This is an optimization exercise on Yosys and OpenROAD, whose aim is small area, not a production implementation.
Where RTL was checked, it was by simulation tests only, not by an equivalence proof against the original.
Some runs may be left out. An edit can pass the tests and still lose a function that they never use.
For runs 2 to 6, only the layout was checked, not whether the RTL still works.

$ cat design/flow/design.v
package tl_pkg;
  localparam logic [1:0] M_GRN = 2'b00;
  localparam logic [1:0] M_YEL = 2'b01;
  localparam logic [1:0] M_RED = 2'b11;
  localparam logic [1:0] M_OVR = 2'b10;
  localparam logic [1:0] P_AS = 2'b00;
  localparam logic [1:0] P_AL = 2'b01;
  localparam logic [1:0] P_BS = 2'b10;
  localparam logic [1:0] P_BL = 2'b11;
  localparam logic [1:0] D_THR = 2'd0;  
  localparam logic [1:0] D_LT  = 2'd1;  
  localparam logic [1:0] D_YEL = 2'd2;  
  localparam logic [1:0] D_AR  = 2'd3;  
endpackage : tl_pkg
import tl_pkg::*;
module tl_timer #(
  parameter longint D_THR_CYC = 30000,
  parameter longint D_LT_CYC  = 10000,
  parameter longint D_YEL_CYC = 3000,
  parameter longint D_AR_CYC  = 1000
)(
  input  logic       clk,
  input  logic       rst_n,
  input  logic [1:0] cls,
  output logic       expired
);
    localparam logic [14:0] POL    = 15'h2aaa;
    localparam logic [14:0] T_END  = 15'h6f6e;
    localparam logic [14:0] L_THR  = 15'h73c7;
    localparam logic [14:0] L_LT   = 15'h77d5;
    localparam logic [14:0] L_YEL  = 15'h13c5;
    localparam logic [14:0] L_AR   = 15'h73c6;
    logic [14:0] p, c, ld;
    assign c = p ^ POL;
    always_comb begin
      case (cls)
        D_THR:   ld = L_THR;
        D_LT:    ld = L_LT;
        D_YEL:   ld = L_YEL;
        default: ld = L_AR;
      endcase
    end
    always_ff @(posedge clk or negedge rst_n) begin
      if (!rst_n)       p <= T_END ^ POL;
      else if (expired) p <= ld ^ POL;
      else              p <= {c[13:0], c[14] ^ c[10]} ^ POL;
    end
    assign expired = (c == T_END);
endmodule
module debounce_sync #(
  parameter int unsigned CYCLES = 20
)(
  input  logic clk, rst_n,
  input  logic din,
  output logic dout,
  output logic rise_nx
);
  logic d1, d2;
  always_ff @(posedge clk or negedge rst_n) begin
    if (!rst_n) begin d1<=0; d2<=0; end
    else         begin d1<=din; d2<=d1; end
  end
  logic stable_state;
  logic differ, hit;
  assign differ = d2 ^ stable_state;
  localparam logic [4:0] POL = 5'd10;
  localparam logic [4:0] CNT0 = 5'd10;
  localparam logic [4:0] CEND = 5'd13;
  localparam logic [4:0] MASK = 5'd19;
  logic [4:0] p, c;
  assign c = p ^ POL;
  always_ff @(posedge clk or negedge rst_n) begin
    if (!rst_n)              p <= CNT0 ^ POL;
    else if (differ && !hit) p <= {c[3:0], c[4] ^ c[1]} ^ POL;
    else                     p <= CNT0 ^ POL;
  end
  assign hit = ((c & MASK) == (CEND & MASK));
  always_ff @(posedge clk or negedge rst_n) begin
    if (!rst_n)             stable_state <= 1'b0;
    else if (differ && hit) stable_state <= d2;
  end
  assign dout    = stable_state;
  assign rise_nx = differ && hit && d2;
endmodule
import tl_pkg::*;
module btn_interface #(
  parameter int unsigned F_CLK_HZ      = 50_000_000,
  parameter int unsigned T_DEBOUNCE_MS = 20
)(
  input  logic        clk,
  input  logic        rst_n,
  input  logic [11:0] btn_raw,
  input  logic        accept_jump,  
  output logic        jump_req,     
  output logic [1:0]  jump_phase    
);
  localparam int unsigned DEBOUNCE_CYC = (F_CLK_HZ / 1000) * T_DEBOUNCE_MS;
  logic [11:0] rise_nx;
  for (genvar i = 0; i < 12; i++) begin : g_db
    debounce_sync #(.CYCLES(DEBOUNCE_CYC)) u_db (
      .clk    (clk),
      .rst_n  (rst_n),
      .din    (btn_raw[i]),
      .dout   (),
      .rise_nx(rise_nx[i])
    );
  end
  function automatic logic [1:0] target(input int k);
    case (k)
      0, 2, 3, 5:  target = P_BS;
      1, 4:        target = P_BL;
      6, 8, 9, 11: target = P_AS;
      default:     target = P_AL;
    endcase
  endfunction
  logic [1:0] pick;
  always_comb begin
    pick = 2'b00;
    for (int k = 11; k >= 0; k--) if (rise_nx[k]) pick = target(k);
  end
  logic       ev_v;    
  logic       busy;
  logic [1:0] tgt;     
  logic       busy_nx;
  assign busy_nx = busy ? !accept_jump : ev_v;
  always_ff @(posedge clk or negedge rst_n) begin
    if (!rst_n) begin
      ev_v <= 1'b0;
      busy <= 1'b0;
      tgt  <= 2'b00;
    end else begin
      ev_v <= |rise_nx;
      busy <= busy_nx;
      if (!busy_nx) tgt <= pick;
    end
  end
  assign jump_req   = busy;
  assign jump_phase = tgt;
endmodule
import tl_pkg::*;
module tl_fsm #(
  parameter int unsigned F_CLK_HZ      = 50_000_000,
  parameter int unsigned T_GREEN_S_THR = 30,  
  parameter int unsigned T_GREEN_S_LT  = 10,  
  parameter int unsigned T_YELLOW_S    = 3,
  parameter int unsigned T_ALLRED_S    = 1
)(
  input  logic       clk,
  input  logic       rst_n,
  input  logic       jump_req,     
  input  logic [1:0] jump_phase,   
  output logic       accept_jump,  
  output logic [1:0] mode,
  output logic [1:0] phase
);
  logic       expired;
  logic [1:0] cls;
  tl_timer #(
    .D_THR_CYC(longint'(F_CLK_HZ) * T_GREEN_S_THR),
    .D_LT_CYC (longint'(F_CLK_HZ) * T_GREEN_S_LT),
    .D_YEL_CYC(longint'(F_CLK_HZ) * T_YELLOW_S),
    .D_AR_CYC (longint'(F_CLK_HZ) * T_ALLRED_S)
  ) u_tmr (
    .clk    (clk),
    .rst_n  (rst_n),
    .cls    (cls),
    .expired(expired)
  );
  logic [1:0] mode_nx, phase_nx;
  always_comb begin
    accept_jump = 1'b0;
    mode_nx     = M_GRN;
    phase_nx    = phase;
    cls         = D_YEL;
    case (mode)
      M_GRN: begin mode_nx = M_YEL; cls = D_YEL; end
      M_YEL: begin mode_nx = M_RED; cls = D_AR;  end
      M_RED: begin
        if (jump_req) begin
          accept_jump = expired;
          mode_nx     = M_OVR;
          phase_nx    = jump_phase;
          cls         = D_YEL;
        end else begin
          mode_nx     = M_GRN;
          phase_nx    = phase + 2'd1;
          cls         = phase[0] ? D_THR : D_LT;
        end
      end
      default: begin  
        mode_nx = M_GRN;
        cls     = phase[0] ? D_LT : D_THR;
      end
    endcase
  end
  always_ff @(posedge clk or negedge rst_n) begin
    if (!rst_n) begin
      mode  <= M_GRN;
      phase <= P_AS;
    end else if (expired) begin
      mode  <= mode_nx;
      phase <= phase_nx;
    end
  end
endmodule
import tl_pkg::*;
module light_mapper(
  input  logic [1:0] mode,
  input  logic [1:0] phase,
  output logic a_straight_r, a_straight_y, a_straight_g,
  output logic a_left_r,     a_left_y,     a_left_g,
  output logic a_p_r,        a_p_g,
  output logic b_straight_r, b_straight_y, b_straight_g,
  output logic b_left_r,     b_left_y,     b_left_g,
  output logic b_p_r,        b_p_g
);
  logic grn, yel, ovr;
  assign grn = (mode == M_GRN);
  assign yel = (mode == M_YEL);
  assign ovr = (mode == M_OVR);
  assign a_straight_g = grn && phase == P_AS;
  assign a_straight_y = (yel && phase == P_AS) || ovr;
  assign a_straight_r = !(a_straight_g || a_straight_y);
  assign a_left_g     = grn && phase == P_AL;
  assign a_left_y     = yel && phase == P_AL;
  assign a_left_r     = !(a_left_g || a_left_y);
  assign a_p_g        = a_straight_g;
  assign a_p_r        = !a_straight_g;
  assign b_straight_g = grn && phase == P_BS;
  assign b_straight_y = (yel && phase == P_BS) || ovr;
  assign b_straight_r = !(b_straight_g || b_straight_y);
  assign b_left_g     = grn && phase == P_BL;
  assign b_left_y     = yel && phase == P_BL;
  assign b_left_r     = !(b_left_g || b_left_y);
  assign b_p_g        = b_straight_g;
  assign b_p_r        = !b_straight_g;
endmodule
import tl_pkg::*;
module traffic_light_top #(
  parameter int unsigned F_CLK_HZ      = 1_000,
  parameter int unsigned T_GREEN_S_THR = 30,  
  parameter int unsigned T_GREEN_S_LT  = 10,  
  parameter int unsigned T_YELLOW_S    = 3,
  parameter int unsigned T_ALLRED_S    = 1,
  parameter int unsigned T_DEBOUNCE_MS = 20
)
(
  input  logic        clk,
  input  logic        rst_n,
  input  logic [11:0] btn_raw,
  output logic a_straight_r, a_straight_y, a_straight_g,
  output logic a_left_r,     a_left_y,     a_left_g,
  output logic a_p_r,        a_p_g,
  output logic b_straight_r, b_straight_y, b_straight_g,
  output logic b_left_r,     b_left_y,     b_left_g,
  output logic b_p_r,        b_p_g
);
  logic       jump_req;
  logic [1:0] jump_phase;
  logic       accept_jump;
  btn_interface #(
    .F_CLK_HZ(F_CLK_HZ),
    .T_DEBOUNCE_MS(T_DEBOUNCE_MS)
  ) u_btn_if (
    .clk         (clk),
    .rst_n       (rst_n),
    .btn_raw     (btn_raw),
    .accept_jump (accept_jump),
    .jump_req    (jump_req),
    .jump_phase  (jump_phase)
  );
  logic [1:0] mode, phase;
  tl_fsm #(
    .F_CLK_HZ      (F_CLK_HZ),
    .T_GREEN_S_THR (T_GREEN_S_THR),
    .T_GREEN_S_LT  (T_GREEN_S_LT),
    .T_YELLOW_S    (T_YELLOW_S),
    .T_ALLRED_S    (T_ALLRED_S)
  ) u_fsm (
    .clk         (clk),
    .rst_n       (rst_n),
    .jump_req    (jump_req),
    .jump_phase  (jump_phase),
    .accept_jump (accept_jump),
    .mode        (mode),
    .phase       (phase)
  );
  light_mapper u_map (
    .mode            (mode),
    .phase           (phase),
    .a_straight_r    (a_straight_r),
    .a_straight_y    (a_straight_y),
    .a_straight_g    (a_straight_g),
    .a_left_r        (a_left_r),
    .a_left_y        (a_left_y),
    .a_left_g        (a_left_g),
    .a_p_r           (a_p_r),
    .a_p_g           (a_p_g),
    .b_straight_r    (b_straight_r),
    .b_straight_y    (b_straight_y),
    .b_straight_g    (b_straight_g),
    .b_left_r        (b_left_r),
    .b_left_y        (b_left_y),
    .b_left_g        (b_left_g),
    .b_p_r           (b_p_r),
    .b_p_g           (b_p_g)
  );
endmodule
$ cat design/flow/run.sh
#!/bin/bash
# synth_recipe.tcl (not shown) runs the flow's synth.tcl, then flattens the netlist and writes it again
# the make line also repeats each setting of config.mk as NAME=value (left out here)
make -C /OpenROAD-flow-scripts/flow DESIGN_CONFIG=/design/flow/config.mk WORK_HOME=/design/flow/orfs CLKGATE_MAP_FILE= SYNTH_SCRIPT=/design/flow/synth_recipe.tcl finish
$ cat design/flow/config.mk
export PLATFORM = sky130hd
export DESIGN_NAME = traffic_light_top
export DESIGN_NICKNAME = traffic_light_top
export VERILOG_FILES = /design/flow/design.v
export SDC_FILE = /design/flow/constraint.sdc
export NUM_CORES = 4
export LEC_CHECK = 0
export CAP_MARGIN = 20
export CORE_MARGIN = 2
export CORE_UTILIZATION = 40
export CTS_BUF_LIST = sky130_fd_sc_hd__clkbuf_4
export SLEW_MARGIN = 20
$ cat design/flow/constraint.sdc
create_clock -name core_clock -period 10.0 [get_ports {clk}]
set_input_delay 2.0000 -clock core_clock [delete_from_list [all_inputs] [get_ports {clk}]]
set_output_delay 2.0000 -clock core_clock [all_outputs]
set_load 0.01 [all_outputs]
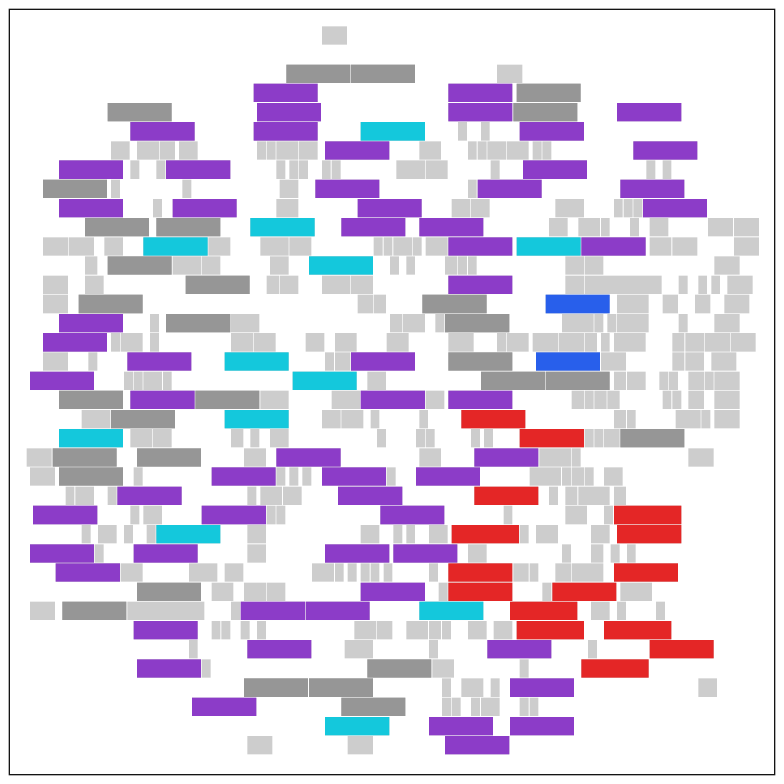
*Sequential cells grouped by signal name, run 1*
Other sequential cells in the stronger grey, the rest of the logic in the fainter grey.
| signal | colour | flops |
|---|---|---|
| `u_fsm.phase` | blue | 2 |
| `u_btn_if.g_db.u_db.p` | purple | 60 |
| `u_fsm.u_tmr.p` | red | 15 |
| `u_btn_if.g_db.u_db.stable_state` | cyan | 12 |
not coloured: 30
Final Util: 47.0%
register area: 2990 sq um
fraction of area in registers: 59.1%

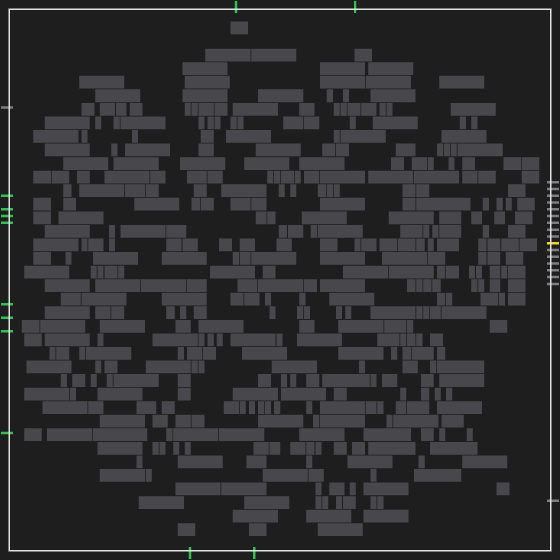
*Pin map, run 1*
Pins as bars across the die edge, other pins in grey.
| port | colour | pins | direction | edge |
|---|---|---|---|---|
| `btn_raw` | green | 12 | input | 8 left, 2 top, 2 bottom |
| `a_straight_y` | yellow | 1 | output | right |
all pins by edge: 17 right, 9 left, 2 top, 2 bottom

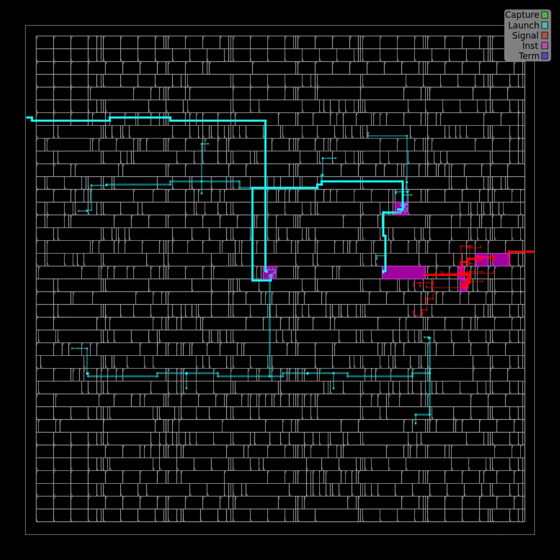
*Worst path highlighted, run 1*
Post-Layout Cell Count: 548
setup TNS: 0 ns
Final WS setup: 5.95 ns
clock period minus worst slack: 4.05 ns

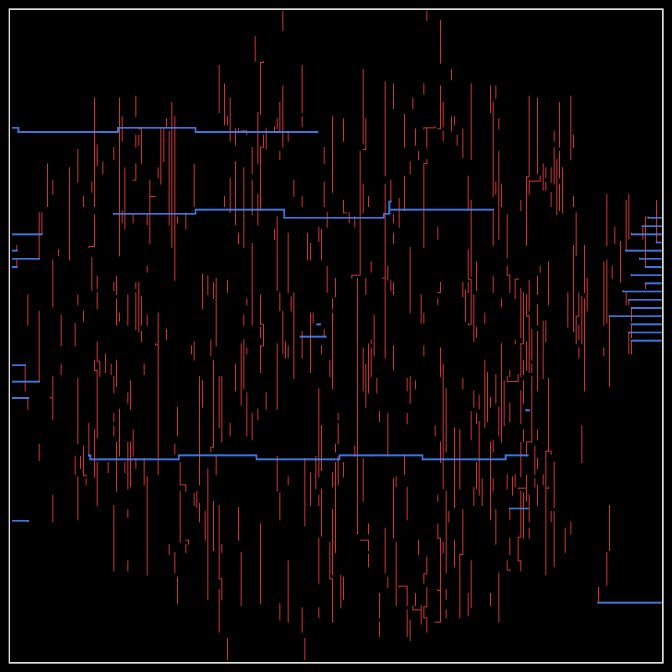
*Metal layers overlaid, run 1*
Only two layers are drawn.
| layer | colour | wire length |
|---|---|---|
| metal 3 | blue | 307 um |
| metal 2 | red | 2,710 um |

==> reports/results.tsv, run 1 <==
stage	metric	value	unit
outcome	status	finished clean	
timing	max-slew violation count	0	
timing	max_slew headroom	38.1	%
placed_design	post-placement cell count	516	
layout	layout cells sized above 1	12.3	%
drt	antenna viol nets, final	0	
drt	DR pass1 iterations	4	
timing	Slew @ Worst Pin	0.928	ns
yosys	Synth area leaders	dfrtp_1 65%, nor2_1 6.0%, dfstp_2 3.6%, mux2_2 2.8%, xnor2_1 2.6%	
layout	Final #Nets	416	
drt	routed len/inst	11.3	um
yosys	commonest cells in the netlist	113 x dfrtp_1, 70 x nor2_1, 27 x inv_1	
timing	Fin. Hold Viols	0	
setup_path	CP Class	flip-flop to primary output	
yosys	post-synthesis async set-or-reset flop share	100	%
placed_design	dpl ws	6.48	ns
clock_network	post_cts resized	0	
clock_network	clock sinks	119	
yosys	Synth Area per Inst	12.4	sq um
setup_path	Worst Path Arrival	2.05	ns
yosys	Ys Warns	4	
clock_network	Post-CTS Hold Fix Bufs	0	
timing	Setup Skew	0.0151	ns
drt	final WL	6.21	mm
yosys	Post-Syn Area	4350	sq um
yosys	#FFs+latches synth	119	
floorplan	Starting Density	40.5	%
timing	Final Setup Violations	0	
yosys	top cell type's share of synthesized area	65.0	%
setup_path	startpoint types	flip-flop	
setup_path	worst-path fanout max	9	
yosys	post-synth top area cell	dfrtp_1	
drt	initial drt markers	105	
placed_design	routability cong.	0.763	
global_route	largest net degree at the start of global routing	79	
yosys	Cell variety after synth	36	
global_route	initial antenna violation count	0	
yosys	number of flops mapped to enable cells by yosys	0	
clock_network	worst-skew pair later-pin latency	0.49	ns
yosys	Mapped Cells	352	
min_path	Hold Crit Class	flip-flop to flip-flop	
floorplan	I/O pins	30	
setup_path	CP max stage delay	0.52	ns
drt	Via Count	2432	
global_route	Tot GR Track Use	12.4	%
placed_design	Port Buffer Count	29	
floorplan	Die ar.	11700	sq um
timing	RSZ-0062 raised after global routing	false	
layout	Syn-to-layout area delta	16.1	%
setup_path	CP endpoint kind	primary output	
flow_run	Max Cap Viol	0	
floorplan	DIE HEIGHT	108	um
clock_network	CTS max path bufs	2	
floorplan	Core Footprint	10700	sq um
global_route	global-route wire length before repair	11.0	mm
global_route	vias in the first global route	2452	
clock_network	Inserted Clock Buffers	17	
layout	antenna cells	0	
timing	fmax	247	MHz
yosys	count leader, synth	dfrtp_1	
yosys	Main synth FF type	dfrtp_1	
drt	Vias/cell	4.44	
clock_network	htree depth	4	
drt	# DRC	0	
clock_network	CTS tree	done	
yosys	post-synthesis sequential area ratio	68.6	%
clock_network	CTS clock-pin slew for the worst setup and hold paths	0.10	ns
setup_path	critical path's slowest cell	clkdlybuf4s50_1	
setup_path	Worst EP required	8.00	ns
setup_path	CP cell instances	inv_1 -> nor2_1 -> a21o_1 -> clkdlybuf4s50_1	
floorplan	row count	38	
clock_network	post-CTS setup buffers	0	
placed_design	dpl hpwl	4.21	mm
floorplan	Die Span X	108	um
timing	final period utilization	40.5	%
global_route	grt total ovfl	0	
yosys	syn nets	373	
clock_network	root buf cell	clkbuf_4	
-- run 1: kinds of logic after synthesis --
logic type                 Yosys count  synth area share (%)
and+or+nand+nor                    133                  14.8
DFF                                119                  68.6
buffers and inverters               33                  3.02
xor gates and xnor gates            25                  5.03
AOI/OAI and AO/OA                   20                  2.82
muxes                               15                  3.77
adders and majority gates            7                  2.01
-- run 1: cell type report --
type,instances,area (sq um)
clock inverter,12,110
fill,1023,5690
sequential,119,2990
tap,140,175
inverter,27,101
clock buffer,20,150
multi-input combinational,200,1240
timing repair buffer,30,295
-- run 1: cell usage in the layout, fill, tap and decap left out, drive strengths merged, types with 4 or more instances in the layout --
| cell type | instances |
|---|---|
| dfrtp | 113 |
| nor2 | 70 |
| clkdlybuf4s50 | 28 |
| inv | 27 |
| nand2 | 24 |
| clkbuf | 20 |
| xnor2 | 13 |
| nand3b | 12 |
| xor2 | 12 |
| mux2 | 11 |
| o21ai | 8 |
| clkinv | 8 |
| nor3b | 7 |
| ha | 7 |
| dfstp | 6 |
| a21oi | 5 |
| mux2i | 4 |
-- run 1: path summary, 6_finish.rpt --
check | start | to | slack (ns) | cells after the start
max | u_fsm.mode[1] | b_straight_y | 5.95 | 4
min | u_btn_if.g_db[1].u_db.d1 | u_btn_if.g_db[1].u_db.d2 | 0.36 | 0
max reg2reg | u_fsm.u_tmr.p[7] | u_btn_if.tgt[0] | 7.98 | 5
min reg2reg | u_btn_if.g_db[1].u_db.d1 | u_btn_if.g_db[1].u_db.d2 | 0.36 | 0
max in group asynchronous | rst_n | u_btn_if.g_db[9].u_db.d2 | 7.23 | 2
min in group asynchronous | rst_n | u_fsm.u_tmr.p[9] | 1.46 | 1
-- run 1: metrics by stage --
stage                     area (sq um)  hold WS (ns)
after floorplan                   4350         0.331
after global placement            4790         0.332
after detailed placement          4790         0.335
after CTS                         5050         0.359
after global routing              5050         0.362
final                             5050         0.356
-- run 1: critical path, delay by kind of cell (launching register included) --
| kind | cells | cell delay, ns |
|---|---|---|
| flip-flops | 1 | 0.48 |
| AO/OA/AOI/OAI | 1 | 0.12 |
| buffers and inverters | 2 | 0.68 |
| AND/OR/NAND/NOR | 1 | 0.28 |
-- run 1: state kept, by name, indices dropped and copies added, names as in the netlist --
register	cells
u_btn_if.g_db.u_db.d1	12
u_btn_if.g_db.u_db.p	60
u_fsm.mode	2
u_fsm.phase	2
u_btn_if.ev_v	1
u_fsm.u_tmr.p	15
u_btn_if.busy	1
u_btn_if.tgt	2
u_btn_if.g_db.u_db.d2	12
u_btn_if.g_db.u_db.stable_state	12
-- run 1: metal layers --
metal  GRT usage, %  routed length [um]
met1           16.4                3110
met2           18.1                2710
met3           5.06                 306
met4           5.22                  88
met5              0                   0
### Finished layout with every layer on, run 1

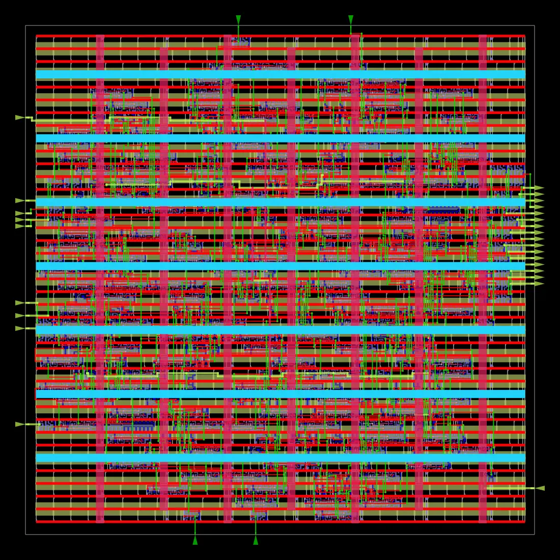

## Run 2: what changed since run 1
--- a/design/flow/design.v
+++ b/design/flow/design.v
@@ -22,15 +22,16 @@
   input  logic       clk,
   input  logic       rst_n,
-  input  logic [1:0] cls,
+  input  logic [1:0] cls,       
   output logic       expired
 );
-    localparam logic [14:0] POL    = 15'h2aaa;
-    localparam logic [14:0] T_END  = 15'h6f6e;
-    localparam logic [14:0] L_THR  = 15'h73c7;
-    localparam logic [14:0] L_LT   = 15'h77d5;
-    localparam logic [14:0] L_YEL  = 15'h13c5;
-    localparam logic [14:0] L_AR   = 15'h73c6;
-    logic [14:0] p, c, ld;
-    assign c = p ^ POL;
+  if (D_THR_CYC == 30000 && D_LT_CYC == 10000 &&
+      D_YEL_CYC == 3000  && D_AR_CYC == 1000) begin : g_lfsr
+    localparam logic [14:0] T_END  = 15'h7bdb;
+    localparam logic [14:0] L_THR  = 15'h3cf1;
+    localparam logic [14:0] L_LT   = 15'h7df5;
+    localparam logic [14:0] L_YEL  = 15'h64f1;
+    localparam logic [14:0] L_AR   = 15'h1cf1;
+    logic [14:0] cnt;
+    logic [14:0] ld;
     always_comb begin
       case (cls)
@@ -42,9 +43,29 @@
     end
     always_ff @(posedge clk or negedge rst_n) begin
-      if (!rst_n)       p <= T_END ^ POL;
-      else if (expired) p <= ld ^ POL;
-      else              p <= {c[13:0], c[14] ^ c[10]} ^ POL;
+      if (!rst_n)       cnt <= T_END;
+      else if (expired) cnt <= ld;
+      else              cnt <= {cnt[13:0], cnt[14] ^ cnt[10]};
     end
-    assign expired = (c == T_END);
+    assign expired = (cnt == T_END);
+  end else begin : g_bin
+    localparam longint MAXD = (D_THR_CYC > D_LT_CYC) ? D_THR_CYC : D_LT_CYC;
+    localparam int W = $clog2(MAXD + 1);
+    logic [W-1:0] cnt;
+    logic [W-1:0] ld;
+    always_comb begin
+      case (cls)
+        D_THR:   ld = W'(D_THR_CYC);
+        D_LT:    ld = W'(D_LT_CYC);
+        D_YEL:   ld = W'(D_YEL_CYC);
+        default: ld = W'(D_AR_CYC);
+      endcase
+    end
+    always_ff @(posedge clk or negedge rst_n) begin
+      if (!rst_n)       cnt <= '0;
+      else if (expired) cnt <= ld;
+      else              cnt <= cnt - 1'b1;
+    end
+    assign expired = (cnt == '0);
+  end
 endmodule
 module debounce_sync #(
@@ -52,7 +73,7 @@
 )(
   input  logic clk, rst_n,
-  input  logic din,
-  output logic dout,
-  output logic rise_nx
+  input  logic din,          
+  output logic dout,         
+  output logic rise_nx       
 );
   logic d1, d2;
@@ -64,16 +85,22 @@
   logic differ, hit;
   assign differ = d2 ^ stable_state;
-  localparam logic [4:0] POL = 5'd10;
-  localparam logic [4:0] CNT0 = 5'd10;
-  localparam logic [4:0] CEND = 5'd13;
-  localparam logic [4:0] MASK = 5'd19;
-  logic [4:0] p, c;
-  assign c = p ^ POL;
-  always_ff @(posedge clk or negedge rst_n) begin
-    if (!rst_n)              p <= CNT0 ^ POL;
-    else if (differ && !hit) p <= {c[3:0], c[4] ^ c[1]} ^ POL;
-    else                     p <= CNT0 ^ POL;
+  if (CYCLES == 20) begin : g_lfsr
+    localparam logic [4:0] CNT0 = 5'b00101;
+    logic [4:0] cnt;
+    always_ff @(posedge clk or negedge rst_n) begin
+      if (!rst_n)              cnt <= CNT0;
+      else if (differ && !hit) cnt <= {cnt[3:0], cnt[4] ^ cnt[1]};
+      else                     cnt <= CNT0;
+    end
+    assign hit = !cnt[4] && !cnt[3] && !cnt[0];
+  end else begin : g_bin
+    logic [$clog2(CYCLES+1)-1:0] cnt;
+    always_ff @(posedge clk or negedge rst_n) begin
+      if (!rst_n)              cnt <= '0;
+      else if (differ && !hit) cnt <= cnt + 1'b1;
+      else                     cnt <= '0;
+    end
+    assign hit = (cnt >= CYCLES);
   end
-  assign hit = ((c & MASK) == (CEND & MASK));
   always_ff @(posedge clk or negedge rst_n) begin
     if (!rst_n)             stable_state <= 1'b0;
--- a/design/flow/config.mk
+++ b/design/flow/config.mk
@@ -9,4 +9,3 @@
 export CORE_MARGIN = 2
 export CORE_UTILIZATION = 40
-export CTS_BUF_LIST = sky130_fd_sc_hd__clkbuf_4
 export SLEW_MARGIN = 20
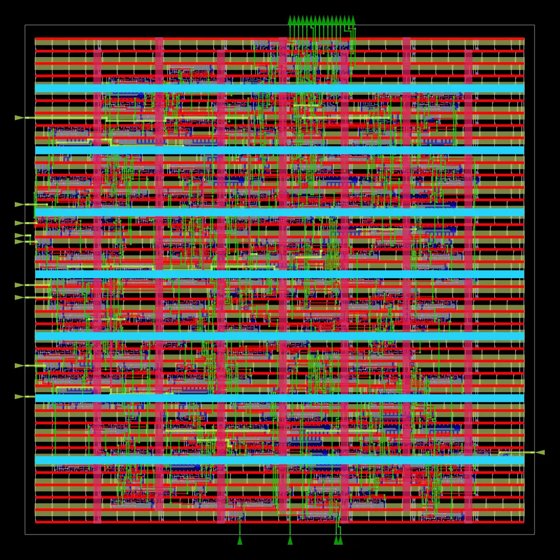
*Finished layout with every layer on, run 2*
Die Span X: 112 um
Final Util: 49.8%
I/O pins: 30
DIE HEIGHT: 112 um
Post-Layout Cell Count: 564

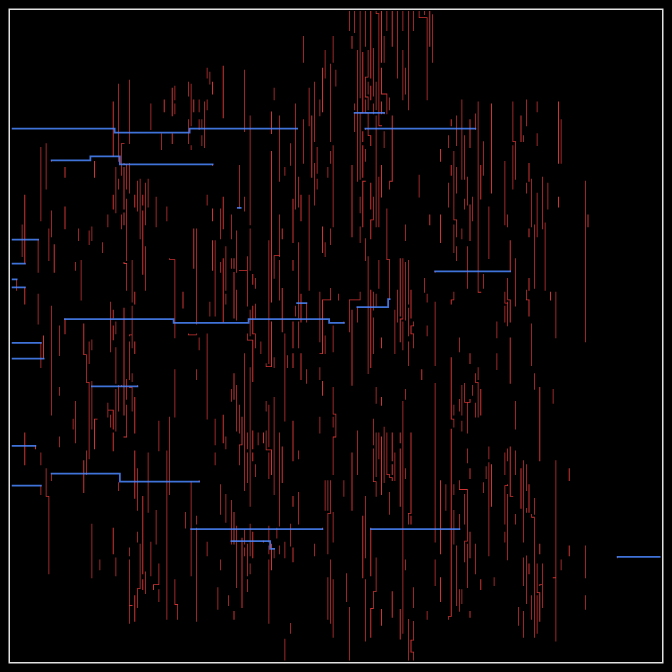
*Metal layers overlaid, run 2*
Only two layers are drawn.
| layer | colour | wire length |
|---|---|---|
| metal 3 | blue | 291 um |
| metal 2 | red | 3,410 um |
Tot GR Track Use: 12.7%
routed len/inst: 12.4 um
final WL: 7.01 mm
Via Count: 2,686

==> run 2 against run 1 <==
Effect of this change:
- still clean on timing, DRC and antenna
- sequential share of layout area decreased by 5.6 points
- global-route usage increased by 0.28 points
- worst hold slack got worse by 0.011 ns
- non-clock buffer count unchanged
- critical path depth unchanged
- clock skew decreased by 0.0058 ns
- worst setup slack improved by 0.053 ns
- core utilization increased by 2.7 points
- die area increased by 6.6%
==> reports/results.tsv, run 2 <==
stage	metric	value	unit	change
outcome	status	finished clean		
layout	Most flops, register	u_btn_if.g_db.u_db.g_lfsr.cnt		
timing	Slew @ Worst Pin	0.879	ns	-0.0495 ns
yosys	top cell type's share of synthesized area	44.7	%	-20 points
clock_network	Post-CTS Hold Fix Bufs	0		unchanged
yosys	post-synth top area cell	dfrtp_1		
global_route	vias in the first global route	2762		+13%
floorplan	Die ar.	12500	sq um	+6.6%
yosys	syn nets	391		+4.8%
setup_path	startpoint types	flip-flop		
setup_path	CP top delay family	buffers and inverters		
layout	Final #Nets	429		+3.1%
timing	fmax	250	MHz	+1.3%
drt	DR pass1 iterations	4		unchanged
setup_path	worst-path fanout max	9		unchanged
global_route	grt peak-use layer	met2		
floorplan	Core Footprint	11400	sq um	+5.8%
global_route	met1 Use GR	15.3	%	-1.0 points
layout	most common cell after layout, fill and taps aside	dfrtp_1		
timing	final period utilization	39.9	%	-0.53 points
setup_path	critical path's slowest cell	clkdlybuf4s50_1		
timing	max_slew headroom	41.0	%	+2.9 points
global_route	initial antenna violation count	0		unchanged
global_route	largest net degree at the start of global routing	64		-19%
timing	Fin. Hold Viols	0		unchanged
drt	# DRC	0		unchanged
clock_network	worst-skew pair later-pin latency	0.40	ns	-0.09 ns
setup_path	CP max stage delay	0.54	ns	+0.02 ns
clock_network	post_cts resized	0		unchanged
setup_path	Worst Path Arrival	1.99	ns	-0.06 ns
yosys	post-synthesis async set-or-reset flop share	100	%	unchanged
layout	commonest non-fill, non-tap cells in the layout	83 x dfrtp_1, 52 x and2_1, 36 x dfstp_2, 28 x clkdlybuf4s50_1, 25 x nor3_1		
yosys	post-synthesis sequential area ratio	65.0	%	-3.6 points
yosys	#FFs+latches synth	119		unchanged
yosys	Synth area leaders	dfrtp_1 45%, dfstp_2 20%, and2_1 7.0%, mux2_2 3.1%, nor3_1 2.7%		
clock_network	root buf cell	clkbuf_16		
layout	max reg flops	60		unchanged
clock_network	clock sinks	119		unchanged
drt	Vias/cell	4.76		+7.3%
clock_network	CTS max path bufs	2		unchanged
placed_design	Port Buffer Count	29		unchanged
setup_path	CP cell instances	inv_1 -> nor2_1 -> a21o_1 -> clkdlybuf4s50_1		
yosys	number of flops mapped to enable cells by yosys	0		unchanged
layout	antenna cells	0		unchanged
setup_path	CP endpoint kind	primary output		
layout	Syn-to-layout area delta	21.7	%	
yosys	Post-Syn Area	4650	sq um	+6.8%
timing	Final Setup Violations	0		unchanged
floorplan	Starting Density	40.9	%	+0.38 points
layout	layout cells sized above 1	20.2	%	+7.9 points
setup_path	Worst EP required	8.00	ns	about the same
clock_network	CTS tree	done		
global_route	GR Util met2	20.0	%	+1.9 points
yosys	Main synth FF type	dfrtp_1		
floorplan	row count	39		+2.6%
drt	antenna viol nets, final	0		unchanged
clock_network	Inserted Clock Buffers	17		unchanged
setup_path	CP Class	flip-flop to primary output		
yosys	count leader, synth	dfrtp_1		
yosys	Synth Area per Inst	12.6	sq um	+1.6%
timing	setup TNS	0	ns	unchanged
drt	initial drt markers	91		-13%
placed_design	routability cong.	0.809		+6.1%
yosys	Mapped Cells	370		+5.1%
clock_network	htree depth	4		unchanged
layout	Filler Cell Count	1003		-2.0%
yosys	Cell variety after synth	34		-5.6%
layout	biggest regs	u_btn_if.g_db.u_db.g_lfsr.cnt: 60 flops, u_fsm.u_tmr.g_lfsr.cnt: 15 flops		
setup_path	CP Buf/Inv Count	2		unchanged
timing	Setup Skew	0.00922	ns	-0.00584 ns
clock_network	CTS clock-pin slew for the worst setup and hold paths	0.05	ns	-0.05 ns
yosys	Ys Warns	4		unchanged
clock_network	post-CTS setup buffers	0		unchanged
min_path	Hold Crit Class	flip-flop to flip-flop		
global_route	grt total ovfl	0		unchanged
placed_design	dpl hpwl	4.66	mm	+11%
global_route	global-route wire length before repair	12.4	mm	+13%
flow_run	Max Cap Viol	0		unchanged
global_route	met3 Use GR	5.39	%	+0.33 points
timing	RSZ-0062 raised after global routing	false		
yosys	commonest cells in the netlist	83 x dfrtp_1, 52 x and2_1, 36 x dfstp_2		
timing	max-slew violation count	0		unchanged
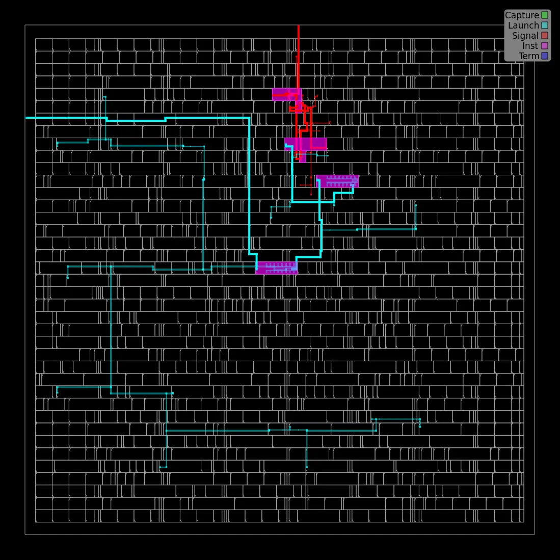
*Worst path highlighted, run 2*
clock period minus worst slack: 3.99 ns
Final WS setup: 6.01 ns

-- run 2: cell count changes in the layout (fill, tap and decap cells not counted), moves of 9 or more --
cell	before	now
and2_1	2	52
clkbuf_16	0	17
clkbuf_4	20	0
dfrtp_1	113	83
dfstp_2	6	36
inv_1	27	13
nand2_1	24	14
nand2b_1	3	12
nor2_1	70	19
nor2b_1	1	17
nor3_1	1	25
o21ai_0	7	17
xnor2_1	13	0
-- run 2: worst reg2reg max path: stages, from the launching register on --
cell	delay [ns]
dfstp_2	0.57
nand4b_4	0.11
nor4_4	0.81
and3_1	0.36
nand3_1	0.10
o211ai_1	0.10
-- run 2: final timing paths --
check	startpoint	to	slack, ns	depth (start not counted)
min reg2reg	u_btn_if.g_db[7].u_db.d1	u_btn_if.g_db[7].u_db.d2	0.35	0
max reg2reg	u_fsm.u_tmr.g_lfsr.cnt[6]	u_fsm.phase[0]	7.87	5
min in group asynchronous	rst_n	u_btn_if.g_db[3].u_db.g_lfsr.cnt[3]	1.66	1
max	u_fsm.mode[1]	b_straight_y	6.01	4
max in group asynchronous	rst_n	u_btn_if.g_db[11].u_db.stable_state	7.15	2
min	u_btn_if.g_db[7].u_db.d1	u_btn_if.g_db[7].u_db.d2	0.35	0
-- run 2: cells by family (layout without fill, tap and decap cells) --
kind of cell / after synthesis / after routing / synth area share [%]
xor gates and xnor gates: 13 / 13 / 2.45
AOI/OAI and AO/OA: 32 / 32 / 4.58
adders and majority gates: 7 / 7 / 1.88
buffers and inverters: 24 / 75 / 2.18
DFF: 119 / 119 / 65.0
and+or+nand+nor: 158 / 158 / 19.9
muxes: 17 / 17 / 4.01
-- run 2: through the flow --
step / util (%) / worst slack (ns) / cell area [sq um] / hold WS, ns / instances
2_1_floorplan: - / 6.89 / 4650 / 0.331 / 370
3_3_place_gp: 44.6 / 6.50 / 5070 / 0.334 / 532
3_5_place_dp: 44.6 / 6.43 / 5070 / 0.335 / 532
4_1_cts: 49.8 / 5.99 / 5660 / 0.347 / 564
5_1_grt: 49.8 / 5.85 / 5660 / 0.352 / 564
6_report: 49.8 / 6.01 / 5660 / 0.345 / 564
-- run 2: metal layers --
metal,wire [um],vias to the layer above
met2,3410,37
met5,0,-
met1,3230,1341
met3,291,6
li1,-,1302
met4,76,0
-- run 2: cell type report --
class                      count  area [sq um]  share of cell area, %
inverter                      13          48.8                  0.863
multi-input combinational    227          1530                   27.0
timing repair buffer          30           295                   5.22
clock buffer                  23           488                   8.63
clock inverter                 9          97.6                   1.73
sequential                   119          3020                   53.4
tap                          143           179                   3.16
### Gate families picked out, run 2

The bar under the picture is 20 um long.
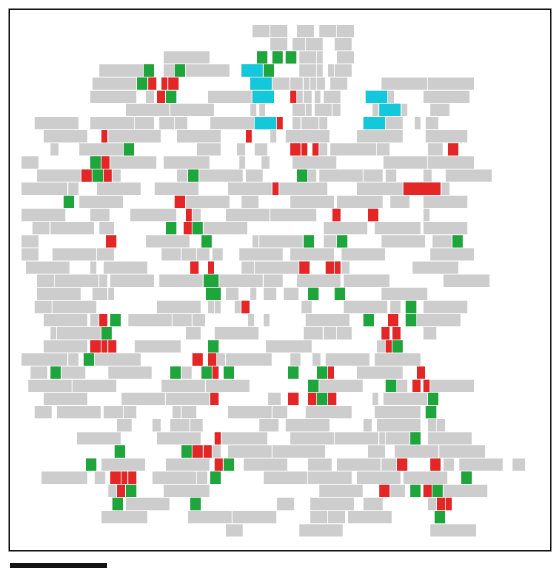

## Run 3: what changed since run 2
--- a/design/flow/config.mk
+++ b/design/flow/config.mk
@@ -9,3 +9,4 @@
 export CORE_MARGIN = 2
 export CORE_UTILIZATION = 40
+export CTS_BUF_LIST = sky130_fd_sc_hd__clkbuf_8
 export SLEW_MARGIN = 20
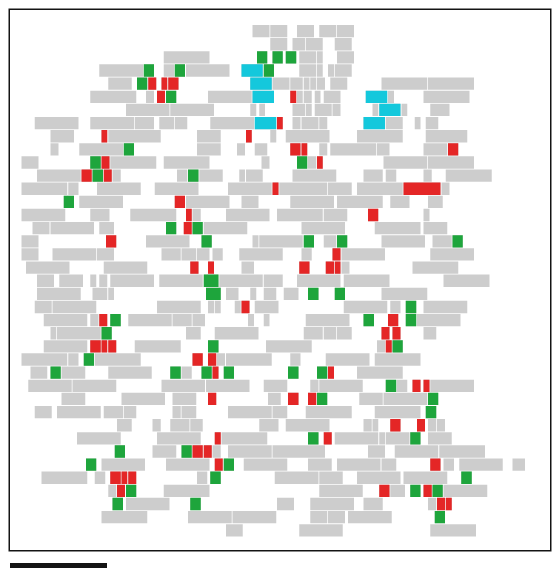
*Gate families picked out, run 3*
The bar under the picture is 20 um long.
| family | colour | cells | most used |
|---|---|---|---|
| fa/ha/maj cells | cyan | 7 | ha_1 |
| and/or cells | green | 56 | and2_1 |
| nor cells | red | 62 | nor3_1 |
most common cell after layout, fill and taps aside: dfrtp_1
multi-input gate share of total cell area: 27.9%

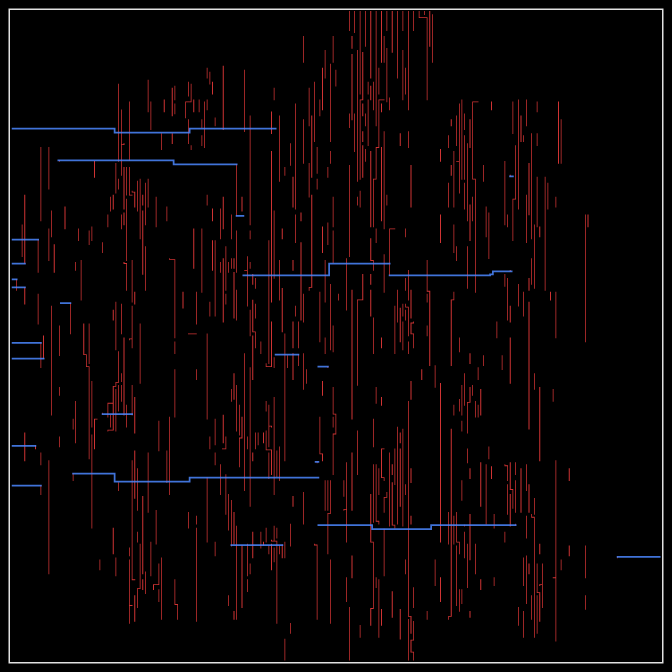
*Metal layers overlaid, run 3*
Only two layers are drawn.
| layer | colour | wire length |
|---|---|---|
| metal 2 | red | 3,390 um |
| metal 3 | blue | 263 um |

==> run 3 against run 2 <==
Effect of this change:
- worst setup slack lost 0.031 ns
- sequential cell count is the same
- highest routed layer unchanged
- global-route usage shrank 0.095 points
==> reports/results.tsv, run 3 <==
stage	metric	value	unit	change
outcome	status	finished clean		
floorplan	DIE HEIGHT	112	um	unchanged
setup_path	Worst Path Arrival	2.02	ns	+0.03 ns
drt	routed len/inst	12.3	um	-1.4%
timing	Setup Skew	0.0117	ns	+0.00249 ns
timing	Fin. Hold Viols	0		unchanged
yosys	syn nets	391		unchanged
setup_path	worst-path fanout max	9		unchanged
yosys	post-synthesis compound-gate area fraction	4.57	%	unchanged
setup_path	CP top delay family	buffers and inverters		
yosys	number of flops mapped to enable cells by yosys	0		unchanged
layout	Syn-to-layout area delta	17.5	%	
yosys	mux cell area share after synthesis	4.01	%	unchanged
timing	fmax	248	MHz	-0.78%
timing	max-slew violation count	0		unchanged
clock_network	CTS max path bufs	2		unchanged
clock_network	CTS tree	done		
yosys	Ys Warns	4		unchanged
timing	setup TNS	0	ns	unchanged
setup_path	CP Buf/Inv Count	2		unchanged
layout	Most flops, register	u_btn_if.g_db.u_db.g_lfsr.cnt		
timing	clock period minus worst slack	4.02	ns	+0.0315 ns
global_route	global-route wire length before repair	12.2	mm	-1.0%
setup_path	Worst EP required	8.00	ns	about the same
yosys	Mapped Cells	370		unchanged
yosys	#FFs+latches synth	119		unchanged
setup_path	CP Class	flip-flop to primary output		
min_path	Hold Crit Class	flip-flop to flip-flop		
layout	Filler Cell Count	1032		+2.9%
clock_network	Post-CTS Hold Fix Bufs	0		unchanged
clock_network	htree depth	4		unchanged
placed_design	dpl ws	6.43	ns	unchanged
drt	Vias/cell	4.73		-0.74%
yosys	post-synthesis sequential area ratio	65.0	%	unchanged
clock_network	CTS clock-pin slew for the worst setup and hold paths	0.06	ns	about the same
layout	commonest non-fill, non-tap cells in the layout	83 x dfrtp_1, 52 x and2_1, 36 x dfstp_2, 28 x clkdlybuf4s50_1, 25 x nor3_1		
timing	Final WS setup	5.98	ns	-0.0315 ns
setup_path	CP max stage delay	0.53	ns	about the same
drt	Via Count	2666		-0.74%
yosys	post-synth top area cell	dfrtp_1		
layout	antenna cells	0		unchanged
global_route	initial antenna violation count	0		unchanged
setup_path	CP cell instances	inv_1 -> nor2_1 -> a21o_1 -> clkdlybuf4s50_1		
placed_design	routability cong.	0.809		unchanged
drt	initial drt markers	84		-7.7%
drt	antenna viol nets, final	0		unchanged
timing	max_slew headroom	43.3	%	+2.3 points
yosys	top cell type's share of synthesized area	44.7	%	unchanged
floorplan	Core Footprint	11400	sq um	unchanged
floorplan	Die Span X	112	um	unchanged
flow_run	Max Cap Viol	0		unchanged
timing	Slew @ Worst Pin	0.845	ns	-0.0340 ns
layout	biggest regs	u_btn_if.g_db.u_db.g_lfsr.cnt: 60 flops, u_fsm.u_tmr.g_lfsr.cnt: 15 flops		
layout	max reg flops	60		unchanged
timing	RSZ-0062 raised after global routing	false		
floorplan	I/O pins	30		unchanged
yosys	Post-Syn Area	4650	sq um	unchanged
clock_network	root buf cell	clkbuf_8		
yosys	post-synthesis async set-or-reset flop share	100	%	unchanged
layout	Final #Nets	429		unchanged
yosys	commonest cells in the netlist	83 x dfrtp_1, 52 x and2_1, 36 x dfstp_2		
setup_path	critical path's slowest cell	clkdlybuf4s50_1		
global_route	vias in the first global route	2739		-0.83%
global_route	Tot GR Track Use	12.6	%	-0.095 points
clock_network	worst-skew pair later-pin latency	0.43	ns	+0.03 ns
yosys	Synth Area in XOR/XNOR	2.45	%	unchanged
clock_network	post-CTS setup buffers	0		unchanged
yosys	simple-gate portion of the synthesized area	19.9	%	unchanged
clock_network	Inserted Clock Buffers	17		unchanged
setup_path	CP endpoint kind	primary output		
yosys	Post-Synth Adder-Cell Area	1.88	%	unchanged
layout	layout cells sized above 1	20.2	%	unchanged
timing	Final Setup Violations	0		unchanged
clock_network	post_cts resized	0		unchanged
yosys	count leader, synth	dfrtp_1		
drt	DR pass1 iterations	4		unchanged
yosys	Synth Area per Inst	12.6	sq um	unchanged
yosys	main combinational cell family by area after synthesis	simple AND/OR/NAND/NOR gates		
global_route	grt total ovfl	0		unchanged
yosys	Synth area leaders	dfrtp_1 45%, dfstp_2 20%, and2_1 7.0%, mux2_2 3.1%, nor3_1 2.7%		
placed_design	dpl hpwl	4.66	mm	unchanged
yosys	Cell variety after synth	34		unchanged
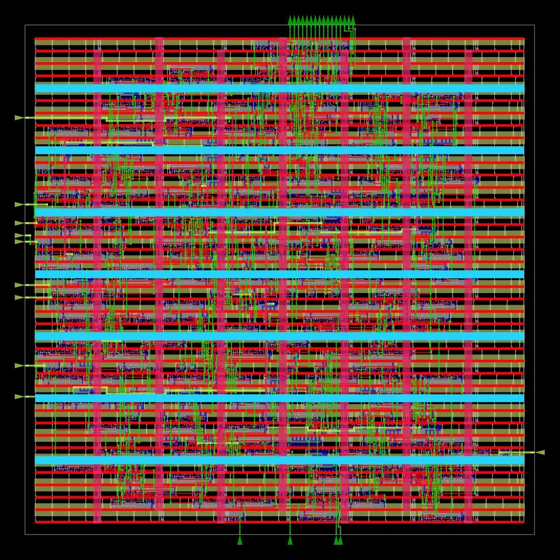
*Finished layout with every layer on, run 3*
final WL: 6.91 mm
Die ar.: 12,500 sq um
row count: 39
Final Util: 48.1%

-- run 3: path summary, 6_finish.rpt --
| check | startpoint | end | slack, ns | cells past startpoint |
|---|---|---|---|---|
| setup reg to reg | u_fsm.u_tmr.g_lfsr.cnt[6] | u_fsm.phase[0] | 7.89 | 5 |
| hold reg to reg | u_btn_if.g_db[7].u_db.d1 | u_btn_if.g_db[7].u_db.d2 | 0.35 | 0 |
| min in group asynchronous | rst_n | u_btn_if.g_db[1].u_db.g_lfsr.cnt[4] | 1.64 | 1 |
| max in group asynchronous | rst_n | u_btn_if.g_db[11].u_db.stable_state | 7.18 | 2 |
| setup / recovery | u_fsm.mode[1] | b_straight_y | 5.98 | 4 |
| hold / removal | u_btn_if.g_db[7].u_db.d1 | u_btn_if.g_db[7].u_db.d2 | 0.35 | 0 |
-- run 3: per-layer routing --
layer / vias to the layer above / global-route usage (%) / share of wire (%) / wire length [um]
met5: - / 0 / 0 / 0
met2: 31 / 19.6 / 49 / 3390
met1: 1322 / 15.2 / 45 / 3130
met3: 13 / 4.74 / 3.8 / 263
met4: 0 / 6.67 / 1.9 / 132
li1: 1300 / - / - / -
-- run 3: cell families (layout without fill, tap and decap cells) --
family | count (synthesis) | after routing
xor gates and xnor gates | 13 | 13
and+or+nand+nor | 158 | 158
DFF | 119 | 119
AOI/OAI and AO/OA | 32 | 32
muxes | 17 | 17
buffers and inverters | 24 | 75
adders and majority gates | 7 | 7
-- run 3: metrics by stage --
step / utilization (%) / hold slack [ns] / area (sq um) / std cells
finish: 48.1 / 0.348 / 5470 / 564
global route: 48.1 / 0.356 / 5470 / 564
CTS: 48.1 / 0.350 / 5470 / 564
detailed placement: 44.6 / 0.335 / 5070 / 532
global placement: 44.6 / 0.334 / 5070 / 532
floorplan: - / 0.331 / 4650 / 370
-- run 3: cell type report --
| cell class | count | area [sq um] | share of cell area [%] |
|---|---|---|---|
| clock inverters | 11 | 105 | 1.92 |
| multi-input cells | 227 | 1530 | 27.9 |
| well taps | 143 | 179 | 3.27 |
| flip-flops and latches | 119 | 3020 | 55.3 |
| repair buffers | 30 | 295 | 5.40 |
| clock buffers | 21 | 289 | 5.29 |
| inverters | 13 | 48.8 | 0.893 |
### Pin map, run 3

Pins as bars across the die edge, other pins in grey.
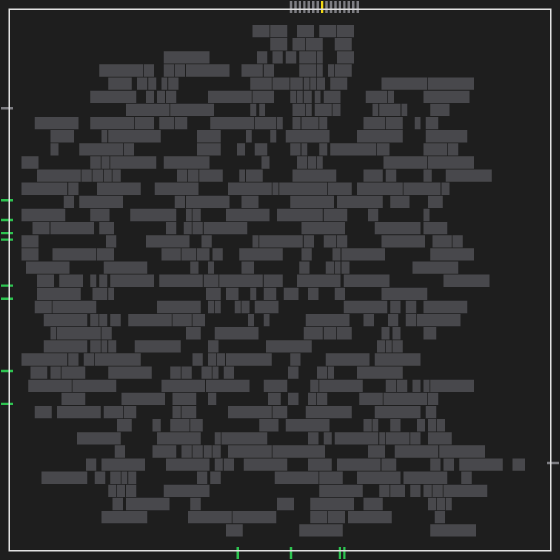

## Run 4: what changed since run 3
--- a/design/flow/config.mk
+++ b/design/flow/config.mk
@@ -9,4 +9,4 @@
 export CORE_MARGIN = 2
 export CORE_UTILIZATION = 40
-export CTS_BUF_LIST = sky130_fd_sc_hd__clkbuf_8
+export CTS_BUF_LIST = sky130_fd_sc_hd__clkbuf_4
 export SLEW_MARGIN = 20
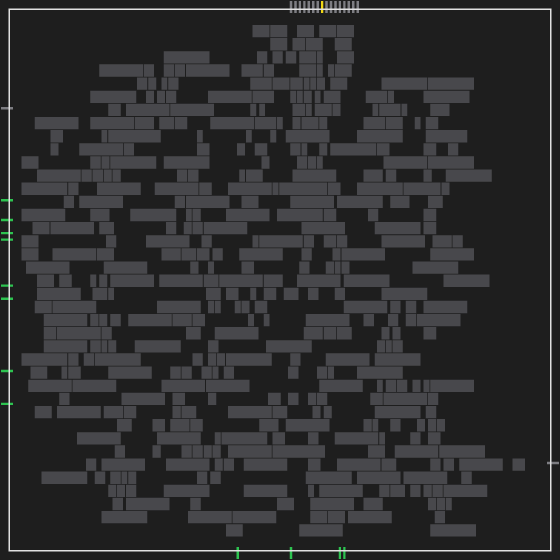
*Pin map, run 4*
Pins as bars across the die edge, other pins in grey.
| port | colour | pins | direction | edge |
|---|---|---|---|---|
| `a_straight_y` | yellow | 1 | output | top |
| `btn_raw` | green | 12 | input | 8 left, 4 bottom |
all pins by edge: 16 top, 9 left, 4 bottom, 1 right
Port Buffer Count: 29

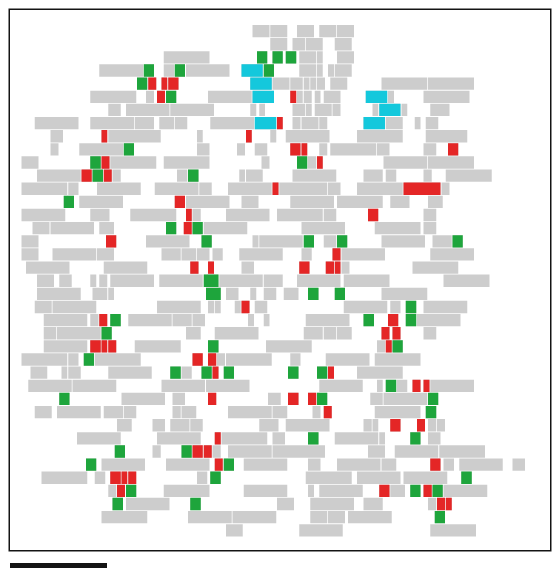
*Gate families picked out, run 4*
The bar under the picture is 20 um long.
| family | colour | cells | most used |
|---|---|---|---|
| nor cells | red | 62 | nor3_1 |
| and/or cells | green | 56 | and2_1 |
| fa/ha/maj cells | cyan | 7 | ha_1 |
multi-input gate share of total cell area: 28.6%

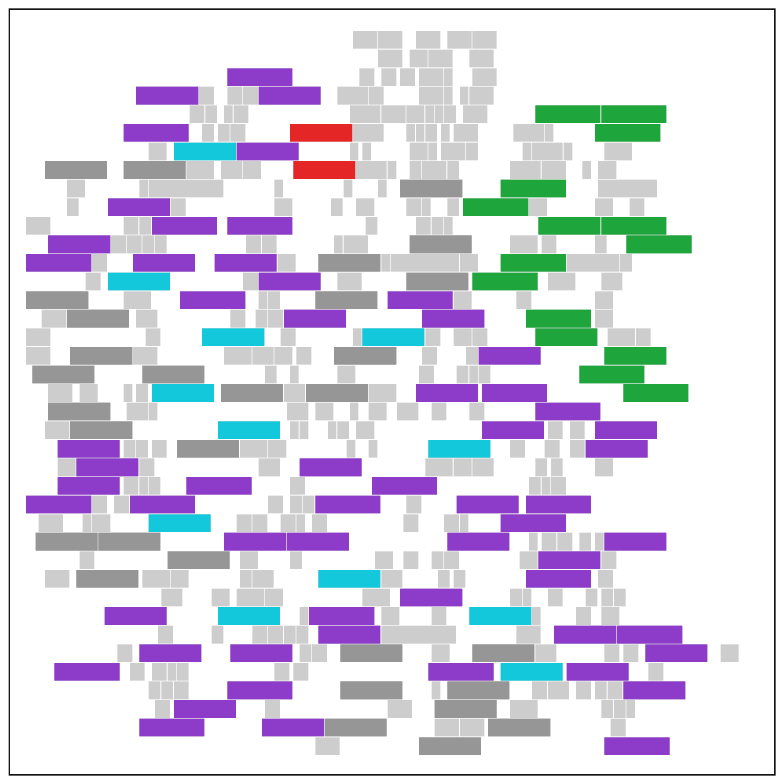
*Sequential cells grouped by signal name, run 4*
Other sequential cells in the stronger grey, the rest of the logic in the fainter grey.
| signal | colour | flops |
|---|---|---|
| `u_fsm.u_tmr.g_lfsr.cnt` | green | 15 |
| `u_btn_if.g_db.u_db.g_lfsr.cnt` | purple | 60 |
| `u_fsm.phase` | red | 2 |
| `u_btn_if.g_db.u_db.stable_state` | cyan | 12 |
not coloured: 30

==> run 4 against run 3 <==
Effect of this change:
- still clean
- sequential cell count did not move
- worst hold slack improved by 0.0034 ns
- synthesized cell count did not move
- critical path depth did not move
- count of clock-buffer cells in the layout fell by 2
==> reports/results.tsv, run 4 <==
stage	metric	value	unit	change
outcome	status	finished clean		
yosys	Cell variety after synth	34		unchanged
setup_path	CP endpoint kind	primary output		
timing	Fin. Hold Viols	0		unchanged
floorplan	DIE HEIGHT	112	um	unchanged
layout	most common cell after layout, fill and taps aside	dfrtp_1		
yosys	syn nets	391		unchanged
global_route	grt total ovfl	0		unchanged
clock_network	Post-CTS Hold Fix Bufs	0		unchanged
placed_design	routability cong.	0.809		unchanged
setup_path	FF-to-FF Start	u_fsm.u_tmr.g_lfsr.cnt[6]		
setup_path	cell depth of the worst flop-to-flop path	5		unchanged
placed_design	dpl ws	6.43	ns	unchanged
yosys	post-synthesis async set-or-reset flop share	100	%	unchanged
yosys	Mapped Cells	370		unchanged
min_path	Hold Crit Depth	0		unchanged
yosys	post-synthesis sequential area ratio	65.0	%	unchanged
yosys	Synth Area per Inst	12.6	sq um	unchanged
timing	max_slew headroom	43.6	%	+0.31 points
global_route	largest net degree at the start of global routing	64		
floorplan	row count	39		unchanged
layout	biggest regs	u_btn_if.g_db.u_db.g_lfsr.cnt: 60 flops, u_fsm.u_tmr.g_lfsr.cnt: 15 flops		
clock_network	CTS clock-pin slew for the worst setup and hold paths	0.10	ns	+0.04 ns
timing	Slew @ Worst Pin	0.840	ns	-0.00463 ns
layout	max reg flops	60		unchanged
layout	Post-Layout Cell Count	564		unchanged
drt	routed len/inst	12.1	um	-1.0%
drt	final WL	6.84	mm	-1.0%
yosys	top cell type's share of synthesized area	44.7	%	unchanged
min_path	Hold Crit Class	flip-flop to flip-flop		
timing	RSZ-0062 raised after global routing	false		
timing	Final Setup Violations	0		unchanged
layout	Final #Nets	429		unchanged
yosys	post-synth top area cell	dfrtp_1		
yosys	count leader, synth	dfrtp_1		
floorplan	I/O pins	30		unchanged
setup_path	FF-to-FF setup slack	7.89	ns	about the same
layout	commonest non-fill, non-tap cells in the layout	83 x dfrtp_1, 52 x and2_1, 36 x dfstp_2, 28 x clkdlybuf4s50_1, 25 x nor3_1		
clock_network	htree depth	4		unchanged
layout	Most flops, register	u_btn_if.g_db.u_db.g_lfsr.cnt		
floorplan	Core Footprint	11400	sq um	unchanged
yosys	commonest cells in the netlist	83 x dfrtp_1, 52 x and2_1, 36 x dfstp_2		
global_route	global-route wire length before repair	12.2	mm	-0.62%
setup_path	RR Endpoint	u_fsm.phase[0]		
layout	post-route cell area	5330	sq um	-2.5%
yosys	Ys Warns	4		unchanged
timing	Setup Skew	0.0183	ns	+0.00662 ns
setup_path	Worst EP required	8.00	ns	about the same
drt	Via Count	2658		-0.30%
yosys	#FFs+latches synth	119		unchanged
floorplan	Die ar.	12500	sq um	unchanged
timing	max-slew violation count	0		unchanged
clock_network	post-CTS setup buffers	0		unchanged
layout	antenna cells	0		unchanged
drt	antenna viol nets, final	0		unchanged
min_path	sink of the worst hold path	u_btn_if.g_db[10].u_db.d2		
yosys	Post-Syn Area	4650	sq um	unchanged
clock_network	root buf cell	clkbuf_4		
setup_path	Worst Path Arrival	2.10	ns	+0.08 ns
placed_design	post-placement cell count	532		unchanged
timing	Final WS setup	5.90	ns	-0.0757 ns
floorplan	Starting Density	40.9	%	
global_route	initial antenna violation count	0		unchanged
placed_design	Placement Cell Area	5070	sq um	unchanged
drt	DR pass1 iterations	4		unchanged
global_route	Tot GR Track Use	12.5	%	-0.060 points
timing	fmax	244	MHz	-1.8%
yosys	Synth area leaders	dfrtp_1 45%, dfstp_2 20%, and2_1 7.0%, mux2_2 3.1%, nor3_1 2.7%		
clock_network	CTS max path bufs	2		unchanged
floorplan	Die Span X	112	um	unchanged
timing	setup TNS	0	ns	unchanged
drt	Vias/cell	4.71		-0.30%
clock_network	CTS tree	done		
setup_path	startpoint types	flip-flop		
layout	Syn-to-layout area delta	14.6	%	
min_path	min-delay src	u_btn_if.g_db[10].u_db.d1		
drt	initial drt markers	75		-11%
flow_run	Max Cap Viol	0		unchanged
clock_network	post_cts resized	0		unchanged
clock_network	Inserted Clock Buffers	17		unchanged
placed_design	dpl hpwl	4.66	mm	unchanged
setup_path	worst-path fanout max	9		unchanged
setup_path	CP Class	flip-flop to primary output		
yosys	number of flops mapped to enable cells by yosys	0		unchanged
layout	layout cells sized above 1	19.7	%	-0.48 points
layout	Filler Cell Count	1048		+1.6%
clock_network	worst-skew pair later-pin latency	0.50	ns	+0.07 ns
global_route	vias in the first global route	2732		-0.26%
timing	clock period minus worst slack	4.10	ns	+0.0757 ns
==> run 4: stage by stage <==
step	hold WS, ns	util (%)
4_1_cts	0.358	46.8
5_1_grt	0.359	46.8
6_report	0.352	46.8
2_1_floorplan	0.331	-
3_5_place_dp	0.335	44.6
3_3_place_gp	0.334	44.6
==> run 4: routing by layer <==
| layer | global-route usage (%) | up-vias | part of all wire, % |
|---|---|---|---|
| li1 | - | 1304 | - |
| met1 | 15.2 | 1313 | 46 |
| met2 | 19.5 | 31 | 49 |
| met3 | 4.74 | 10 | 3.8 |
| met4 | 6.67 | 0 | 1.6 |
| met5 | 0 | - | 0 |
==> run 4: worst max-delay path: stages, from the launching register on <==
cell,delay (ns)
dfrtp_1,0.52
inv_1,0.18
nor2_1,0.26
a21o_1,0.12
clkdlybuf4s50_1,0.53
==> run 4: cell type report <==
| cell class | count | area [sq um] | area share [%] |
|---|---|---|---|
| Clock buffer | 19 | 143 | 2.68 |
| Clock inverter | 13 | 113 | 2.11 |
| Multi-Input combinational cell | 227 | 1530 | 28.6 |
| Inverter | 13 | 48.8 | 0.916 |
| Tap cell | 143 | 179 | 3.36 |
| Sequential cell | 119 | 3020 | 56.8 |
| Timing Repair Buffer | 30 | 295 | 5.54 |
==> run 4: cell families (layout without fill, tap and decap cells) <==
| logic type | Yosys count | in the layout | share of synthesized area, % |
|---|---|---|---|
| and+or+nand+nor | 158 | 158 | 19.9 |
| xor gates and xnor gates | 13 | 13 | 2.45 |
| DFF | 119 | 119 | 65.0 |
| AOI/OAI and AO/OA | 32 | 32 | 4.58 |
| adders and majority gates | 7 | 7 | 1.88 |
| buffers and inverters | 24 | 75 | 2.18 |
| muxes | 17 | 17 | 4.01 |
==> run 4: worst max-delay path by stage <==
stage | start | end | slack [ns] | cells after the start
2_1_floorplan | u_fsm.mode[0] | a_straight_g | 6.89 | 5
3_3_place_gp | u_fsm.mode[1] | b_straight_y | 6.50 | 4
3_5_place_dp | u_fsm.mode[1] | b_straight_y | 6.43 | 4
4_1_cts | u_fsm.mode[1] | b_straight_y | 5.84 | 4
5_1_grt | u_fsm.mode[1] | b_straight_y | 5.70 | 4
6_report | u_fsm.mode[1] | b_straight_y | 5.90 | 4
## Run 5: what changed since run 4
--- a/design/flow/config.mk
+++ b/design/flow/config.mk
@@ -10,3 +10,5 @@
 export CORE_UTILIZATION = 40
 export CTS_BUF_LIST = sky130_fd_sc_hd__clkbuf_4
+export CTS_CLUSTER_DIAMETER = 100
+export CTS_CLUSTER_SIZE = 30
 export SLEW_MARGIN = 20
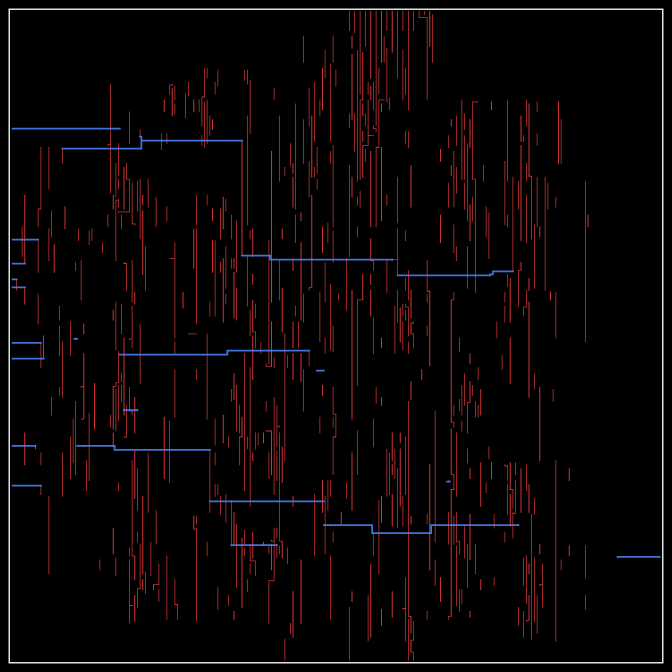
*Metal layers overlaid, run 5*
Only two layers are drawn.
| layer | colour | wire length |
|---|---|---|
| metal 3 | blue | 258 um |
| metal 2 | red | 3,360 um |
routed len/inst: 12.1 um
Tot GR Track Use: 12.5%
Via Count: 2,658

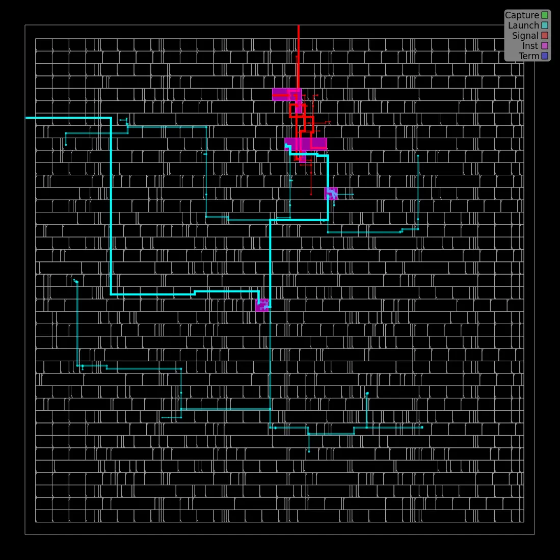
*Worst path highlighted, run 5*
clock period minus worst slack: 4.10 ns
Final Util: 46.8%
Final WS setup: 5.90 ns

==> run 5 against run 4 <==
Effect of this change:
- still clean on timing, DRC and antenna
- die area is the same
- via count is the same
- count of clock-buffer cells in the layout is the same
- worst setup slack is the same
- clock skew is the same
- core utilization is the same
==> reports/results.tsv, run 5 <==
stage	metric	value	unit	change
outcome	status	finished clean		
layout	Post-Layout Cell Count	564		unchanged
yosys	simple-gate portion of the synthesized area	19.9	%	unchanged
clock_network	clock sinks	119		
yosys	mux cell area share after synthesis	4.01	%	unchanged
layout	Syn-to-layout area delta	14.6	%	unchanged
timing	setup TNS	0	ns	unchanged
floorplan	DIE HEIGHT	112	um	unchanged
layout	most common cell after layout, fill and taps aside	dfrtp_1		
yosys	post-synthesis compound-gate area fraction	4.57	%	unchanged
clock_network	worst-skew pair later-pin latency	0.50	ns	about the same
floorplan	Die Span X	112	um	unchanged
timing	Setup Skew	0.0183	ns	unchanged
layout	Most flops, register	u_btn_if.g_db.u_db.g_lfsr.cnt		
timing	Fin. Hold Viols	0		unchanged
yosys	top cell type's share of synthesized area	44.7	%	unchanged
setup_path	CP endpoint kind	primary output		
clock_network	CTS clock-pin slew for the worst setup and hold paths	0.10	ns	about the same
clock_network	post-CTS setup buffers	0		unchanged
global_route	grt total ovfl	0		unchanged
clock_network	htree depth	4		unchanged
timing	max_slew headroom	43.6	%	unchanged
clock_network	Inserted Clock Buffers	17		unchanged
timing	final period utilization	41.0	%	
clock_network	root buf cell	clkbuf_4		
yosys	post-synthesis sequential area ratio	65.0	%	unchanged
yosys	#FFs+latches synth	119		unchanged
yosys	Mapped Cells	370		unchanged
setup_path	Worst Setup SP	u_fsm.mode[1]		
yosys	post-synth top area cell	dfrtp_1		
yosys	Post-Syn Area	4650	sq um	unchanged
layout	layout cells sized above 1	19.7	%	unchanged
timing	RSZ-0062 raised after global routing	false		
yosys	syn nets	391		unchanged
placed_design	routability cong.	0.809		unchanged
timing	Slew @ Worst Pin	0.840	ns	unchanged
placed_design	Port Buffer Count	29		unchanged
yosys	count leader, synth	dfrtp_1		
global_route	largest net degree at the start of global routing	64		unchanged
flow_run	Max Cap Viol	0		unchanged
yosys	Post-Synth Adder-Cell Area	1.88	%	unchanged
clock_network	CTS tree	done		
yosys	Cell variety after synth	34		unchanged
timing	minimum hold slack	0.352	ns	unchanged
clock_network	CTS max path bufs	2		unchanged
floorplan	Die ar.	12500	sq um	unchanged
drt	# DRC	0		
layout	biggest regs	u_btn_if.g_db.u_db.g_lfsr.cnt: 60 flops, u_fsm.u_tmr.g_lfsr.cnt: 15 flops		
yosys	Main synth FF type	dfrtp_1		
floorplan	Starting Density	40.9	%	unchanged
floorplan	I/O pins	30		unchanged
clock_network	post_cts resized	0		unchanged
yosys	Synth area leaders	dfrtp_1 45%, dfstp_2 20%, and2_1 7.0%, mux2_2 3.1%, nor3_1 2.7%		
floorplan	row count	39		unchanged
setup_path	FF-to-FF Start	u_fsm.u_tmr.g_lfsr.cnt[6]		
min_path	min-delay src	u_btn_if.g_db[10].u_db.d1		
drt	antenna viol nets, final	0		unchanged
min_path	Hold Crit Class	flip-flop to flip-flop		
placed_design	post-placement cell count	532		unchanged
drt	initial drt markers	75		unchanged
global_route	vias in the first global route	2732		unchanged
drt	DR pass1 iterations	4		unchanged
setup_path	CP Class	flip-flop to primary output		
timing	Final Setup Violations	0		unchanged
floorplan	Core Footprint	11400	sq um	unchanged
global_route	initial antenna violation count	0		unchanged
layout	max reg flops	60		unchanged
global_route	global-route wire length before repair	12.2	mm	unchanged
yosys	Ys Warns	4		unchanged
placed_design	dpl hpwl	4.66	mm	unchanged
setup_path	Worst Path Arrival	2.10	ns	about the same
layout	commonest non-fill, non-tap cells in the layout	83 x dfrtp_1, 52 x and2_1, 36 x dfstp_2, 28 x clkdlybuf4s50_1, 25 x nor3_1		
drt	Vias/cell	4.71		unchanged
setup_path	startpoint types	flip-flop		
timing	max-slew violation count	0		unchanged
setup_path	worst-path fanout max	9		unchanged
timing	fmax	244	MHz	unchanged
yosys	post-synthesis async set-or-reset flop share	100	%	unchanged
yosys	main combinational cell family by area after synthesis	simple AND/OR/NAND/NOR gates		
yosys	Synth Area per Inst	12.6	sq um	unchanged
layout	Final #Nets	429		unchanged
layout	antenna cells	0		unchanged
clock_network	Post-CTS Hold Fix Bufs	0		unchanged
yosys	number of flops mapped to enable cells by yosys	0		unchanged
yosys	Synth Area in XOR/XNOR	2.45	%	unchanged
yosys	commonest cells in the netlist	83 x dfrtp_1, 52 x and2_1, 36 x dfstp_2		
setup_path	Worst EP required	8.00	ns	about the same
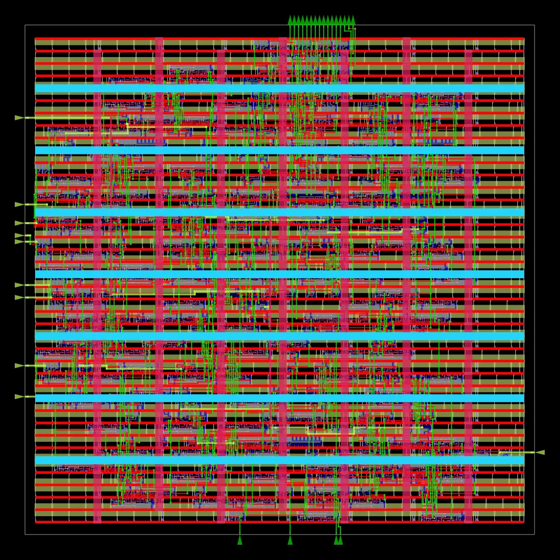
*Finished layout with every layer on, run 5*
final WL: 6.84 mm
post-route cell area: 5330 sq um

run 5: worst max-delay path, stage by stage, from the launching register on:
cell and delay (ns):
dfrtp_1 0.52, inv_1 0.18, nor2_1 0.26, a21o_1 0.12, clkdlybuf4s50_1 0.53
run 5: worst paths after layout:
kind / slack, ns / to / cells after the start
setup / recovery: 5.90 / b_straight_y / 4
hold / removal: 0.35 / u_btn_if.g_db[10].u_db.d2 / 0
setup reg to reg: 7.89 / u_fsm.phase[0] / 5
hold reg to reg: 0.35 / u_btn_if.g_db[10].u_db.d2 / 0
max in group asynchronous: 7.25 / u_btn_if.g_db[11].u_db.g_lfsr.cnt[1] / 2
min in group asynchronous: 1.56 / u_btn_if.g_db[1].u_db.g_lfsr.cnt[4] / 1
run 5: final cells by class:
cell class,instances,area [sq um]
clock buffer,19,143
clock inverter,13,113
fill,1048,6040
inverter,13,48.8
multi-input combinational,227,1530
sequential,119,3020
tap,143,179
timing repair buffer,30,295
run 5: cells by family after synthesis:
group,count (synthesis)
simple gates,158
flops,119
compound gates,32
buf+inv,24
mux,17
xor+xnor,13
fa+ha+maj,7
run 5: layer usage:
metal | vias to the layer above | global-route usage, % | share of wire (%)
li1 | 1304 | - | -
met1 | 1313 | 15.2 | 46
met2 | 31 | 19.5 | 49
met3 | 10 | 4.74 | 3.8
met4 | 0 | 6.67 | 1.6
met5 | - | 0 | 0
run 5: per-stage QoR:
| step | setup WS (ns) | area [sq um] |
|---|---|---|
| 2_1_floorplan | 6.89 | 4650 |
| 3_3_place_gp | 6.50 | 5070 |
| 3_5_place_dp | 6.43 | 5070 |
| 4_1_cts | 5.84 | 5330 |
| 5_1_grt | 5.70 | 5330 |
| 6_report | 5.90 | 5330 |
## Run 6: what changed since run 5
--- a/design/flow/config.mk
+++ b/design/flow/config.mk
@@ -9,6 +9,6 @@
 export CORE_MARGIN = 2
 export CORE_UTILIZATION = 40
-export CTS_BUF_LIST = sky130_fd_sc_hd__clkbuf_4
-export CTS_CLUSTER_DIAMETER = 100
-export CTS_CLUSTER_SIZE = 30
+export CTS_BUF_LIST = sky130_fd_sc_hd__clkbuf_8
+export CTS_CLUSTER_DIAMETER = 150
+export CTS_CLUSTER_SIZE = 40
 export SLEW_MARGIN = 20
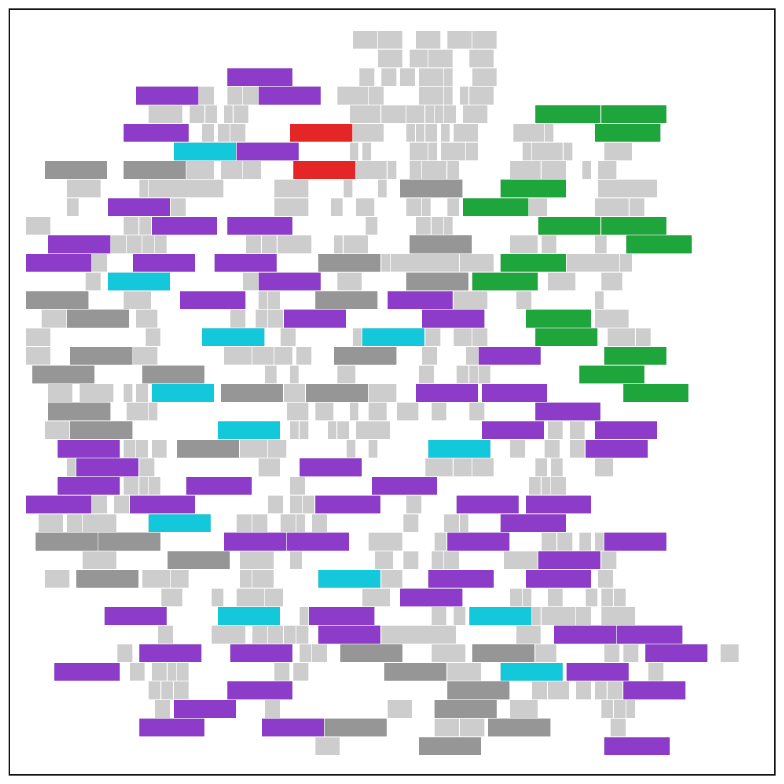
*Sequential cells grouped by signal name, run 6*
Other sequential cells in the stronger grey, the rest of the logic in the fainter grey.
| signal | colour | flops |
|---|---|---|
| `u_btn_if.g_db.u_db.stable_state` | cyan | 12 |
| `u_fsm.phase` | red | 2 |
| `u_fsm.u_tmr.g_lfsr.cnt` | green | 15 |
| `u_btn_if.g_db.u_db.g_lfsr.cnt` | purple | 60 |
not coloured: 30

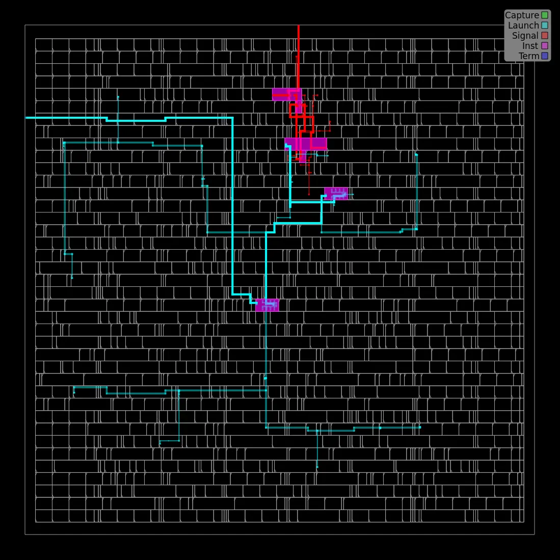
*Worst path highlighted, run 6*
clock period minus worst slack: 4.02 ns
Final WS setup: 5.98 ns
Final Util: 48.1%

==> run 6 against run 5 <==
Effect of this change:
- via count increased by 0.30%
- global-route usage grew 0.060 points
- sequential share of layout area fell by 1.4 points
- maximum frequency up 1.9%
- routed wire length increased by 1.0%
- die area unchanged
- critical endpoint unchanged
- largest cell class unchanged
==> reports/results.tsv, run 6 <==
stage	metric	value	unit	change
outcome	status	finished clean		
floorplan	I/O pins	30		unchanged
layout	most common cell after layout, fill and taps aside	dfrtp_1		
yosys	Synth Area per Inst	12.6	sq um	unchanged
yosys	Post-Synth Adder-Cell Area	1.88	%	unchanged
yosys	post-synth top area cell	dfrtp_1		
timing	max_slew headroom	43.3	%	-0.31 points
clock_network	CTS clock-pin slew for the worst setup and hold paths	0.06	ns	-0.04 ns
min_path	Hold Crit Class	flip-flop to flip-flop		
setup_path	CP endpoint kind	primary output		
drt	Via Count	2666		+0.30%
yosys	post-synthesis sequential area ratio	65.0	%	unchanged
drt	initial drt markers	84		+12%
global_route	Tot GR Track Use	12.6	%	+0.060 points
setup_path	Worst EP required	8.00	ns	about the same
floorplan	Die ar.	12500	sq um	unchanged
layout	Syn-to-layout area delta	17.5	%	
yosys	mux cell area share after synthesis	4.01	%	unchanged
global_route	largest net degree at the start of global routing	64		unchanged
yosys	top cell type's share of synthesized area	44.7	%	unchanged
drt	routed len/inst	12.3	um	+1.0%
global_route	vias in the first global route	2739		+0.26%
placed_design	routability cong.	0.809		unchanged
yosys	count leader, synth	dfrtp_1		
yosys	post-synthesis compound-gate area fraction	4.57	%	unchanged
layout	biggest regs	u_btn_if.g_db.u_db.g_lfsr.cnt: 60 flops, u_fsm.u_tmr.g_lfsr.cnt: 15 flops		
floorplan	Starting Density	40.9	%	unchanged
floorplan	Core Footprint	11400	sq um	unchanged
setup_path	FF-to-FF Start	u_fsm.u_tmr.g_lfsr.cnt[6]		
placed_design	Port Buffer Count	29		unchanged
setup_path	Worst Path Arrival	2.02	ns	-0.08 ns
timing	max-slew violation count	0		unchanged
setup_path	Worst Setup SP	u_fsm.mode[1]		
placed_design	post-placement cell count	532		unchanged
yosys	syn nets	391		unchanged
layout	post-route cell area	5470	sq um	+2.6%
setup_path	worst-path fanout max	9		unchanged
clock_network	clock sinks	119		unchanged
setup_path	startpoint types	flip-flop		
layout	Post-Layout Cell Count	564		unchanged
timing	minimum hold slack	0.348	ns	-0.00338 ns
clock_network	Inserted Clock Buffers	17		unchanged
floorplan	DIE HEIGHT	112	um	unchanged
timing	RSZ-0062 raised after global routing	false		
clock_network	CTS max path bufs	2		unchanged
layout	Most flops, register	u_btn_if.g_db.u_db.g_lfsr.cnt		
timing	Final Setup Violations	0		unchanged
timing	setup TNS	0	ns	unchanged
yosys	Synth area leaders	dfrtp_1 45%, dfstp_2 20%, and2_1 7.0%, mux2_2 3.1%, nor3_1 2.7%		
flow_run	Max Cap Viol	0		unchanged
clock_network	CTS tree	done		
timing	Setup Skew	0.0117	ns	-0.00662 ns
drt	# DRC	0		unchanged
drt	DR pass1 iterations	4		unchanged
layout	Final #Nets	429		unchanged
yosys	commonest cells in the netlist	83 x dfrtp_1, 52 x and2_1, 36 x dfstp_2		
global_route	grt total ovfl	0		unchanged
timing	Slew @ Worst Pin	0.845	ns	+0.00463 ns
clock_network	worst-skew pair later-pin latency	0.43	ns	-0.07 ns
layout	max reg flops	60		unchanged
yosys	#FFs+latches synth	119		unchanged
placed_design	dpl hpwl	4.66	mm	unchanged
drt	Vias/cell	4.73		+0.30%
drt	antenna viol nets, final	0		unchanged
clock_network	root buf cell	clkbuf_8		
min_path	min-delay src	u_btn_if.g_db[7].u_db.d1		
global_route	initial antenna violation count	0		unchanged
yosys	main combinational cell family by area after synthesis	simple AND/OR/NAND/NOR gates		
layout	antenna cells	0		unchanged
timing	final period utilization	40.2	%	-0.76 points
## run 6: metrics by stage
stage / utilization [%] / setup slack (ns)
after floorplan: - / 6.89
after global placement: 44.6 / 6.50
after detailed placement: 44.6 / 6.43
after CTS: 48.1 / 5.95
after global routing: 48.1 / 5.82
final: 48.1 / 5.98
## run 6: logic make-up (layout without fill, tap and decap cells)
group / count (synthesis) / in the layout
simple gates: 158 / 158
buf+inv: 24 / 75
flops: 119 / 119
mux: 17 / 17
xor+xnor: 13 / 13
fa+ha+maj: 7 / 7
compound gates: 32 / 32
## run 6: cell type report
type                            instances  area [sq um]
Multi-Input combinational cell        227          1530
Tap cell                              143           179
Clock inverter                         11           105
Timing Repair Buffer                   30           295
Sequential cell                       119          3020
Clock buffer                           21           289
Fill cell                            1032          5900
Inverter                               13          48.8
## run 6: worst paths after layout
path / slack, ns / endpoint / depth (start not counted)
worst max-delay path: 5.98 / b_straight_y / 4
worst min-delay path: 0.35 / u_btn_if.g_db[7].u_db.d2 / 0
worst max register to register: 7.89 / u_fsm.phase[0] / 5
worst min register to register: 0.35 / u_btn_if.g_db[7].u_db.d2 / 0
max in group asynchronous: 7.18 / u_btn_if.g_db[11].u_db.stable_state / 2
min in group asynchronous: 1.64 / u_btn_if.g_db[1].u_db.g_lfsr.cnt[4] / 1
## run 6: worst max-delay path, stage by stage, from the launching register on
cell and delay (ns):
dfrtp_1 0.51, inv_1 0.17, nor2_1 0.26, a21o_1 0.12
clkdlybuf4s50_1 0.53
## run 6: routing by layer
metal,GRT usage (%),wire length [um]
met4,6.67,132
met3,4.74,263
met5,0,0
met2,19.6,3390
met1,15.2,3130
## Run 7: what changed since run 6
--- a/design/flow/design.v
+++ b/design/flow/design.v
@@ -27,11 +27,12 @@
   if (D_THR_CYC == 30000 && D_LT_CYC == 10000 &&
       D_YEL_CYC == 3000  && D_AR_CYC == 1000) begin : g_lfsr
-    localparam logic [14:0] T_END  = 15'h7bdb;
-    localparam logic [14:0] L_THR  = 15'h3cf1;
-    localparam logic [14:0] L_LT   = 15'h7df5;
-    localparam logic [14:0] L_YEL  = 15'h64f1;
-    localparam logic [14:0] L_AR   = 15'h1cf1;
-    logic [14:0] cnt;
-    logic [14:0] ld;
+    localparam logic [14:0] POL   = 15'h2aaa;
+    localparam logic [14:0] T_END = 15'h6f6e;
+    localparam logic [14:0] L_THR = 15'h73c7;  
+    localparam logic [14:0] L_LT  = 15'h77d5;  
+    localparam logic [14:0] L_YEL = 15'h13c5;  
+    localparam logic [14:0] L_AR  = 15'h73c6;  
+    logic [14:0] p, c, ld;
+    assign c = p ^ POL;
     always_comb begin
       case (cls)
@@ -43,9 +44,9 @@
     end
     always_ff @(posedge clk or negedge rst_n) begin
-      if (!rst_n)       cnt <= T_END;
-      else if (expired) cnt <= ld;
-      else              cnt <= {cnt[13:0], cnt[14] ^ cnt[10]};
+      if (!rst_n)       p <= T_END ^ POL;
+      else if (expired) p <= ld ^ POL;
+      else              p <= {c[13:0], c[14] ^ c[10]} ^ POL;
     end
-    assign expired = (cnt == T_END);
+    assign expired = (c == T_END);
   end else begin : g_bin
     localparam longint MAXD = (D_THR_CYC > D_LT_CYC) ? D_THR_CYC : D_LT_CYC;
@@ -85,13 +86,17 @@
   logic differ, hit;
   assign differ = d2 ^ stable_state;
-  if (CYCLES == 20) begin : g_lfsr
-    localparam logic [4:0] CNT0 = 5'b00101;
-    logic [4:0] cnt;
+  if (CYCLES == 20) begin : g_sr
+    localparam logic [4:0] POL  = 5'd26;
+    localparam logic [4:0] CNT0 = 5'd26;
+    localparam logic [4:0] CEND = 5'd13;
+    localparam logic [4:0] MASK = 5'd22;
+    logic [4:0] p, c;
+    assign c = p ^ POL;
     always_ff @(posedge clk or negedge rst_n) begin
-      if (!rst_n)              cnt <= CNT0;
-      else if (differ && !hit) cnt <= {cnt[3:0], cnt[4] ^ cnt[1]};
-      else                     cnt <= CNT0;
+      if (!rst_n)      p <= CNT0 ^ POL;
+      else if (differ) p <= {c[3:0], !(c[4] ^ c[3])} ^ POL;
+      else             p <= CNT0 ^ POL;
     end
-    assign hit = !cnt[4] && !cnt[3] && !cnt[0];
+    assign hit = ((c & MASK) == (CEND & MASK));
   end else begin : g_bin
     logic [$clog2(CYCLES+1)-1:0] cnt;
==> design/flow/flow/run.sh (new file) <==
#!/bin/bash
export BUFFER_PORTS_ARGS="-buffer_cell sky130_fd_sc_hd__buf_1"
export CTS_ARGS="-sink_clustering_enable -repair_clock_nets -buf_list sky130_fd_sc_hd__clkbuf_4 -dont_use_dummy_load"
bash standard.sh > standard.log 2>&1
==> design/flow/standard.sh (new file) <==
#!/bin/bash
# synth_recipe.tcl (not shown) runs the flow's synth.tcl, then flattens the netlist and writes it again
# the make line also repeats each setting of config.mk as NAME=value (left out here)
make -C /OpenROAD-flow-scripts/flow DESIGN_CONFIG=/design/flow/config.mk WORK_HOME=/design/flow/orfs CLKGATE_MAP_FILE= SYNTH_SCRIPT=/design/flow/synth_recipe.tcl "${@:-finish}"
--- a/design/flow/config.mk
+++ b/design/flow/config.mk
@@ -9,6 +9,4 @@
 export CORE_MARGIN = 2
 export CORE_UTILIZATION = 40
-export CTS_BUF_LIST = sky130_fd_sc_hd__clkbuf_8
-export CTS_CLUSTER_DIAMETER = 150
-export CTS_CLUSTER_SIZE = 40
+export CTS_BUF_LIST = sky130_fd_sc_hd__clkbuf_4
 export SLEW_MARGIN = 20
removed: design/flow/run.sh
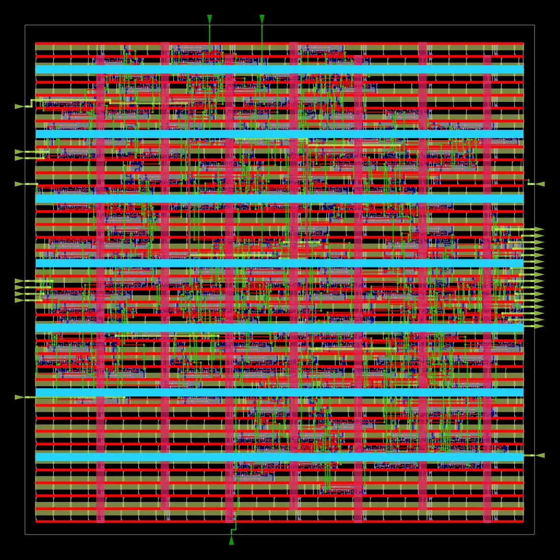
*Finished layout with every layer on, run 7*
final WL: 5.92 mm
DIE HEIGHT: 107 um
Die ar.: 11,500 sq um
Post-Layout Cell Count: 508
Final Util: 45.1%

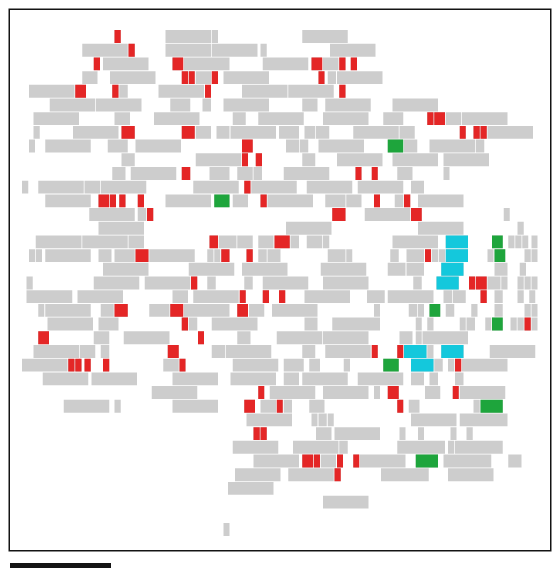
*Gate families picked out, run 7*
The bar under the picture is 20 um long.
| family | colour | cells |
|---|---|---|
| nor cells | red | 81 |
| and/or cells | green | 9 |
| fa/ha/maj cells | cyan | 7 |
multi-input gate share of total cell area: 25.5%

==> run 7 against run 6 <==
Effect of this change:
- still clean
- non-clock buffer count unchanged
- sequential share of layout area rose by 8.8 points
- worst setup slack better by 0.39 ns
- maximum frequency grew 11%
- global-route usage fell by 0.74 points
- largest cell class unchanged
- highest routed layer unchanged
==> reports/results.tsv, run 7 <==
stage	metric	value	unit	change
setup_path	CP endpoint kind	primary output		
layout	Final #Nets	395		-7.9%
drt	# DRC	0		unchanged
global_route	initial antenna violation count	0		unchanged
layout	Most flops, register	u_btn_if.g_db.u_db.g_sr.p		
yosys	post-synth top area cell	dfrtp_1		
floorplan	Core Footprint	10300	sq um	-9.2%
drt	initial drt markers	87		+3.6%
timing	Slew @ Worst Pin	0.913	ns	+0.0688 ns
drt	antenna viol nets, final	0		unchanged
layout	most common cell after layout, fill and taps aside	dfrtp_1		
layout	antenna cells	0		unchanged
yosys	#FFs+latches synth	119		unchanged
placed_design	post-placement cell count	491		-7.7%
placed_design	dpl hpwl	4.09	mm	-12%
yosys	Synth area leaders	dfrtp_1 66%, nor2_1 5.0%, dfstp_2 3.7%, xnor2_1 2.7%, mux2_2 2.6%		
setup_path	cell depth of the worst flop-to-flop path	5		unchanged
timing	final period utilization	36.3	%	-3.9 points
setup_path	Worst Path Arrival	1.63	ns	-0.39 ns
layout	Filler Cell Count	963		-6.7%
timing	max_slew headroom	39.1	%	-4.2 points
timing	setup TNS	0	ns	unchanged
layout	post-route cell area	4650	sq um	-15%
drt	DR pass1 iterations	4		unchanged
yosys	count leader, synth	dfrtp_1		
timing	Final Setup Violations	0		unchanged
setup_path	FF-to-FF setup slack	7.98	ns	+0.09 ns
clock_network	CTS max path bufs	2		unchanged
clock_network	root buf cell	clkbuf_4		
outcome	status	finished clean		
clock_network	worst-skew pair later-pin latency	0.49	ns	+0.06 ns
floorplan	Starting Density	41.3	%	+0.42 points
global_route	largest net degree at the start of global routing	80		+25%
timing	max-slew violation count	0		unchanged
setup_path	RR Endpoint	u_btn_if.tgt[0]		
layout	biggest regs	u_btn_if.g_db.u_db.g_sr.p: 60 flops, u_fsm.u_tmr.g_lfsr.p: 15 flops		
yosys	Synth Area per Inst	12.9	sq um	+2.5%
global_route	vias in the first global route	2342		-14%
setup_path	Worst EP required	8.00	ns	about the same
layout	max reg flops	60		unchanged
layout	Syn-to-layout area delta	9.09	%	
yosys	top cell type's share of synthesized area	66.3	%	+22 points
yosys	post-synthesis sequential area ratio	70.0	%	+5.0 points
yosys	syn nets	352		-10%
clock_network	CTS tree	done		
global_route	grt total ovfl	0		unchanged
setup_path	Worst Setup SP	u_fsm.mode[1]		
global_route	Tot GR Track Use	11.8	%	-0.74 points
setup_path	FF-to-FF Start	u_fsm.u_tmr.g_lfsr.p[10]		
setup_path	startpoint types	flip-flop		
min_path	Hold Crit Class	flip-flop to flip-flop		
setup_path	worst setup path end	a_straight_y		
setup_path	worst-path fanout max	9		unchanged
placed_design	routability cong.	0.720		-11%
timing	Setup Skew	0.0482	ns	+0.0365 ns
clock_network	CTS clock-pin slew for the worst setup and hold paths	0.12	ns	+0.06 ns
drt	routed len/inst	11.7	um	-4.9%
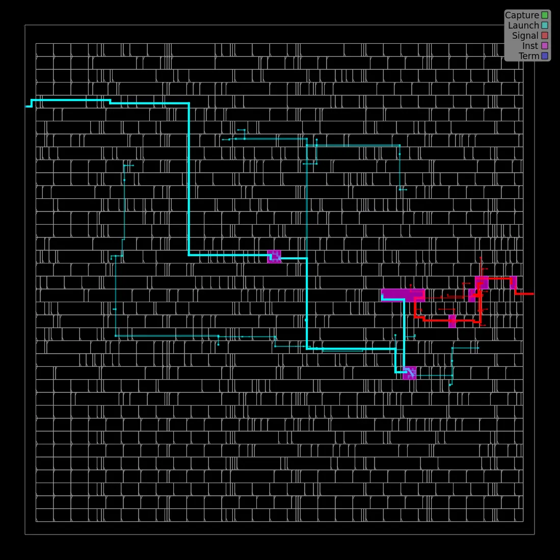
*Worst path highlighted, run 7*
clock period minus worst slack: 3.63 ns
Final WS setup: 6.37 ns

==> run 7: metrics by stage <==
step	hold WS [ns]	worst slack (ns)
floorplan	0.331	6.95
global placement	0.333	6.56
detailed placement	0.335	6.52
CTS	0.351	6.32
global route	0.361	6.10
finish	0.348	6.37
==> run 7: critical path: stages (launching register included) <==
cell     delay, ns
dfrtp_1       0.47
inv_1         0.16
nor2_1        0.29
a21o_1        0.13
buf_1         0.14
==> run 7: worst min path at each step <==
| stage | from | end | slack (ns) | cells after the start |
|---|---|---|---|---|
| 4_1_cts | u_btn_if.g_db[2].u_db.g_sr.p[0] | u_btn_if.g_db[2].u_db.g_sr.p[1] | 0.35 | 1 |
| 3_3_place_gp | u_btn_if.g_db[9].u_db.d1 | u_btn_if.g_db[9].u_db.d2 | 0.33 | 0 |
| 6_report | u_btn_if.g_db[2].u_db.g_sr.p[0] | u_btn_if.g_db[2].u_db.g_sr.p[1] | 0.35 | 1 |
| 2_1_floorplan | u_btn_if.g_db[0].u_db.d1 | u_btn_if.g_db[0].u_db.d2 | 0.33 | 0 |
| 5_1_grt | u_btn_if.g_db[2].u_db.g_sr.p[0] | u_btn_if.g_db[2].u_db.g_sr.p[1] | 0.36 | 1 |
| 3_5_place_dp | u_btn_if.g_db[7].u_db.d1 | u_btn_if.g_db[7].u_db.d2 | 0.33 | 0 |
==> run 7: cells by family (layout without fill, tap and decap cells) <==
| group | count (synthesis) | after routing | synth area share [%] |
|---|---|---|---|
| AND/OR/NAND/NOR | 121 | 121 | 13.8 |
| flip-flops | 119 | 119 | 70.0 |
| XOR/XNOR | 25 | 25 | 5.13 |
| buffers and inverters | 23 | 64 | 2.20 |
| AO/OA/AOI/OAI | 22 | 22 | 3.26 |
| multiplexers | 14 | 14 | 3.58 |
| adder cells (fa/ha/maj) | 7 | 7 | 2.05 |
==> run 7: layer usage <==
layer	global-route usage [%]	wire length, um
met1	15.8	2960
met2	16.9	2620
met3	4.54	259
met4	5.84	74
met5	0	0
==> run 7: area by class of cell <==
cell class	count	area [sq um]	share of cell area, %
Sequential cell	119	2990	64.2
Multi-Input combinational cell	189	1190	25.5
Tap cell	136	170	3.66
Clock buffer	17	128	2.74
Timing Repair Buffer	30	120	2.58
Inverter	17	63.8	1.37
### Metal layers overlaid, run 7

Only two layers are drawn.
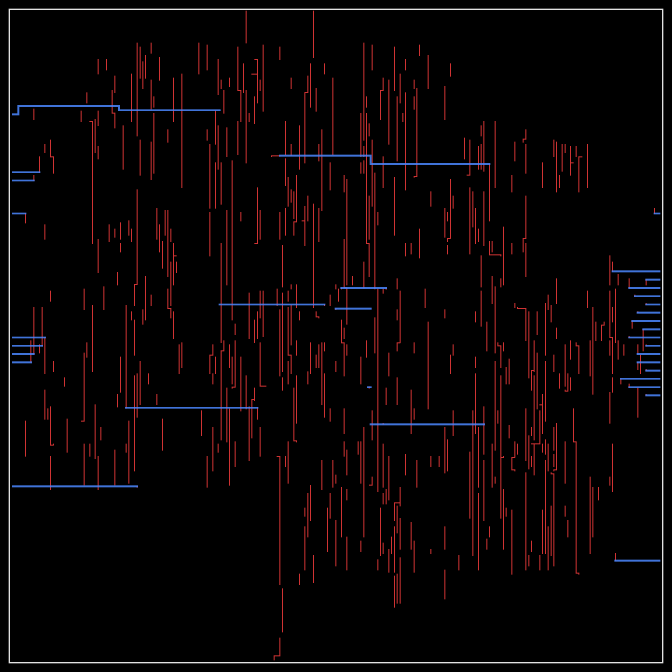

## Run 8: what changed since run 7
--- a/design/flow/design.v
+++ b/design/flow/design.v
@@ -216,5 +216,5 @@
         end else begin
           mode_nx     = M_GRN;
-          phase_nx    = phase + 2'd1;
+          phase_nx    = {phase[0] ? !phase[1] : phase[1], !phase[0]};
           cls         = phase[0] ? D_THR : D_LT;
         end
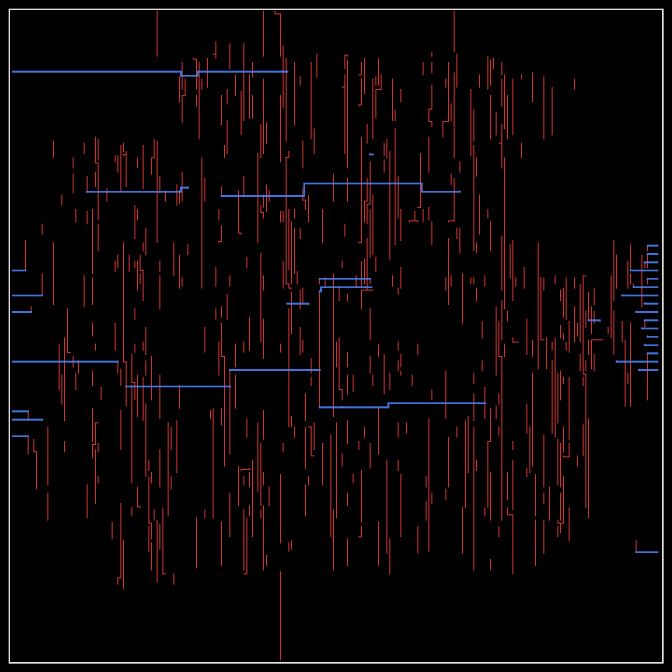
*Metal layers overlaid, run 8*
Only two layers are drawn.
| layer | colour | wire length |
|---|---|---|
| metal 3 | blue | 275 um |
| metal 2 | red | 2,740 um |
routed len/inst: 11.8 um
final WL: 6.01 mm
Via Count: 2,387

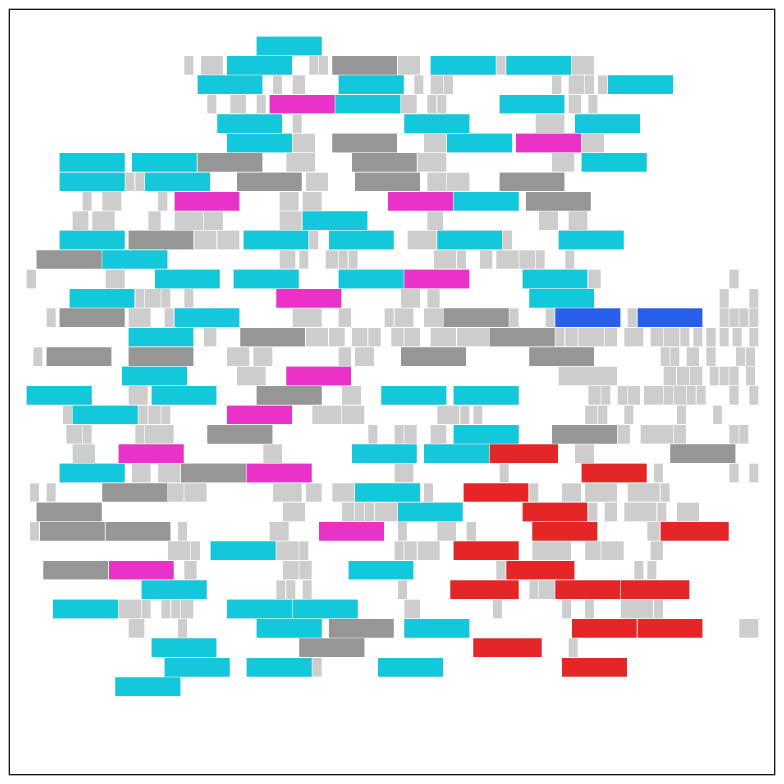
*Sequential cells grouped by signal name, run 8*
Other sequential cells in the stronger grey, the rest of the logic in the fainter grey.
| signal | colour | flops |
|---|---|---|
| `u_fsm.phase` | blue | 2 |
| `u_fsm.u_tmr.g_lfsr.p` | red | 15 |
| `u_btn_if.g_db.u_db.g_sr.p` | cyan | 60 |
| `u_btn_if.g_db.u_db.stable_state` | magenta | 12 |
not coloured: 30
fraction of area in registers: 64.4%
Final Util: 44.9%

==> run 8 against run 7 <==
Effect of this change:
- clock skew fell by 0.0066 ns
- synthesized area decreased by 0.44%
- critical endpoint unchanged
- largest cell class unchanged
==> reports/results.tsv, run 8 <==
stage	metric	value	unit	change
yosys	post-synthesis async set-or-reset flop share	100	%	
yosys	Cell variety after synth	33		
drt	# DRC	0		unchanged
floorplan	Starting Density	41.1	%	-0.18 points
drt	antenna viol nets, final	0		unchanged
global_route	vias in the first global route	2386		+1.9%
placed_design	Port Buffer Count	29		
yosys	Synth Area per Inst	12.8	sq um	-1.0%
min_path	Hold Crit Class	flip-flop to flip-flop		
timing	setup TNS	0	ns	unchanged
clock_network	worst-skew pair later-pin latency	0.49	ns	about the same
yosys	mux cell area share after synthesis	3.12	%	-0.46 points
yosys	syn nets	350		-0.57%
setup_path	most frequent CP cell	nor2_1		
timing	fmax	277	MHz	
global_route	global-route wire length before repair	10.8	mm	
setup_path	startpoint types	flip-flop		
layout	most common cell after layout, fill and taps aside	dfrtp_1		
yosys	simple-gate portion of the synthesized area	14.6	%	+0.80 points
timing	Slew @ Worst Pin	0.855	ns	-0.0582 ns
floorplan	DIE HEIGHT	107	um	-0.21%
clock_network	root buf cell	clkbuf_4		
placed_design	post-placement cell count	494		+0.61%
layout	Syn-to-layout area delta	9.22	%	
drt	DR pass1 iterations	4		unchanged
setup_path	CP max stage delay	0.43	ns	-0.04 ns
yosys	commonest cells in the netlist	113 x dfrtp_1, 63 x nor2_1, 17 x inv_1		
min_path	min-delay src	u_btn_if.g_db[10].u_db.d1		
clock_network	CTS max path bufs	2		unchanged
yosys	Post-Synth Adder-Cell Area	0.884	%	-1.2 points
timing	Fin. Hold Viols	0		
yosys	Post-Syn Area	4250	sq um	
yosys	Main synth FF type	dfrtp_1		
global_route	grt total ovfl	0		unchanged
drt	initial drt markers	77		-11%
drt	Vias/cell	4.67		
global_route	Tot GR Track Use	12.4	%	+0.53 points
timing	max_slew headroom	43.0	%	+3.9 points
global_route	largest net degree at the start of global routing	73		-8.8%
floorplan	Die ar.	11500	sq um	-0.43%
setup_path	Worst Setup SP	u_fsm.mode[1]		
placed_design	routability cong.	0.756		+5.0%
setup_path	CP top delay family	flip-flops		
setup_path	FF-to-FF Start	u_fsm.u_tmr.g_lfsr.p[10]		
clock_network	htree depth	4		
setup_path	CP Buf/Inv Count	2		unchanged
yosys	count leader, synth	dfrtp_1		
yosys	Synth area leaders	dfrtp_1 67%, nor2_1 5.6%, dfstp_2 3.7%, xnor2_1 2.7%, mux2_2 2.7%		
timing	Setup Skew	0.0416	ns	-0.00658 ns
yosys	Ys Warns	4		
placed_design	dpl hpwl	4.14	mm	+1.3%
layout	Filler Cell Count	961		-0.21%
layout	Final #Nets	394		-0.25%
yosys	Mapped Cells	333		
timing	max-slew violation count	0		unchanged
clock_network	clock sinks	119		
yosys	Synth Area in XOR/XNOR	5.16	%	+0.023 points
layout	layout cells sized above 1	11.2	%	
outcome	status	finished clean		
timing	Final Setup Violations	0		unchanged
floorplan	Die Span X	107	um	
yosys	post-synthesis compound-gate area fraction	3.83	%	+0.57 points
floorplan	row count	37		
clock_network	post-CTS setup buffers	0		
yosys	main combinational cell family by area after synthesis	simple AND/OR/NAND/NOR gates		
clock_network	CTS clock-pin slew for the worst setup and hold paths	0.07	ns	-0.05 ns
layout	biggest regs	u_btn_if.g_db.u_db.g_sr.p: 60 flops, u_fsm.u_tmr.g_lfsr.p: 15 flops		
clock_network	Inserted Clock Buffers	17		
timing	minimum hold slack	0.352	ns	+0.00450 ns
flow_run	Max Cap Viol	0		
clock_network	Post-CTS Hold Fix Bufs	0		
timing	clock period minus worst slack	3.60	ns	-0.0282 ns
layout	Post-Layout Cell Count	511		+0.59%
setup_path	CP Class	flip-flop to primary output		
setup_path	Worst Path Arrival	1.60	ns	-0.03 ns
timing	RSZ-0062 raised after global routing	false		
setup_path	CP endpoint kind	primary output		
setup_path	CP cell instances	inv_1 -> nor2_1 -> a21oi_1 -> nor2_1 -> buf_1		
timing	final period utilization	36.0	%	-0.28 points
yosys	top cell type's share of synthesized area	66.6	%	+0.29 points
global_route	initial antenna violation count	0		unchanged
yosys	post-synthesis sequential area ratio	70.3	%	+0.31 points
yosys	number of flops mapped to enable cells by yosys	0		
floorplan	I/O pins	30		
floorplan	Core Footprint	10300	sq um	unchanged
yosys	post-synth top area cell	dfrtp_1		
setup_path	worst-path fanout max	8		-1
clock_network	CTS tree	done		
yosys	#FFs+latches synth	119		unchanged
layout	max reg flops	60		unchanged
setup_path	critical path's slowest cell	dfrtp_1		
layout	antenna cells	0		unchanged
layout	Most flops, register	u_btn_if.g_db.u_db.g_sr.p		
setup_path	Worst EP required	8.00	ns	about the same
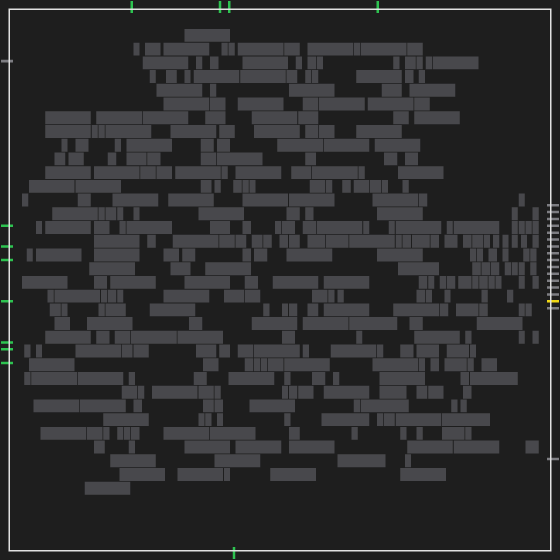
*Pin map, run 8*
Pins as bars across the die edge, other pins in grey.
| port | colour | pins | direction | edge |
|---|---|---|---|---|
| `btn_raw` | green | 12 | input | 7 left, 4 top, 1 bottom |
| `a_straight_y` | yellow | 1 | output | right |
all pins by edge: 17 right, 8 left, 4 top, 1 bottom

## run 8: metrics by stage
| step | cell area, sq um | utilization [%] | setup WS [ns] |
|---|---|---|---|
| after floorplan | 4250 | - | 6.90 |
| after global placement | 4510 | 43.7 | 6.57 |
| after detailed placement | 4510 | 43.7 | 6.51 |
| after CTS | 4640 | 44.9 | 6.35 |
| after global routing | 4640 | 44.9 | 6.22 |
| final | 4640 | 44.9 | 6.40 |
## run 8: worst paths after layout
| path | endpoint | slack (ns) | depth (start not counted) |
|---|---|---|---|
| max | a_straight_y | 6.40 | 5 |
| min in group asynchronous | u_fsm.u_tmr.g_lfsr.p[13] | 1.53 | 1 |
| min | u_btn_if.g_db[10].u_db.d2 | 0.35 | 0 |
| max in group asynchronous | u_btn_if.g_db[7].u_db.g_sr.p[2] | 7.09 | 2 |
| max reg2reg | u_btn_if.tgt[0] | 7.95 | 4 |
| min reg2reg | u_btn_if.g_db[10].u_db.d2 | 0.35 | 0 |
## run 8: area by class of cell
class	instances	area, sq um	share of cell area, %
Sequential cell	119	2990	64.4
Inverter	17	63.8	1.38
Tap cell	136	170	3.67
Clock buffer	17	128	2.75
Timing Repair Buffer	30	120	2.59
Multi-Input combinational cell	192	1170	25.2
## run 8: metal layers
metal | GRT usage [%] | share of wire [%] | vias up
li1 | - | - | 1164
met1 | 15.5 | 49 | 1173
met2 | 18.7 | 46 | 45
met3 | 5.59 | 4.6 | 5
met4 | 5.01 | 0.98 | 0
met5 | 0 | 0 | -
## run 8: logic make-up (layout without fill, tap and decap cells)
family | count (synthesis) | count (layout)
AOI/OAI and AO/OA | 24 | 24
xor gates and xnor gates | 25 | 25
adders and majority gates | 3 | 3
buffers and inverters | 22 | 64
DFF | 119 | 119
muxes | 12 | 12
and+or+nand+nor | 128 | 128
## run 8: worst register-to-register path: stages, from the launching register on
cell and delay [ns]:
dfstp_2 0.57, and4bb_1 0.22, nand4_1 0.40, o32a_4 0.50, o31ai_2 0.23
### Gate families picked out, run 8

The bar under the picture is 20 um long.
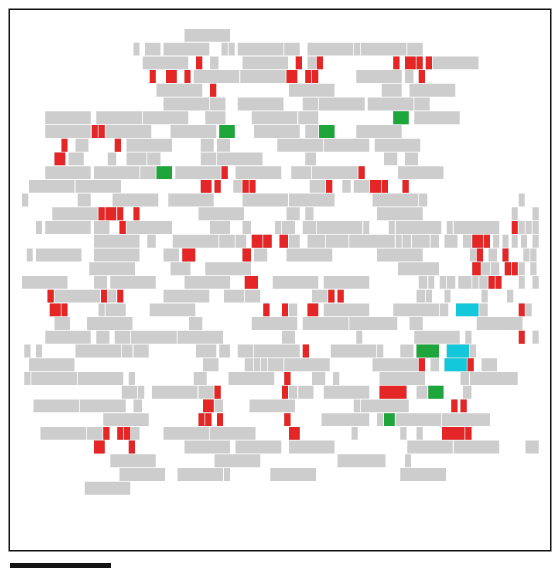

## Run 9: what changed since run 8
--- a/design/flow/config.mk
+++ b/design/flow/config.mk
@@ -8,5 +8,5 @@
 export CAP_MARGIN = 20
 export CORE_MARGIN = 2
-export CORE_UTILIZATION = 40
+export CORE_UTILIZATION = 60
 export CTS_BUF_LIST = sky130_fd_sc_hd__clkbuf_4
 export SLEW_MARGIN = 20
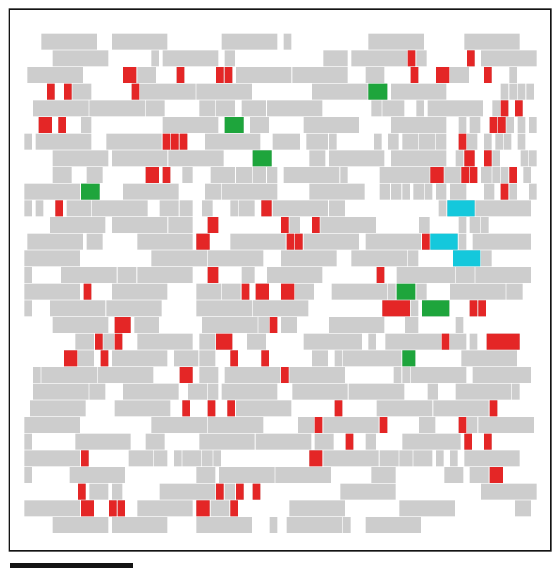
*Gate families picked out, run 9*
The bar under the picture is 20 um long.
| family | colour | cells | most used |
|---|---|---|---|
| and/or cells | green | 7 | or3b_2 |
| fa/ha/maj cells | cyan | 3 | ha_1 |
| nor cells | red | 85 | nor2_1 |

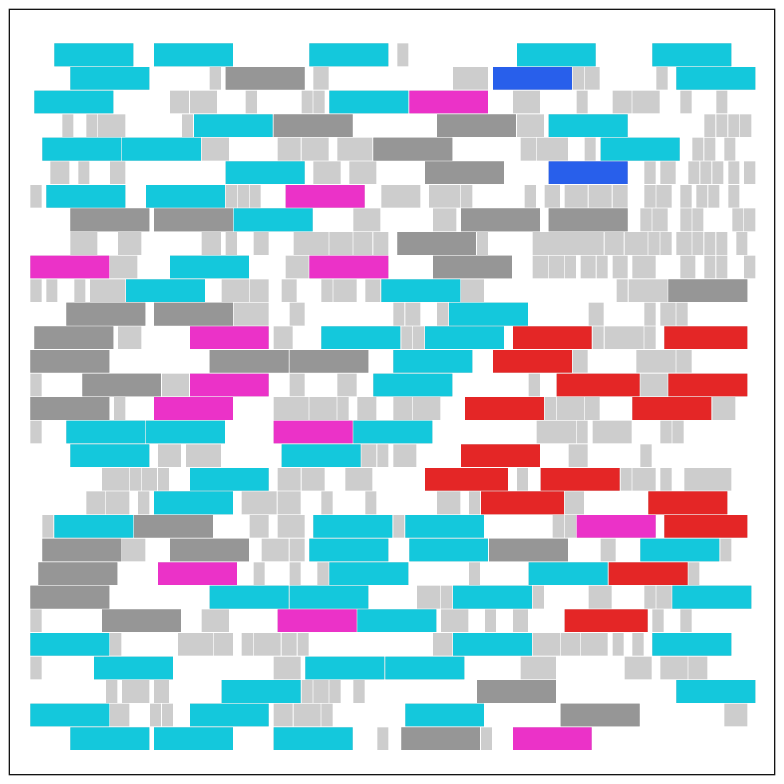
*Sequential cells grouped by signal name, run 9*
Other sequential cells in the stronger grey, the rest of the logic in the fainter grey.
| signal | colour | flops |
|---|---|---|
| `u_btn_if.g_db.u_db.g_sr.p` | cyan | 60 |
| `u_btn_if.g_db.u_db.stable_state` | magenta | 12 |
| `u_fsm.u_tmr.g_lfsr.p` | red | 15 |
| `u_fsm.phase` | blue | 2 |
Final Util: 67.2%
fraction of area in registers: 65.1%

==> run 9 against run 8 <==
Effect of this change:
- worst hold slack worse by 0.00084 ns
- design area down 1.1%
- final cell count down 7.8%
- highest routed layer unchanged
- non-clock buffer count unchanged
- still clean on timing, DRC and antenna
==> reports/results.tsv, run 9 <==
stage	metric	value	unit	change
timing	final period utilization	36.3	%	+0.23 points
yosys	Main synth FF type	dfrtp_1		
clock_network	root buf cell	clkbuf_4		
global_route	initial antenna violation count	0		unchanged
flow_run	Max Cap Viol	0		unchanged
yosys	post-synth top area cell	dfrtp_1		
yosys	syn nets	350		unchanged
drt	initial drt markers	75		-2.6%
yosys	Synth Area per Inst	12.8	sq um	unchanged
drt	# DRC	0		unchanged
setup_path	cell depth of the worst flop-to-flop path	5		+1
global_route	GR Util met2	28.8	%	+10 points
yosys	Post-Syn Area	4250	sq um	unchanged
yosys	Cell variety after synth	33		unchanged
timing	max_slew headroom	49.3	%	+6.3 points
setup_path	RR Endpoint	u_fsm.phase[0]		
floorplan	Starting Density	62.2	%	+21 points
layout	most common cell after layout, fill and taps aside	dfrtp_1		
yosys	top cell type's share of synthesized area	66.6	%	unchanged
global_route	Tot GR Track Use	19.3	%	+6.9 points
yosys	number of flops mapped to enable cells by yosys	0		unchanged
clock_network	CTS max path bufs	2		unchanged
setup_path	CP Class	flip-flop to primary output		
yosys	count leader, synth	dfrtp_1		
clock_network	worst-skew pair later-pin latency	0.49	ns	about the same
setup_path	most frequent CP cell	nor2_1		
placed_design	routability cong.	0.766		+1.4%
timing	Fin. Hold Viols	0		unchanged
setup_path	CP cell instances	inv_1 -> nor2_1 -> a21oi_1 -> nor2_1 -> buf_1		
floorplan	I/O pins	30		unchanged
setup_path	FF-to-FF setup slack	7.86	ns	-0.09 ns
drt	Vias/cell	5.06		+8.3%
setup_path	worst-path fanout max	8		unchanged
yosys	#FFs+latches synth	119		unchanged
clock_network	clock sinks	119		unchanged
drt	Via Count	2383		-0.17%
setup_path	Worst Path Arrival	1.63	ns	+0.03 ns
clock_network	CTS clock-pin slew for the worst setup and hold paths	0.08	ns	about the same
layout	biggest regs	u_btn_if.g_db.u_db.g_sr.p: 60 flops, u_fsm.u_tmr.g_lfsr.p: 15 flops		
global_route	grt total ovfl	0		unchanged
yosys	post-synthesis sequential area ratio	70.3	%	unchanged
setup_path	Worst EP required	8.00	ns	about the same
layout	max reg flops	60		unchanged
setup_path	CP max stage delay	0.45	ns	+0.02 ns
timing	max-slew violation count	0		unchanged
layout	layout cells sized above 1	11.2	%	unchanged
timing	Setup Skew	0.0413	ns	-0.000298 ns
floorplan	Core Footprint	6830	sq um	-34%
placed_design	Placement Cell Area	4460	sq um	-1.1%
global_route	grt peak-use layer	met2		
layout	Syn-to-layout area delta	8.04	%	
setup_path	critical path's slowest cell	dfrtp_1		
setup_path	Worst Setup SP	u_fsm.mode[1]		
clock_network	Inserted Clock Buffers	17		unchanged
yosys	Synth area leaders	dfrtp_1 67%, nor2_1 5.6%, dfstp_2 3.7%, xnor2_1 2.7%, mux2_2 2.7%		
placed_design	Port Buffer Count	29		unchanged
global_route	largest net degree at the start of global routing	63		-14%
min_path	Hold Crit Class	flip-flop to flip-flop		
outcome	status	finished clean		
timing	clock period minus worst slack	3.63	ns	+0.0232 ns
timing	fmax	276	MHz	-0.64%
clock_network	htree depth	4		unchanged
clock_network	post-CTS setup buffers	0		unchanged
clock_network	Post-CTS Hold Fix Bufs	0		unchanged
global_route	met3 Use GR	8.20	%	+2.6 points
timing	Slew @ Worst Pin	0.760	ns	-0.0949 ns
yosys	Ys Warns	4		unchanged
clock_network	CTS tree	done		
timing	setup TNS	0	ns	unchanged
drt	antenna viol nets, final	0		unchanged
drt	DR pass1 iterations	5		+1
layout	Filler Cell Count	531		-45%
yosys	post-synthesis async set-or-reset flop share	100	%	unchanged
global_route	met1 Use GR	25.7	%	+10 points
floorplan	Die Span X	88.1	um	-18%
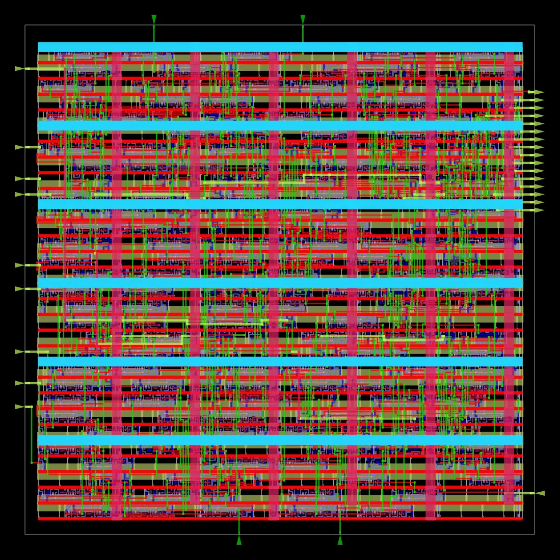
*Finished layout with every layer on, run 9*
Post-Layout Cell Count: 471
row count: 30
DIE HEIGHT: 88.1 um
Die ar.: 7770 sq um
final WL: 6.39 mm

[run 9: cell counts in the layout (fill, tap and decap cells not counted)]
Identical to the previous run, type by type.
[run 9: layout make-up]
class                      count  area (sq um)  area share, %
multi-input combinational    192          1170           25.5
tap                           96           120           2.62
clock buffer                  17           128           2.78
timing repair buffer          30           120           2.62
inverter                      17          63.8           1.39
sequential                   119          2990           65.1
[run 9: stage by stage]
step / hold WS (ns) / util (%) / std cells / worst slack, ns
floorplan: 0.331 / - / 333 / 6.90
global placement: 0.332 / 65.3 / 454 / 6.58
detailed placement: 0.335 / 65.3 / 454 / 6.56
CTS: 0.355 / 67.2 / 471 / 6.35
global route: 0.359 / 67.2 / 471 / 6.15
finish: 0.351 / 67.2 / 471 / 6.37
[run 9: kinds of logic after synthesis]
| logic type | count (synthesis) | share of synthesized area (%) |
|---|---|---|
| XOR/XNOR | 25 | 5.16 |
| AND/OR/NAND/NOR | 128 | 14.6 |
| flip-flops | 119 | 70.3 |
| adder cells (fa/ha/maj) | 3 | 0.884 |
| AO/OA/AOI/OAI | 24 | 3.83 |
| multiplexers | 12 | 3.12 |
| buffers and inverters | 22 | 2.12 |
[run 9: worst min path at each step]
stage / start / endpoint / cells after the start
floorplan: u_btn_if.g_db[0].u_db.d1 / u_btn_if.g_db[0].u_db.d2 / 0
global route: u_btn_if.g_db[4].u_db.d1 / u_btn_if.g_db[4].u_db.d2 / 0
CTS: u_btn_if.g_db[4].u_db.d1 / u_btn_if.g_db[4].u_db.d2 / 0
finish: u_btn_if.g_db[5].u_db.d1 / u_btn_if.g_db[5].u_db.d2 / 0
global placement: u_btn_if.g_db[9].u_db.d1 / u_btn_if.g_db[9].u_db.d2 / 0
detailed placement: u_btn_if.g_db[5].u_db.d1 / u_btn_if.g_db[5].u_db.d2 / 0
[run 9: critical path, delay by kind of cell (launching register included)]
family                 cells  cell delay (ns)
DFF                        1             0.45
buffers and inverters      2             0.32
and+or+nand+nor            2             0.31
AOI/OAI and AO/OA          1             0.08
[run 9: layer usage]
metal	vias to the layer above	part of all wire [%]	wire, um
met4	0	1.2	75
met2	47	47	3030
met1	1166	47	3000
met5	-	0	0
met3	7	4.4	283
li1	1163	-	-

==> screenshots <==
Pin map.
Pins as bars across the die edge, other pins in grey.
panel A
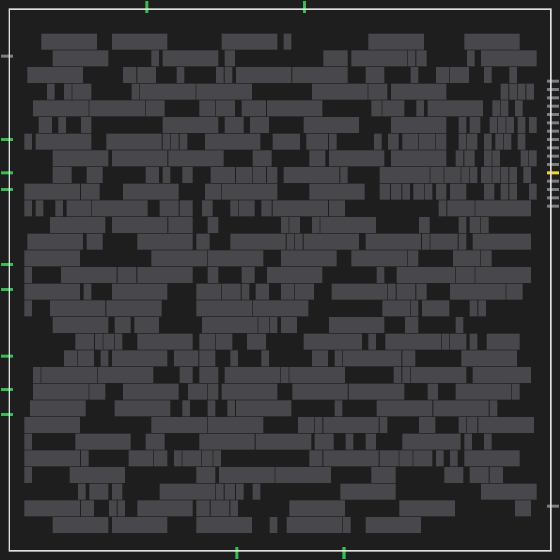
panel B
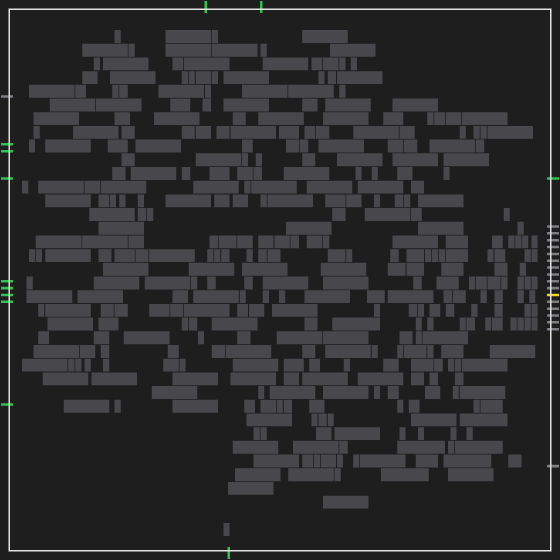
panel C
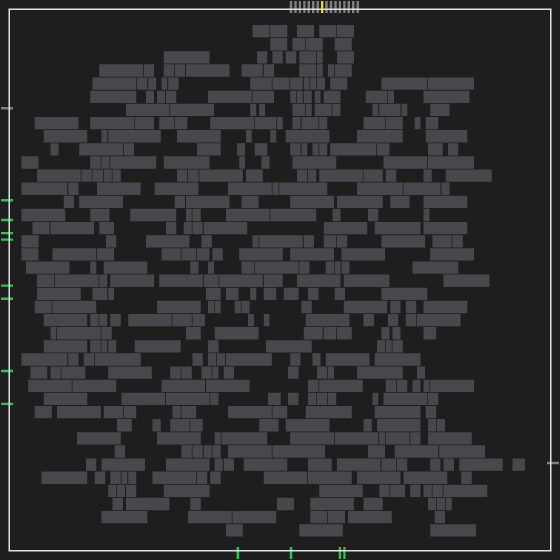
Panel C is run 2.
Panel B is run 7.
Panel A is run 9.

[separate check: timing with driven ports]
Ports are ideal in the flow. The routed layouts listed here were re-timed in OpenROAD. Step 1 sets driving cells, clkbuf_16 on the clock port and buf_2 on the other inputs (assumed; they add their load-dependent delay and slew). Step 2, shift: input delay + t, output delay - t, t = (earliest + latest rising clock arrival at the registers) / 2. This alone moves slack from input paths to output paths. a / b / c = ideal / step 1 / step 2; a / b = the first two.
run | t (ns) | setup slack, ns | clock arrival spread, ns
run 1 | 0.511 | 5.954 / 5.925 / 6.436 | 0.015 / 0.016
run 2 | 0.435 | 6.007 / 5.972 / 6.407 | 0.009 / 0.009
run 3 | 0.453 | 5.975 / 5.942 / 6.395 | 0.012 / 0.012
run 4 | 0.522 | 5.899 / 5.869 / 6.391 | 0.019 / 0.019
run 5 | 0.522 | 5.899 / 5.869 / 6.391 | 0.019 / 0.019
run 6 | 0.453 | 5.975 / 5.942 / 6.395 | 0.012 / 0.012
run 7 | 0.492 | 6.368 / 6.338 / 6.636 | 0.050 / 0.049
run 8 | 0.497 | 6.396 / 6.366 / 6.601 | 0.046 / 0.046
run 9 | 0.504 | 6.373 / 6.342 / 6.625 | 0.056 / 0.056
After both steps every run listed still meets setup and hold. The worst setup slack also covers recovery checks on asynchronous resets.
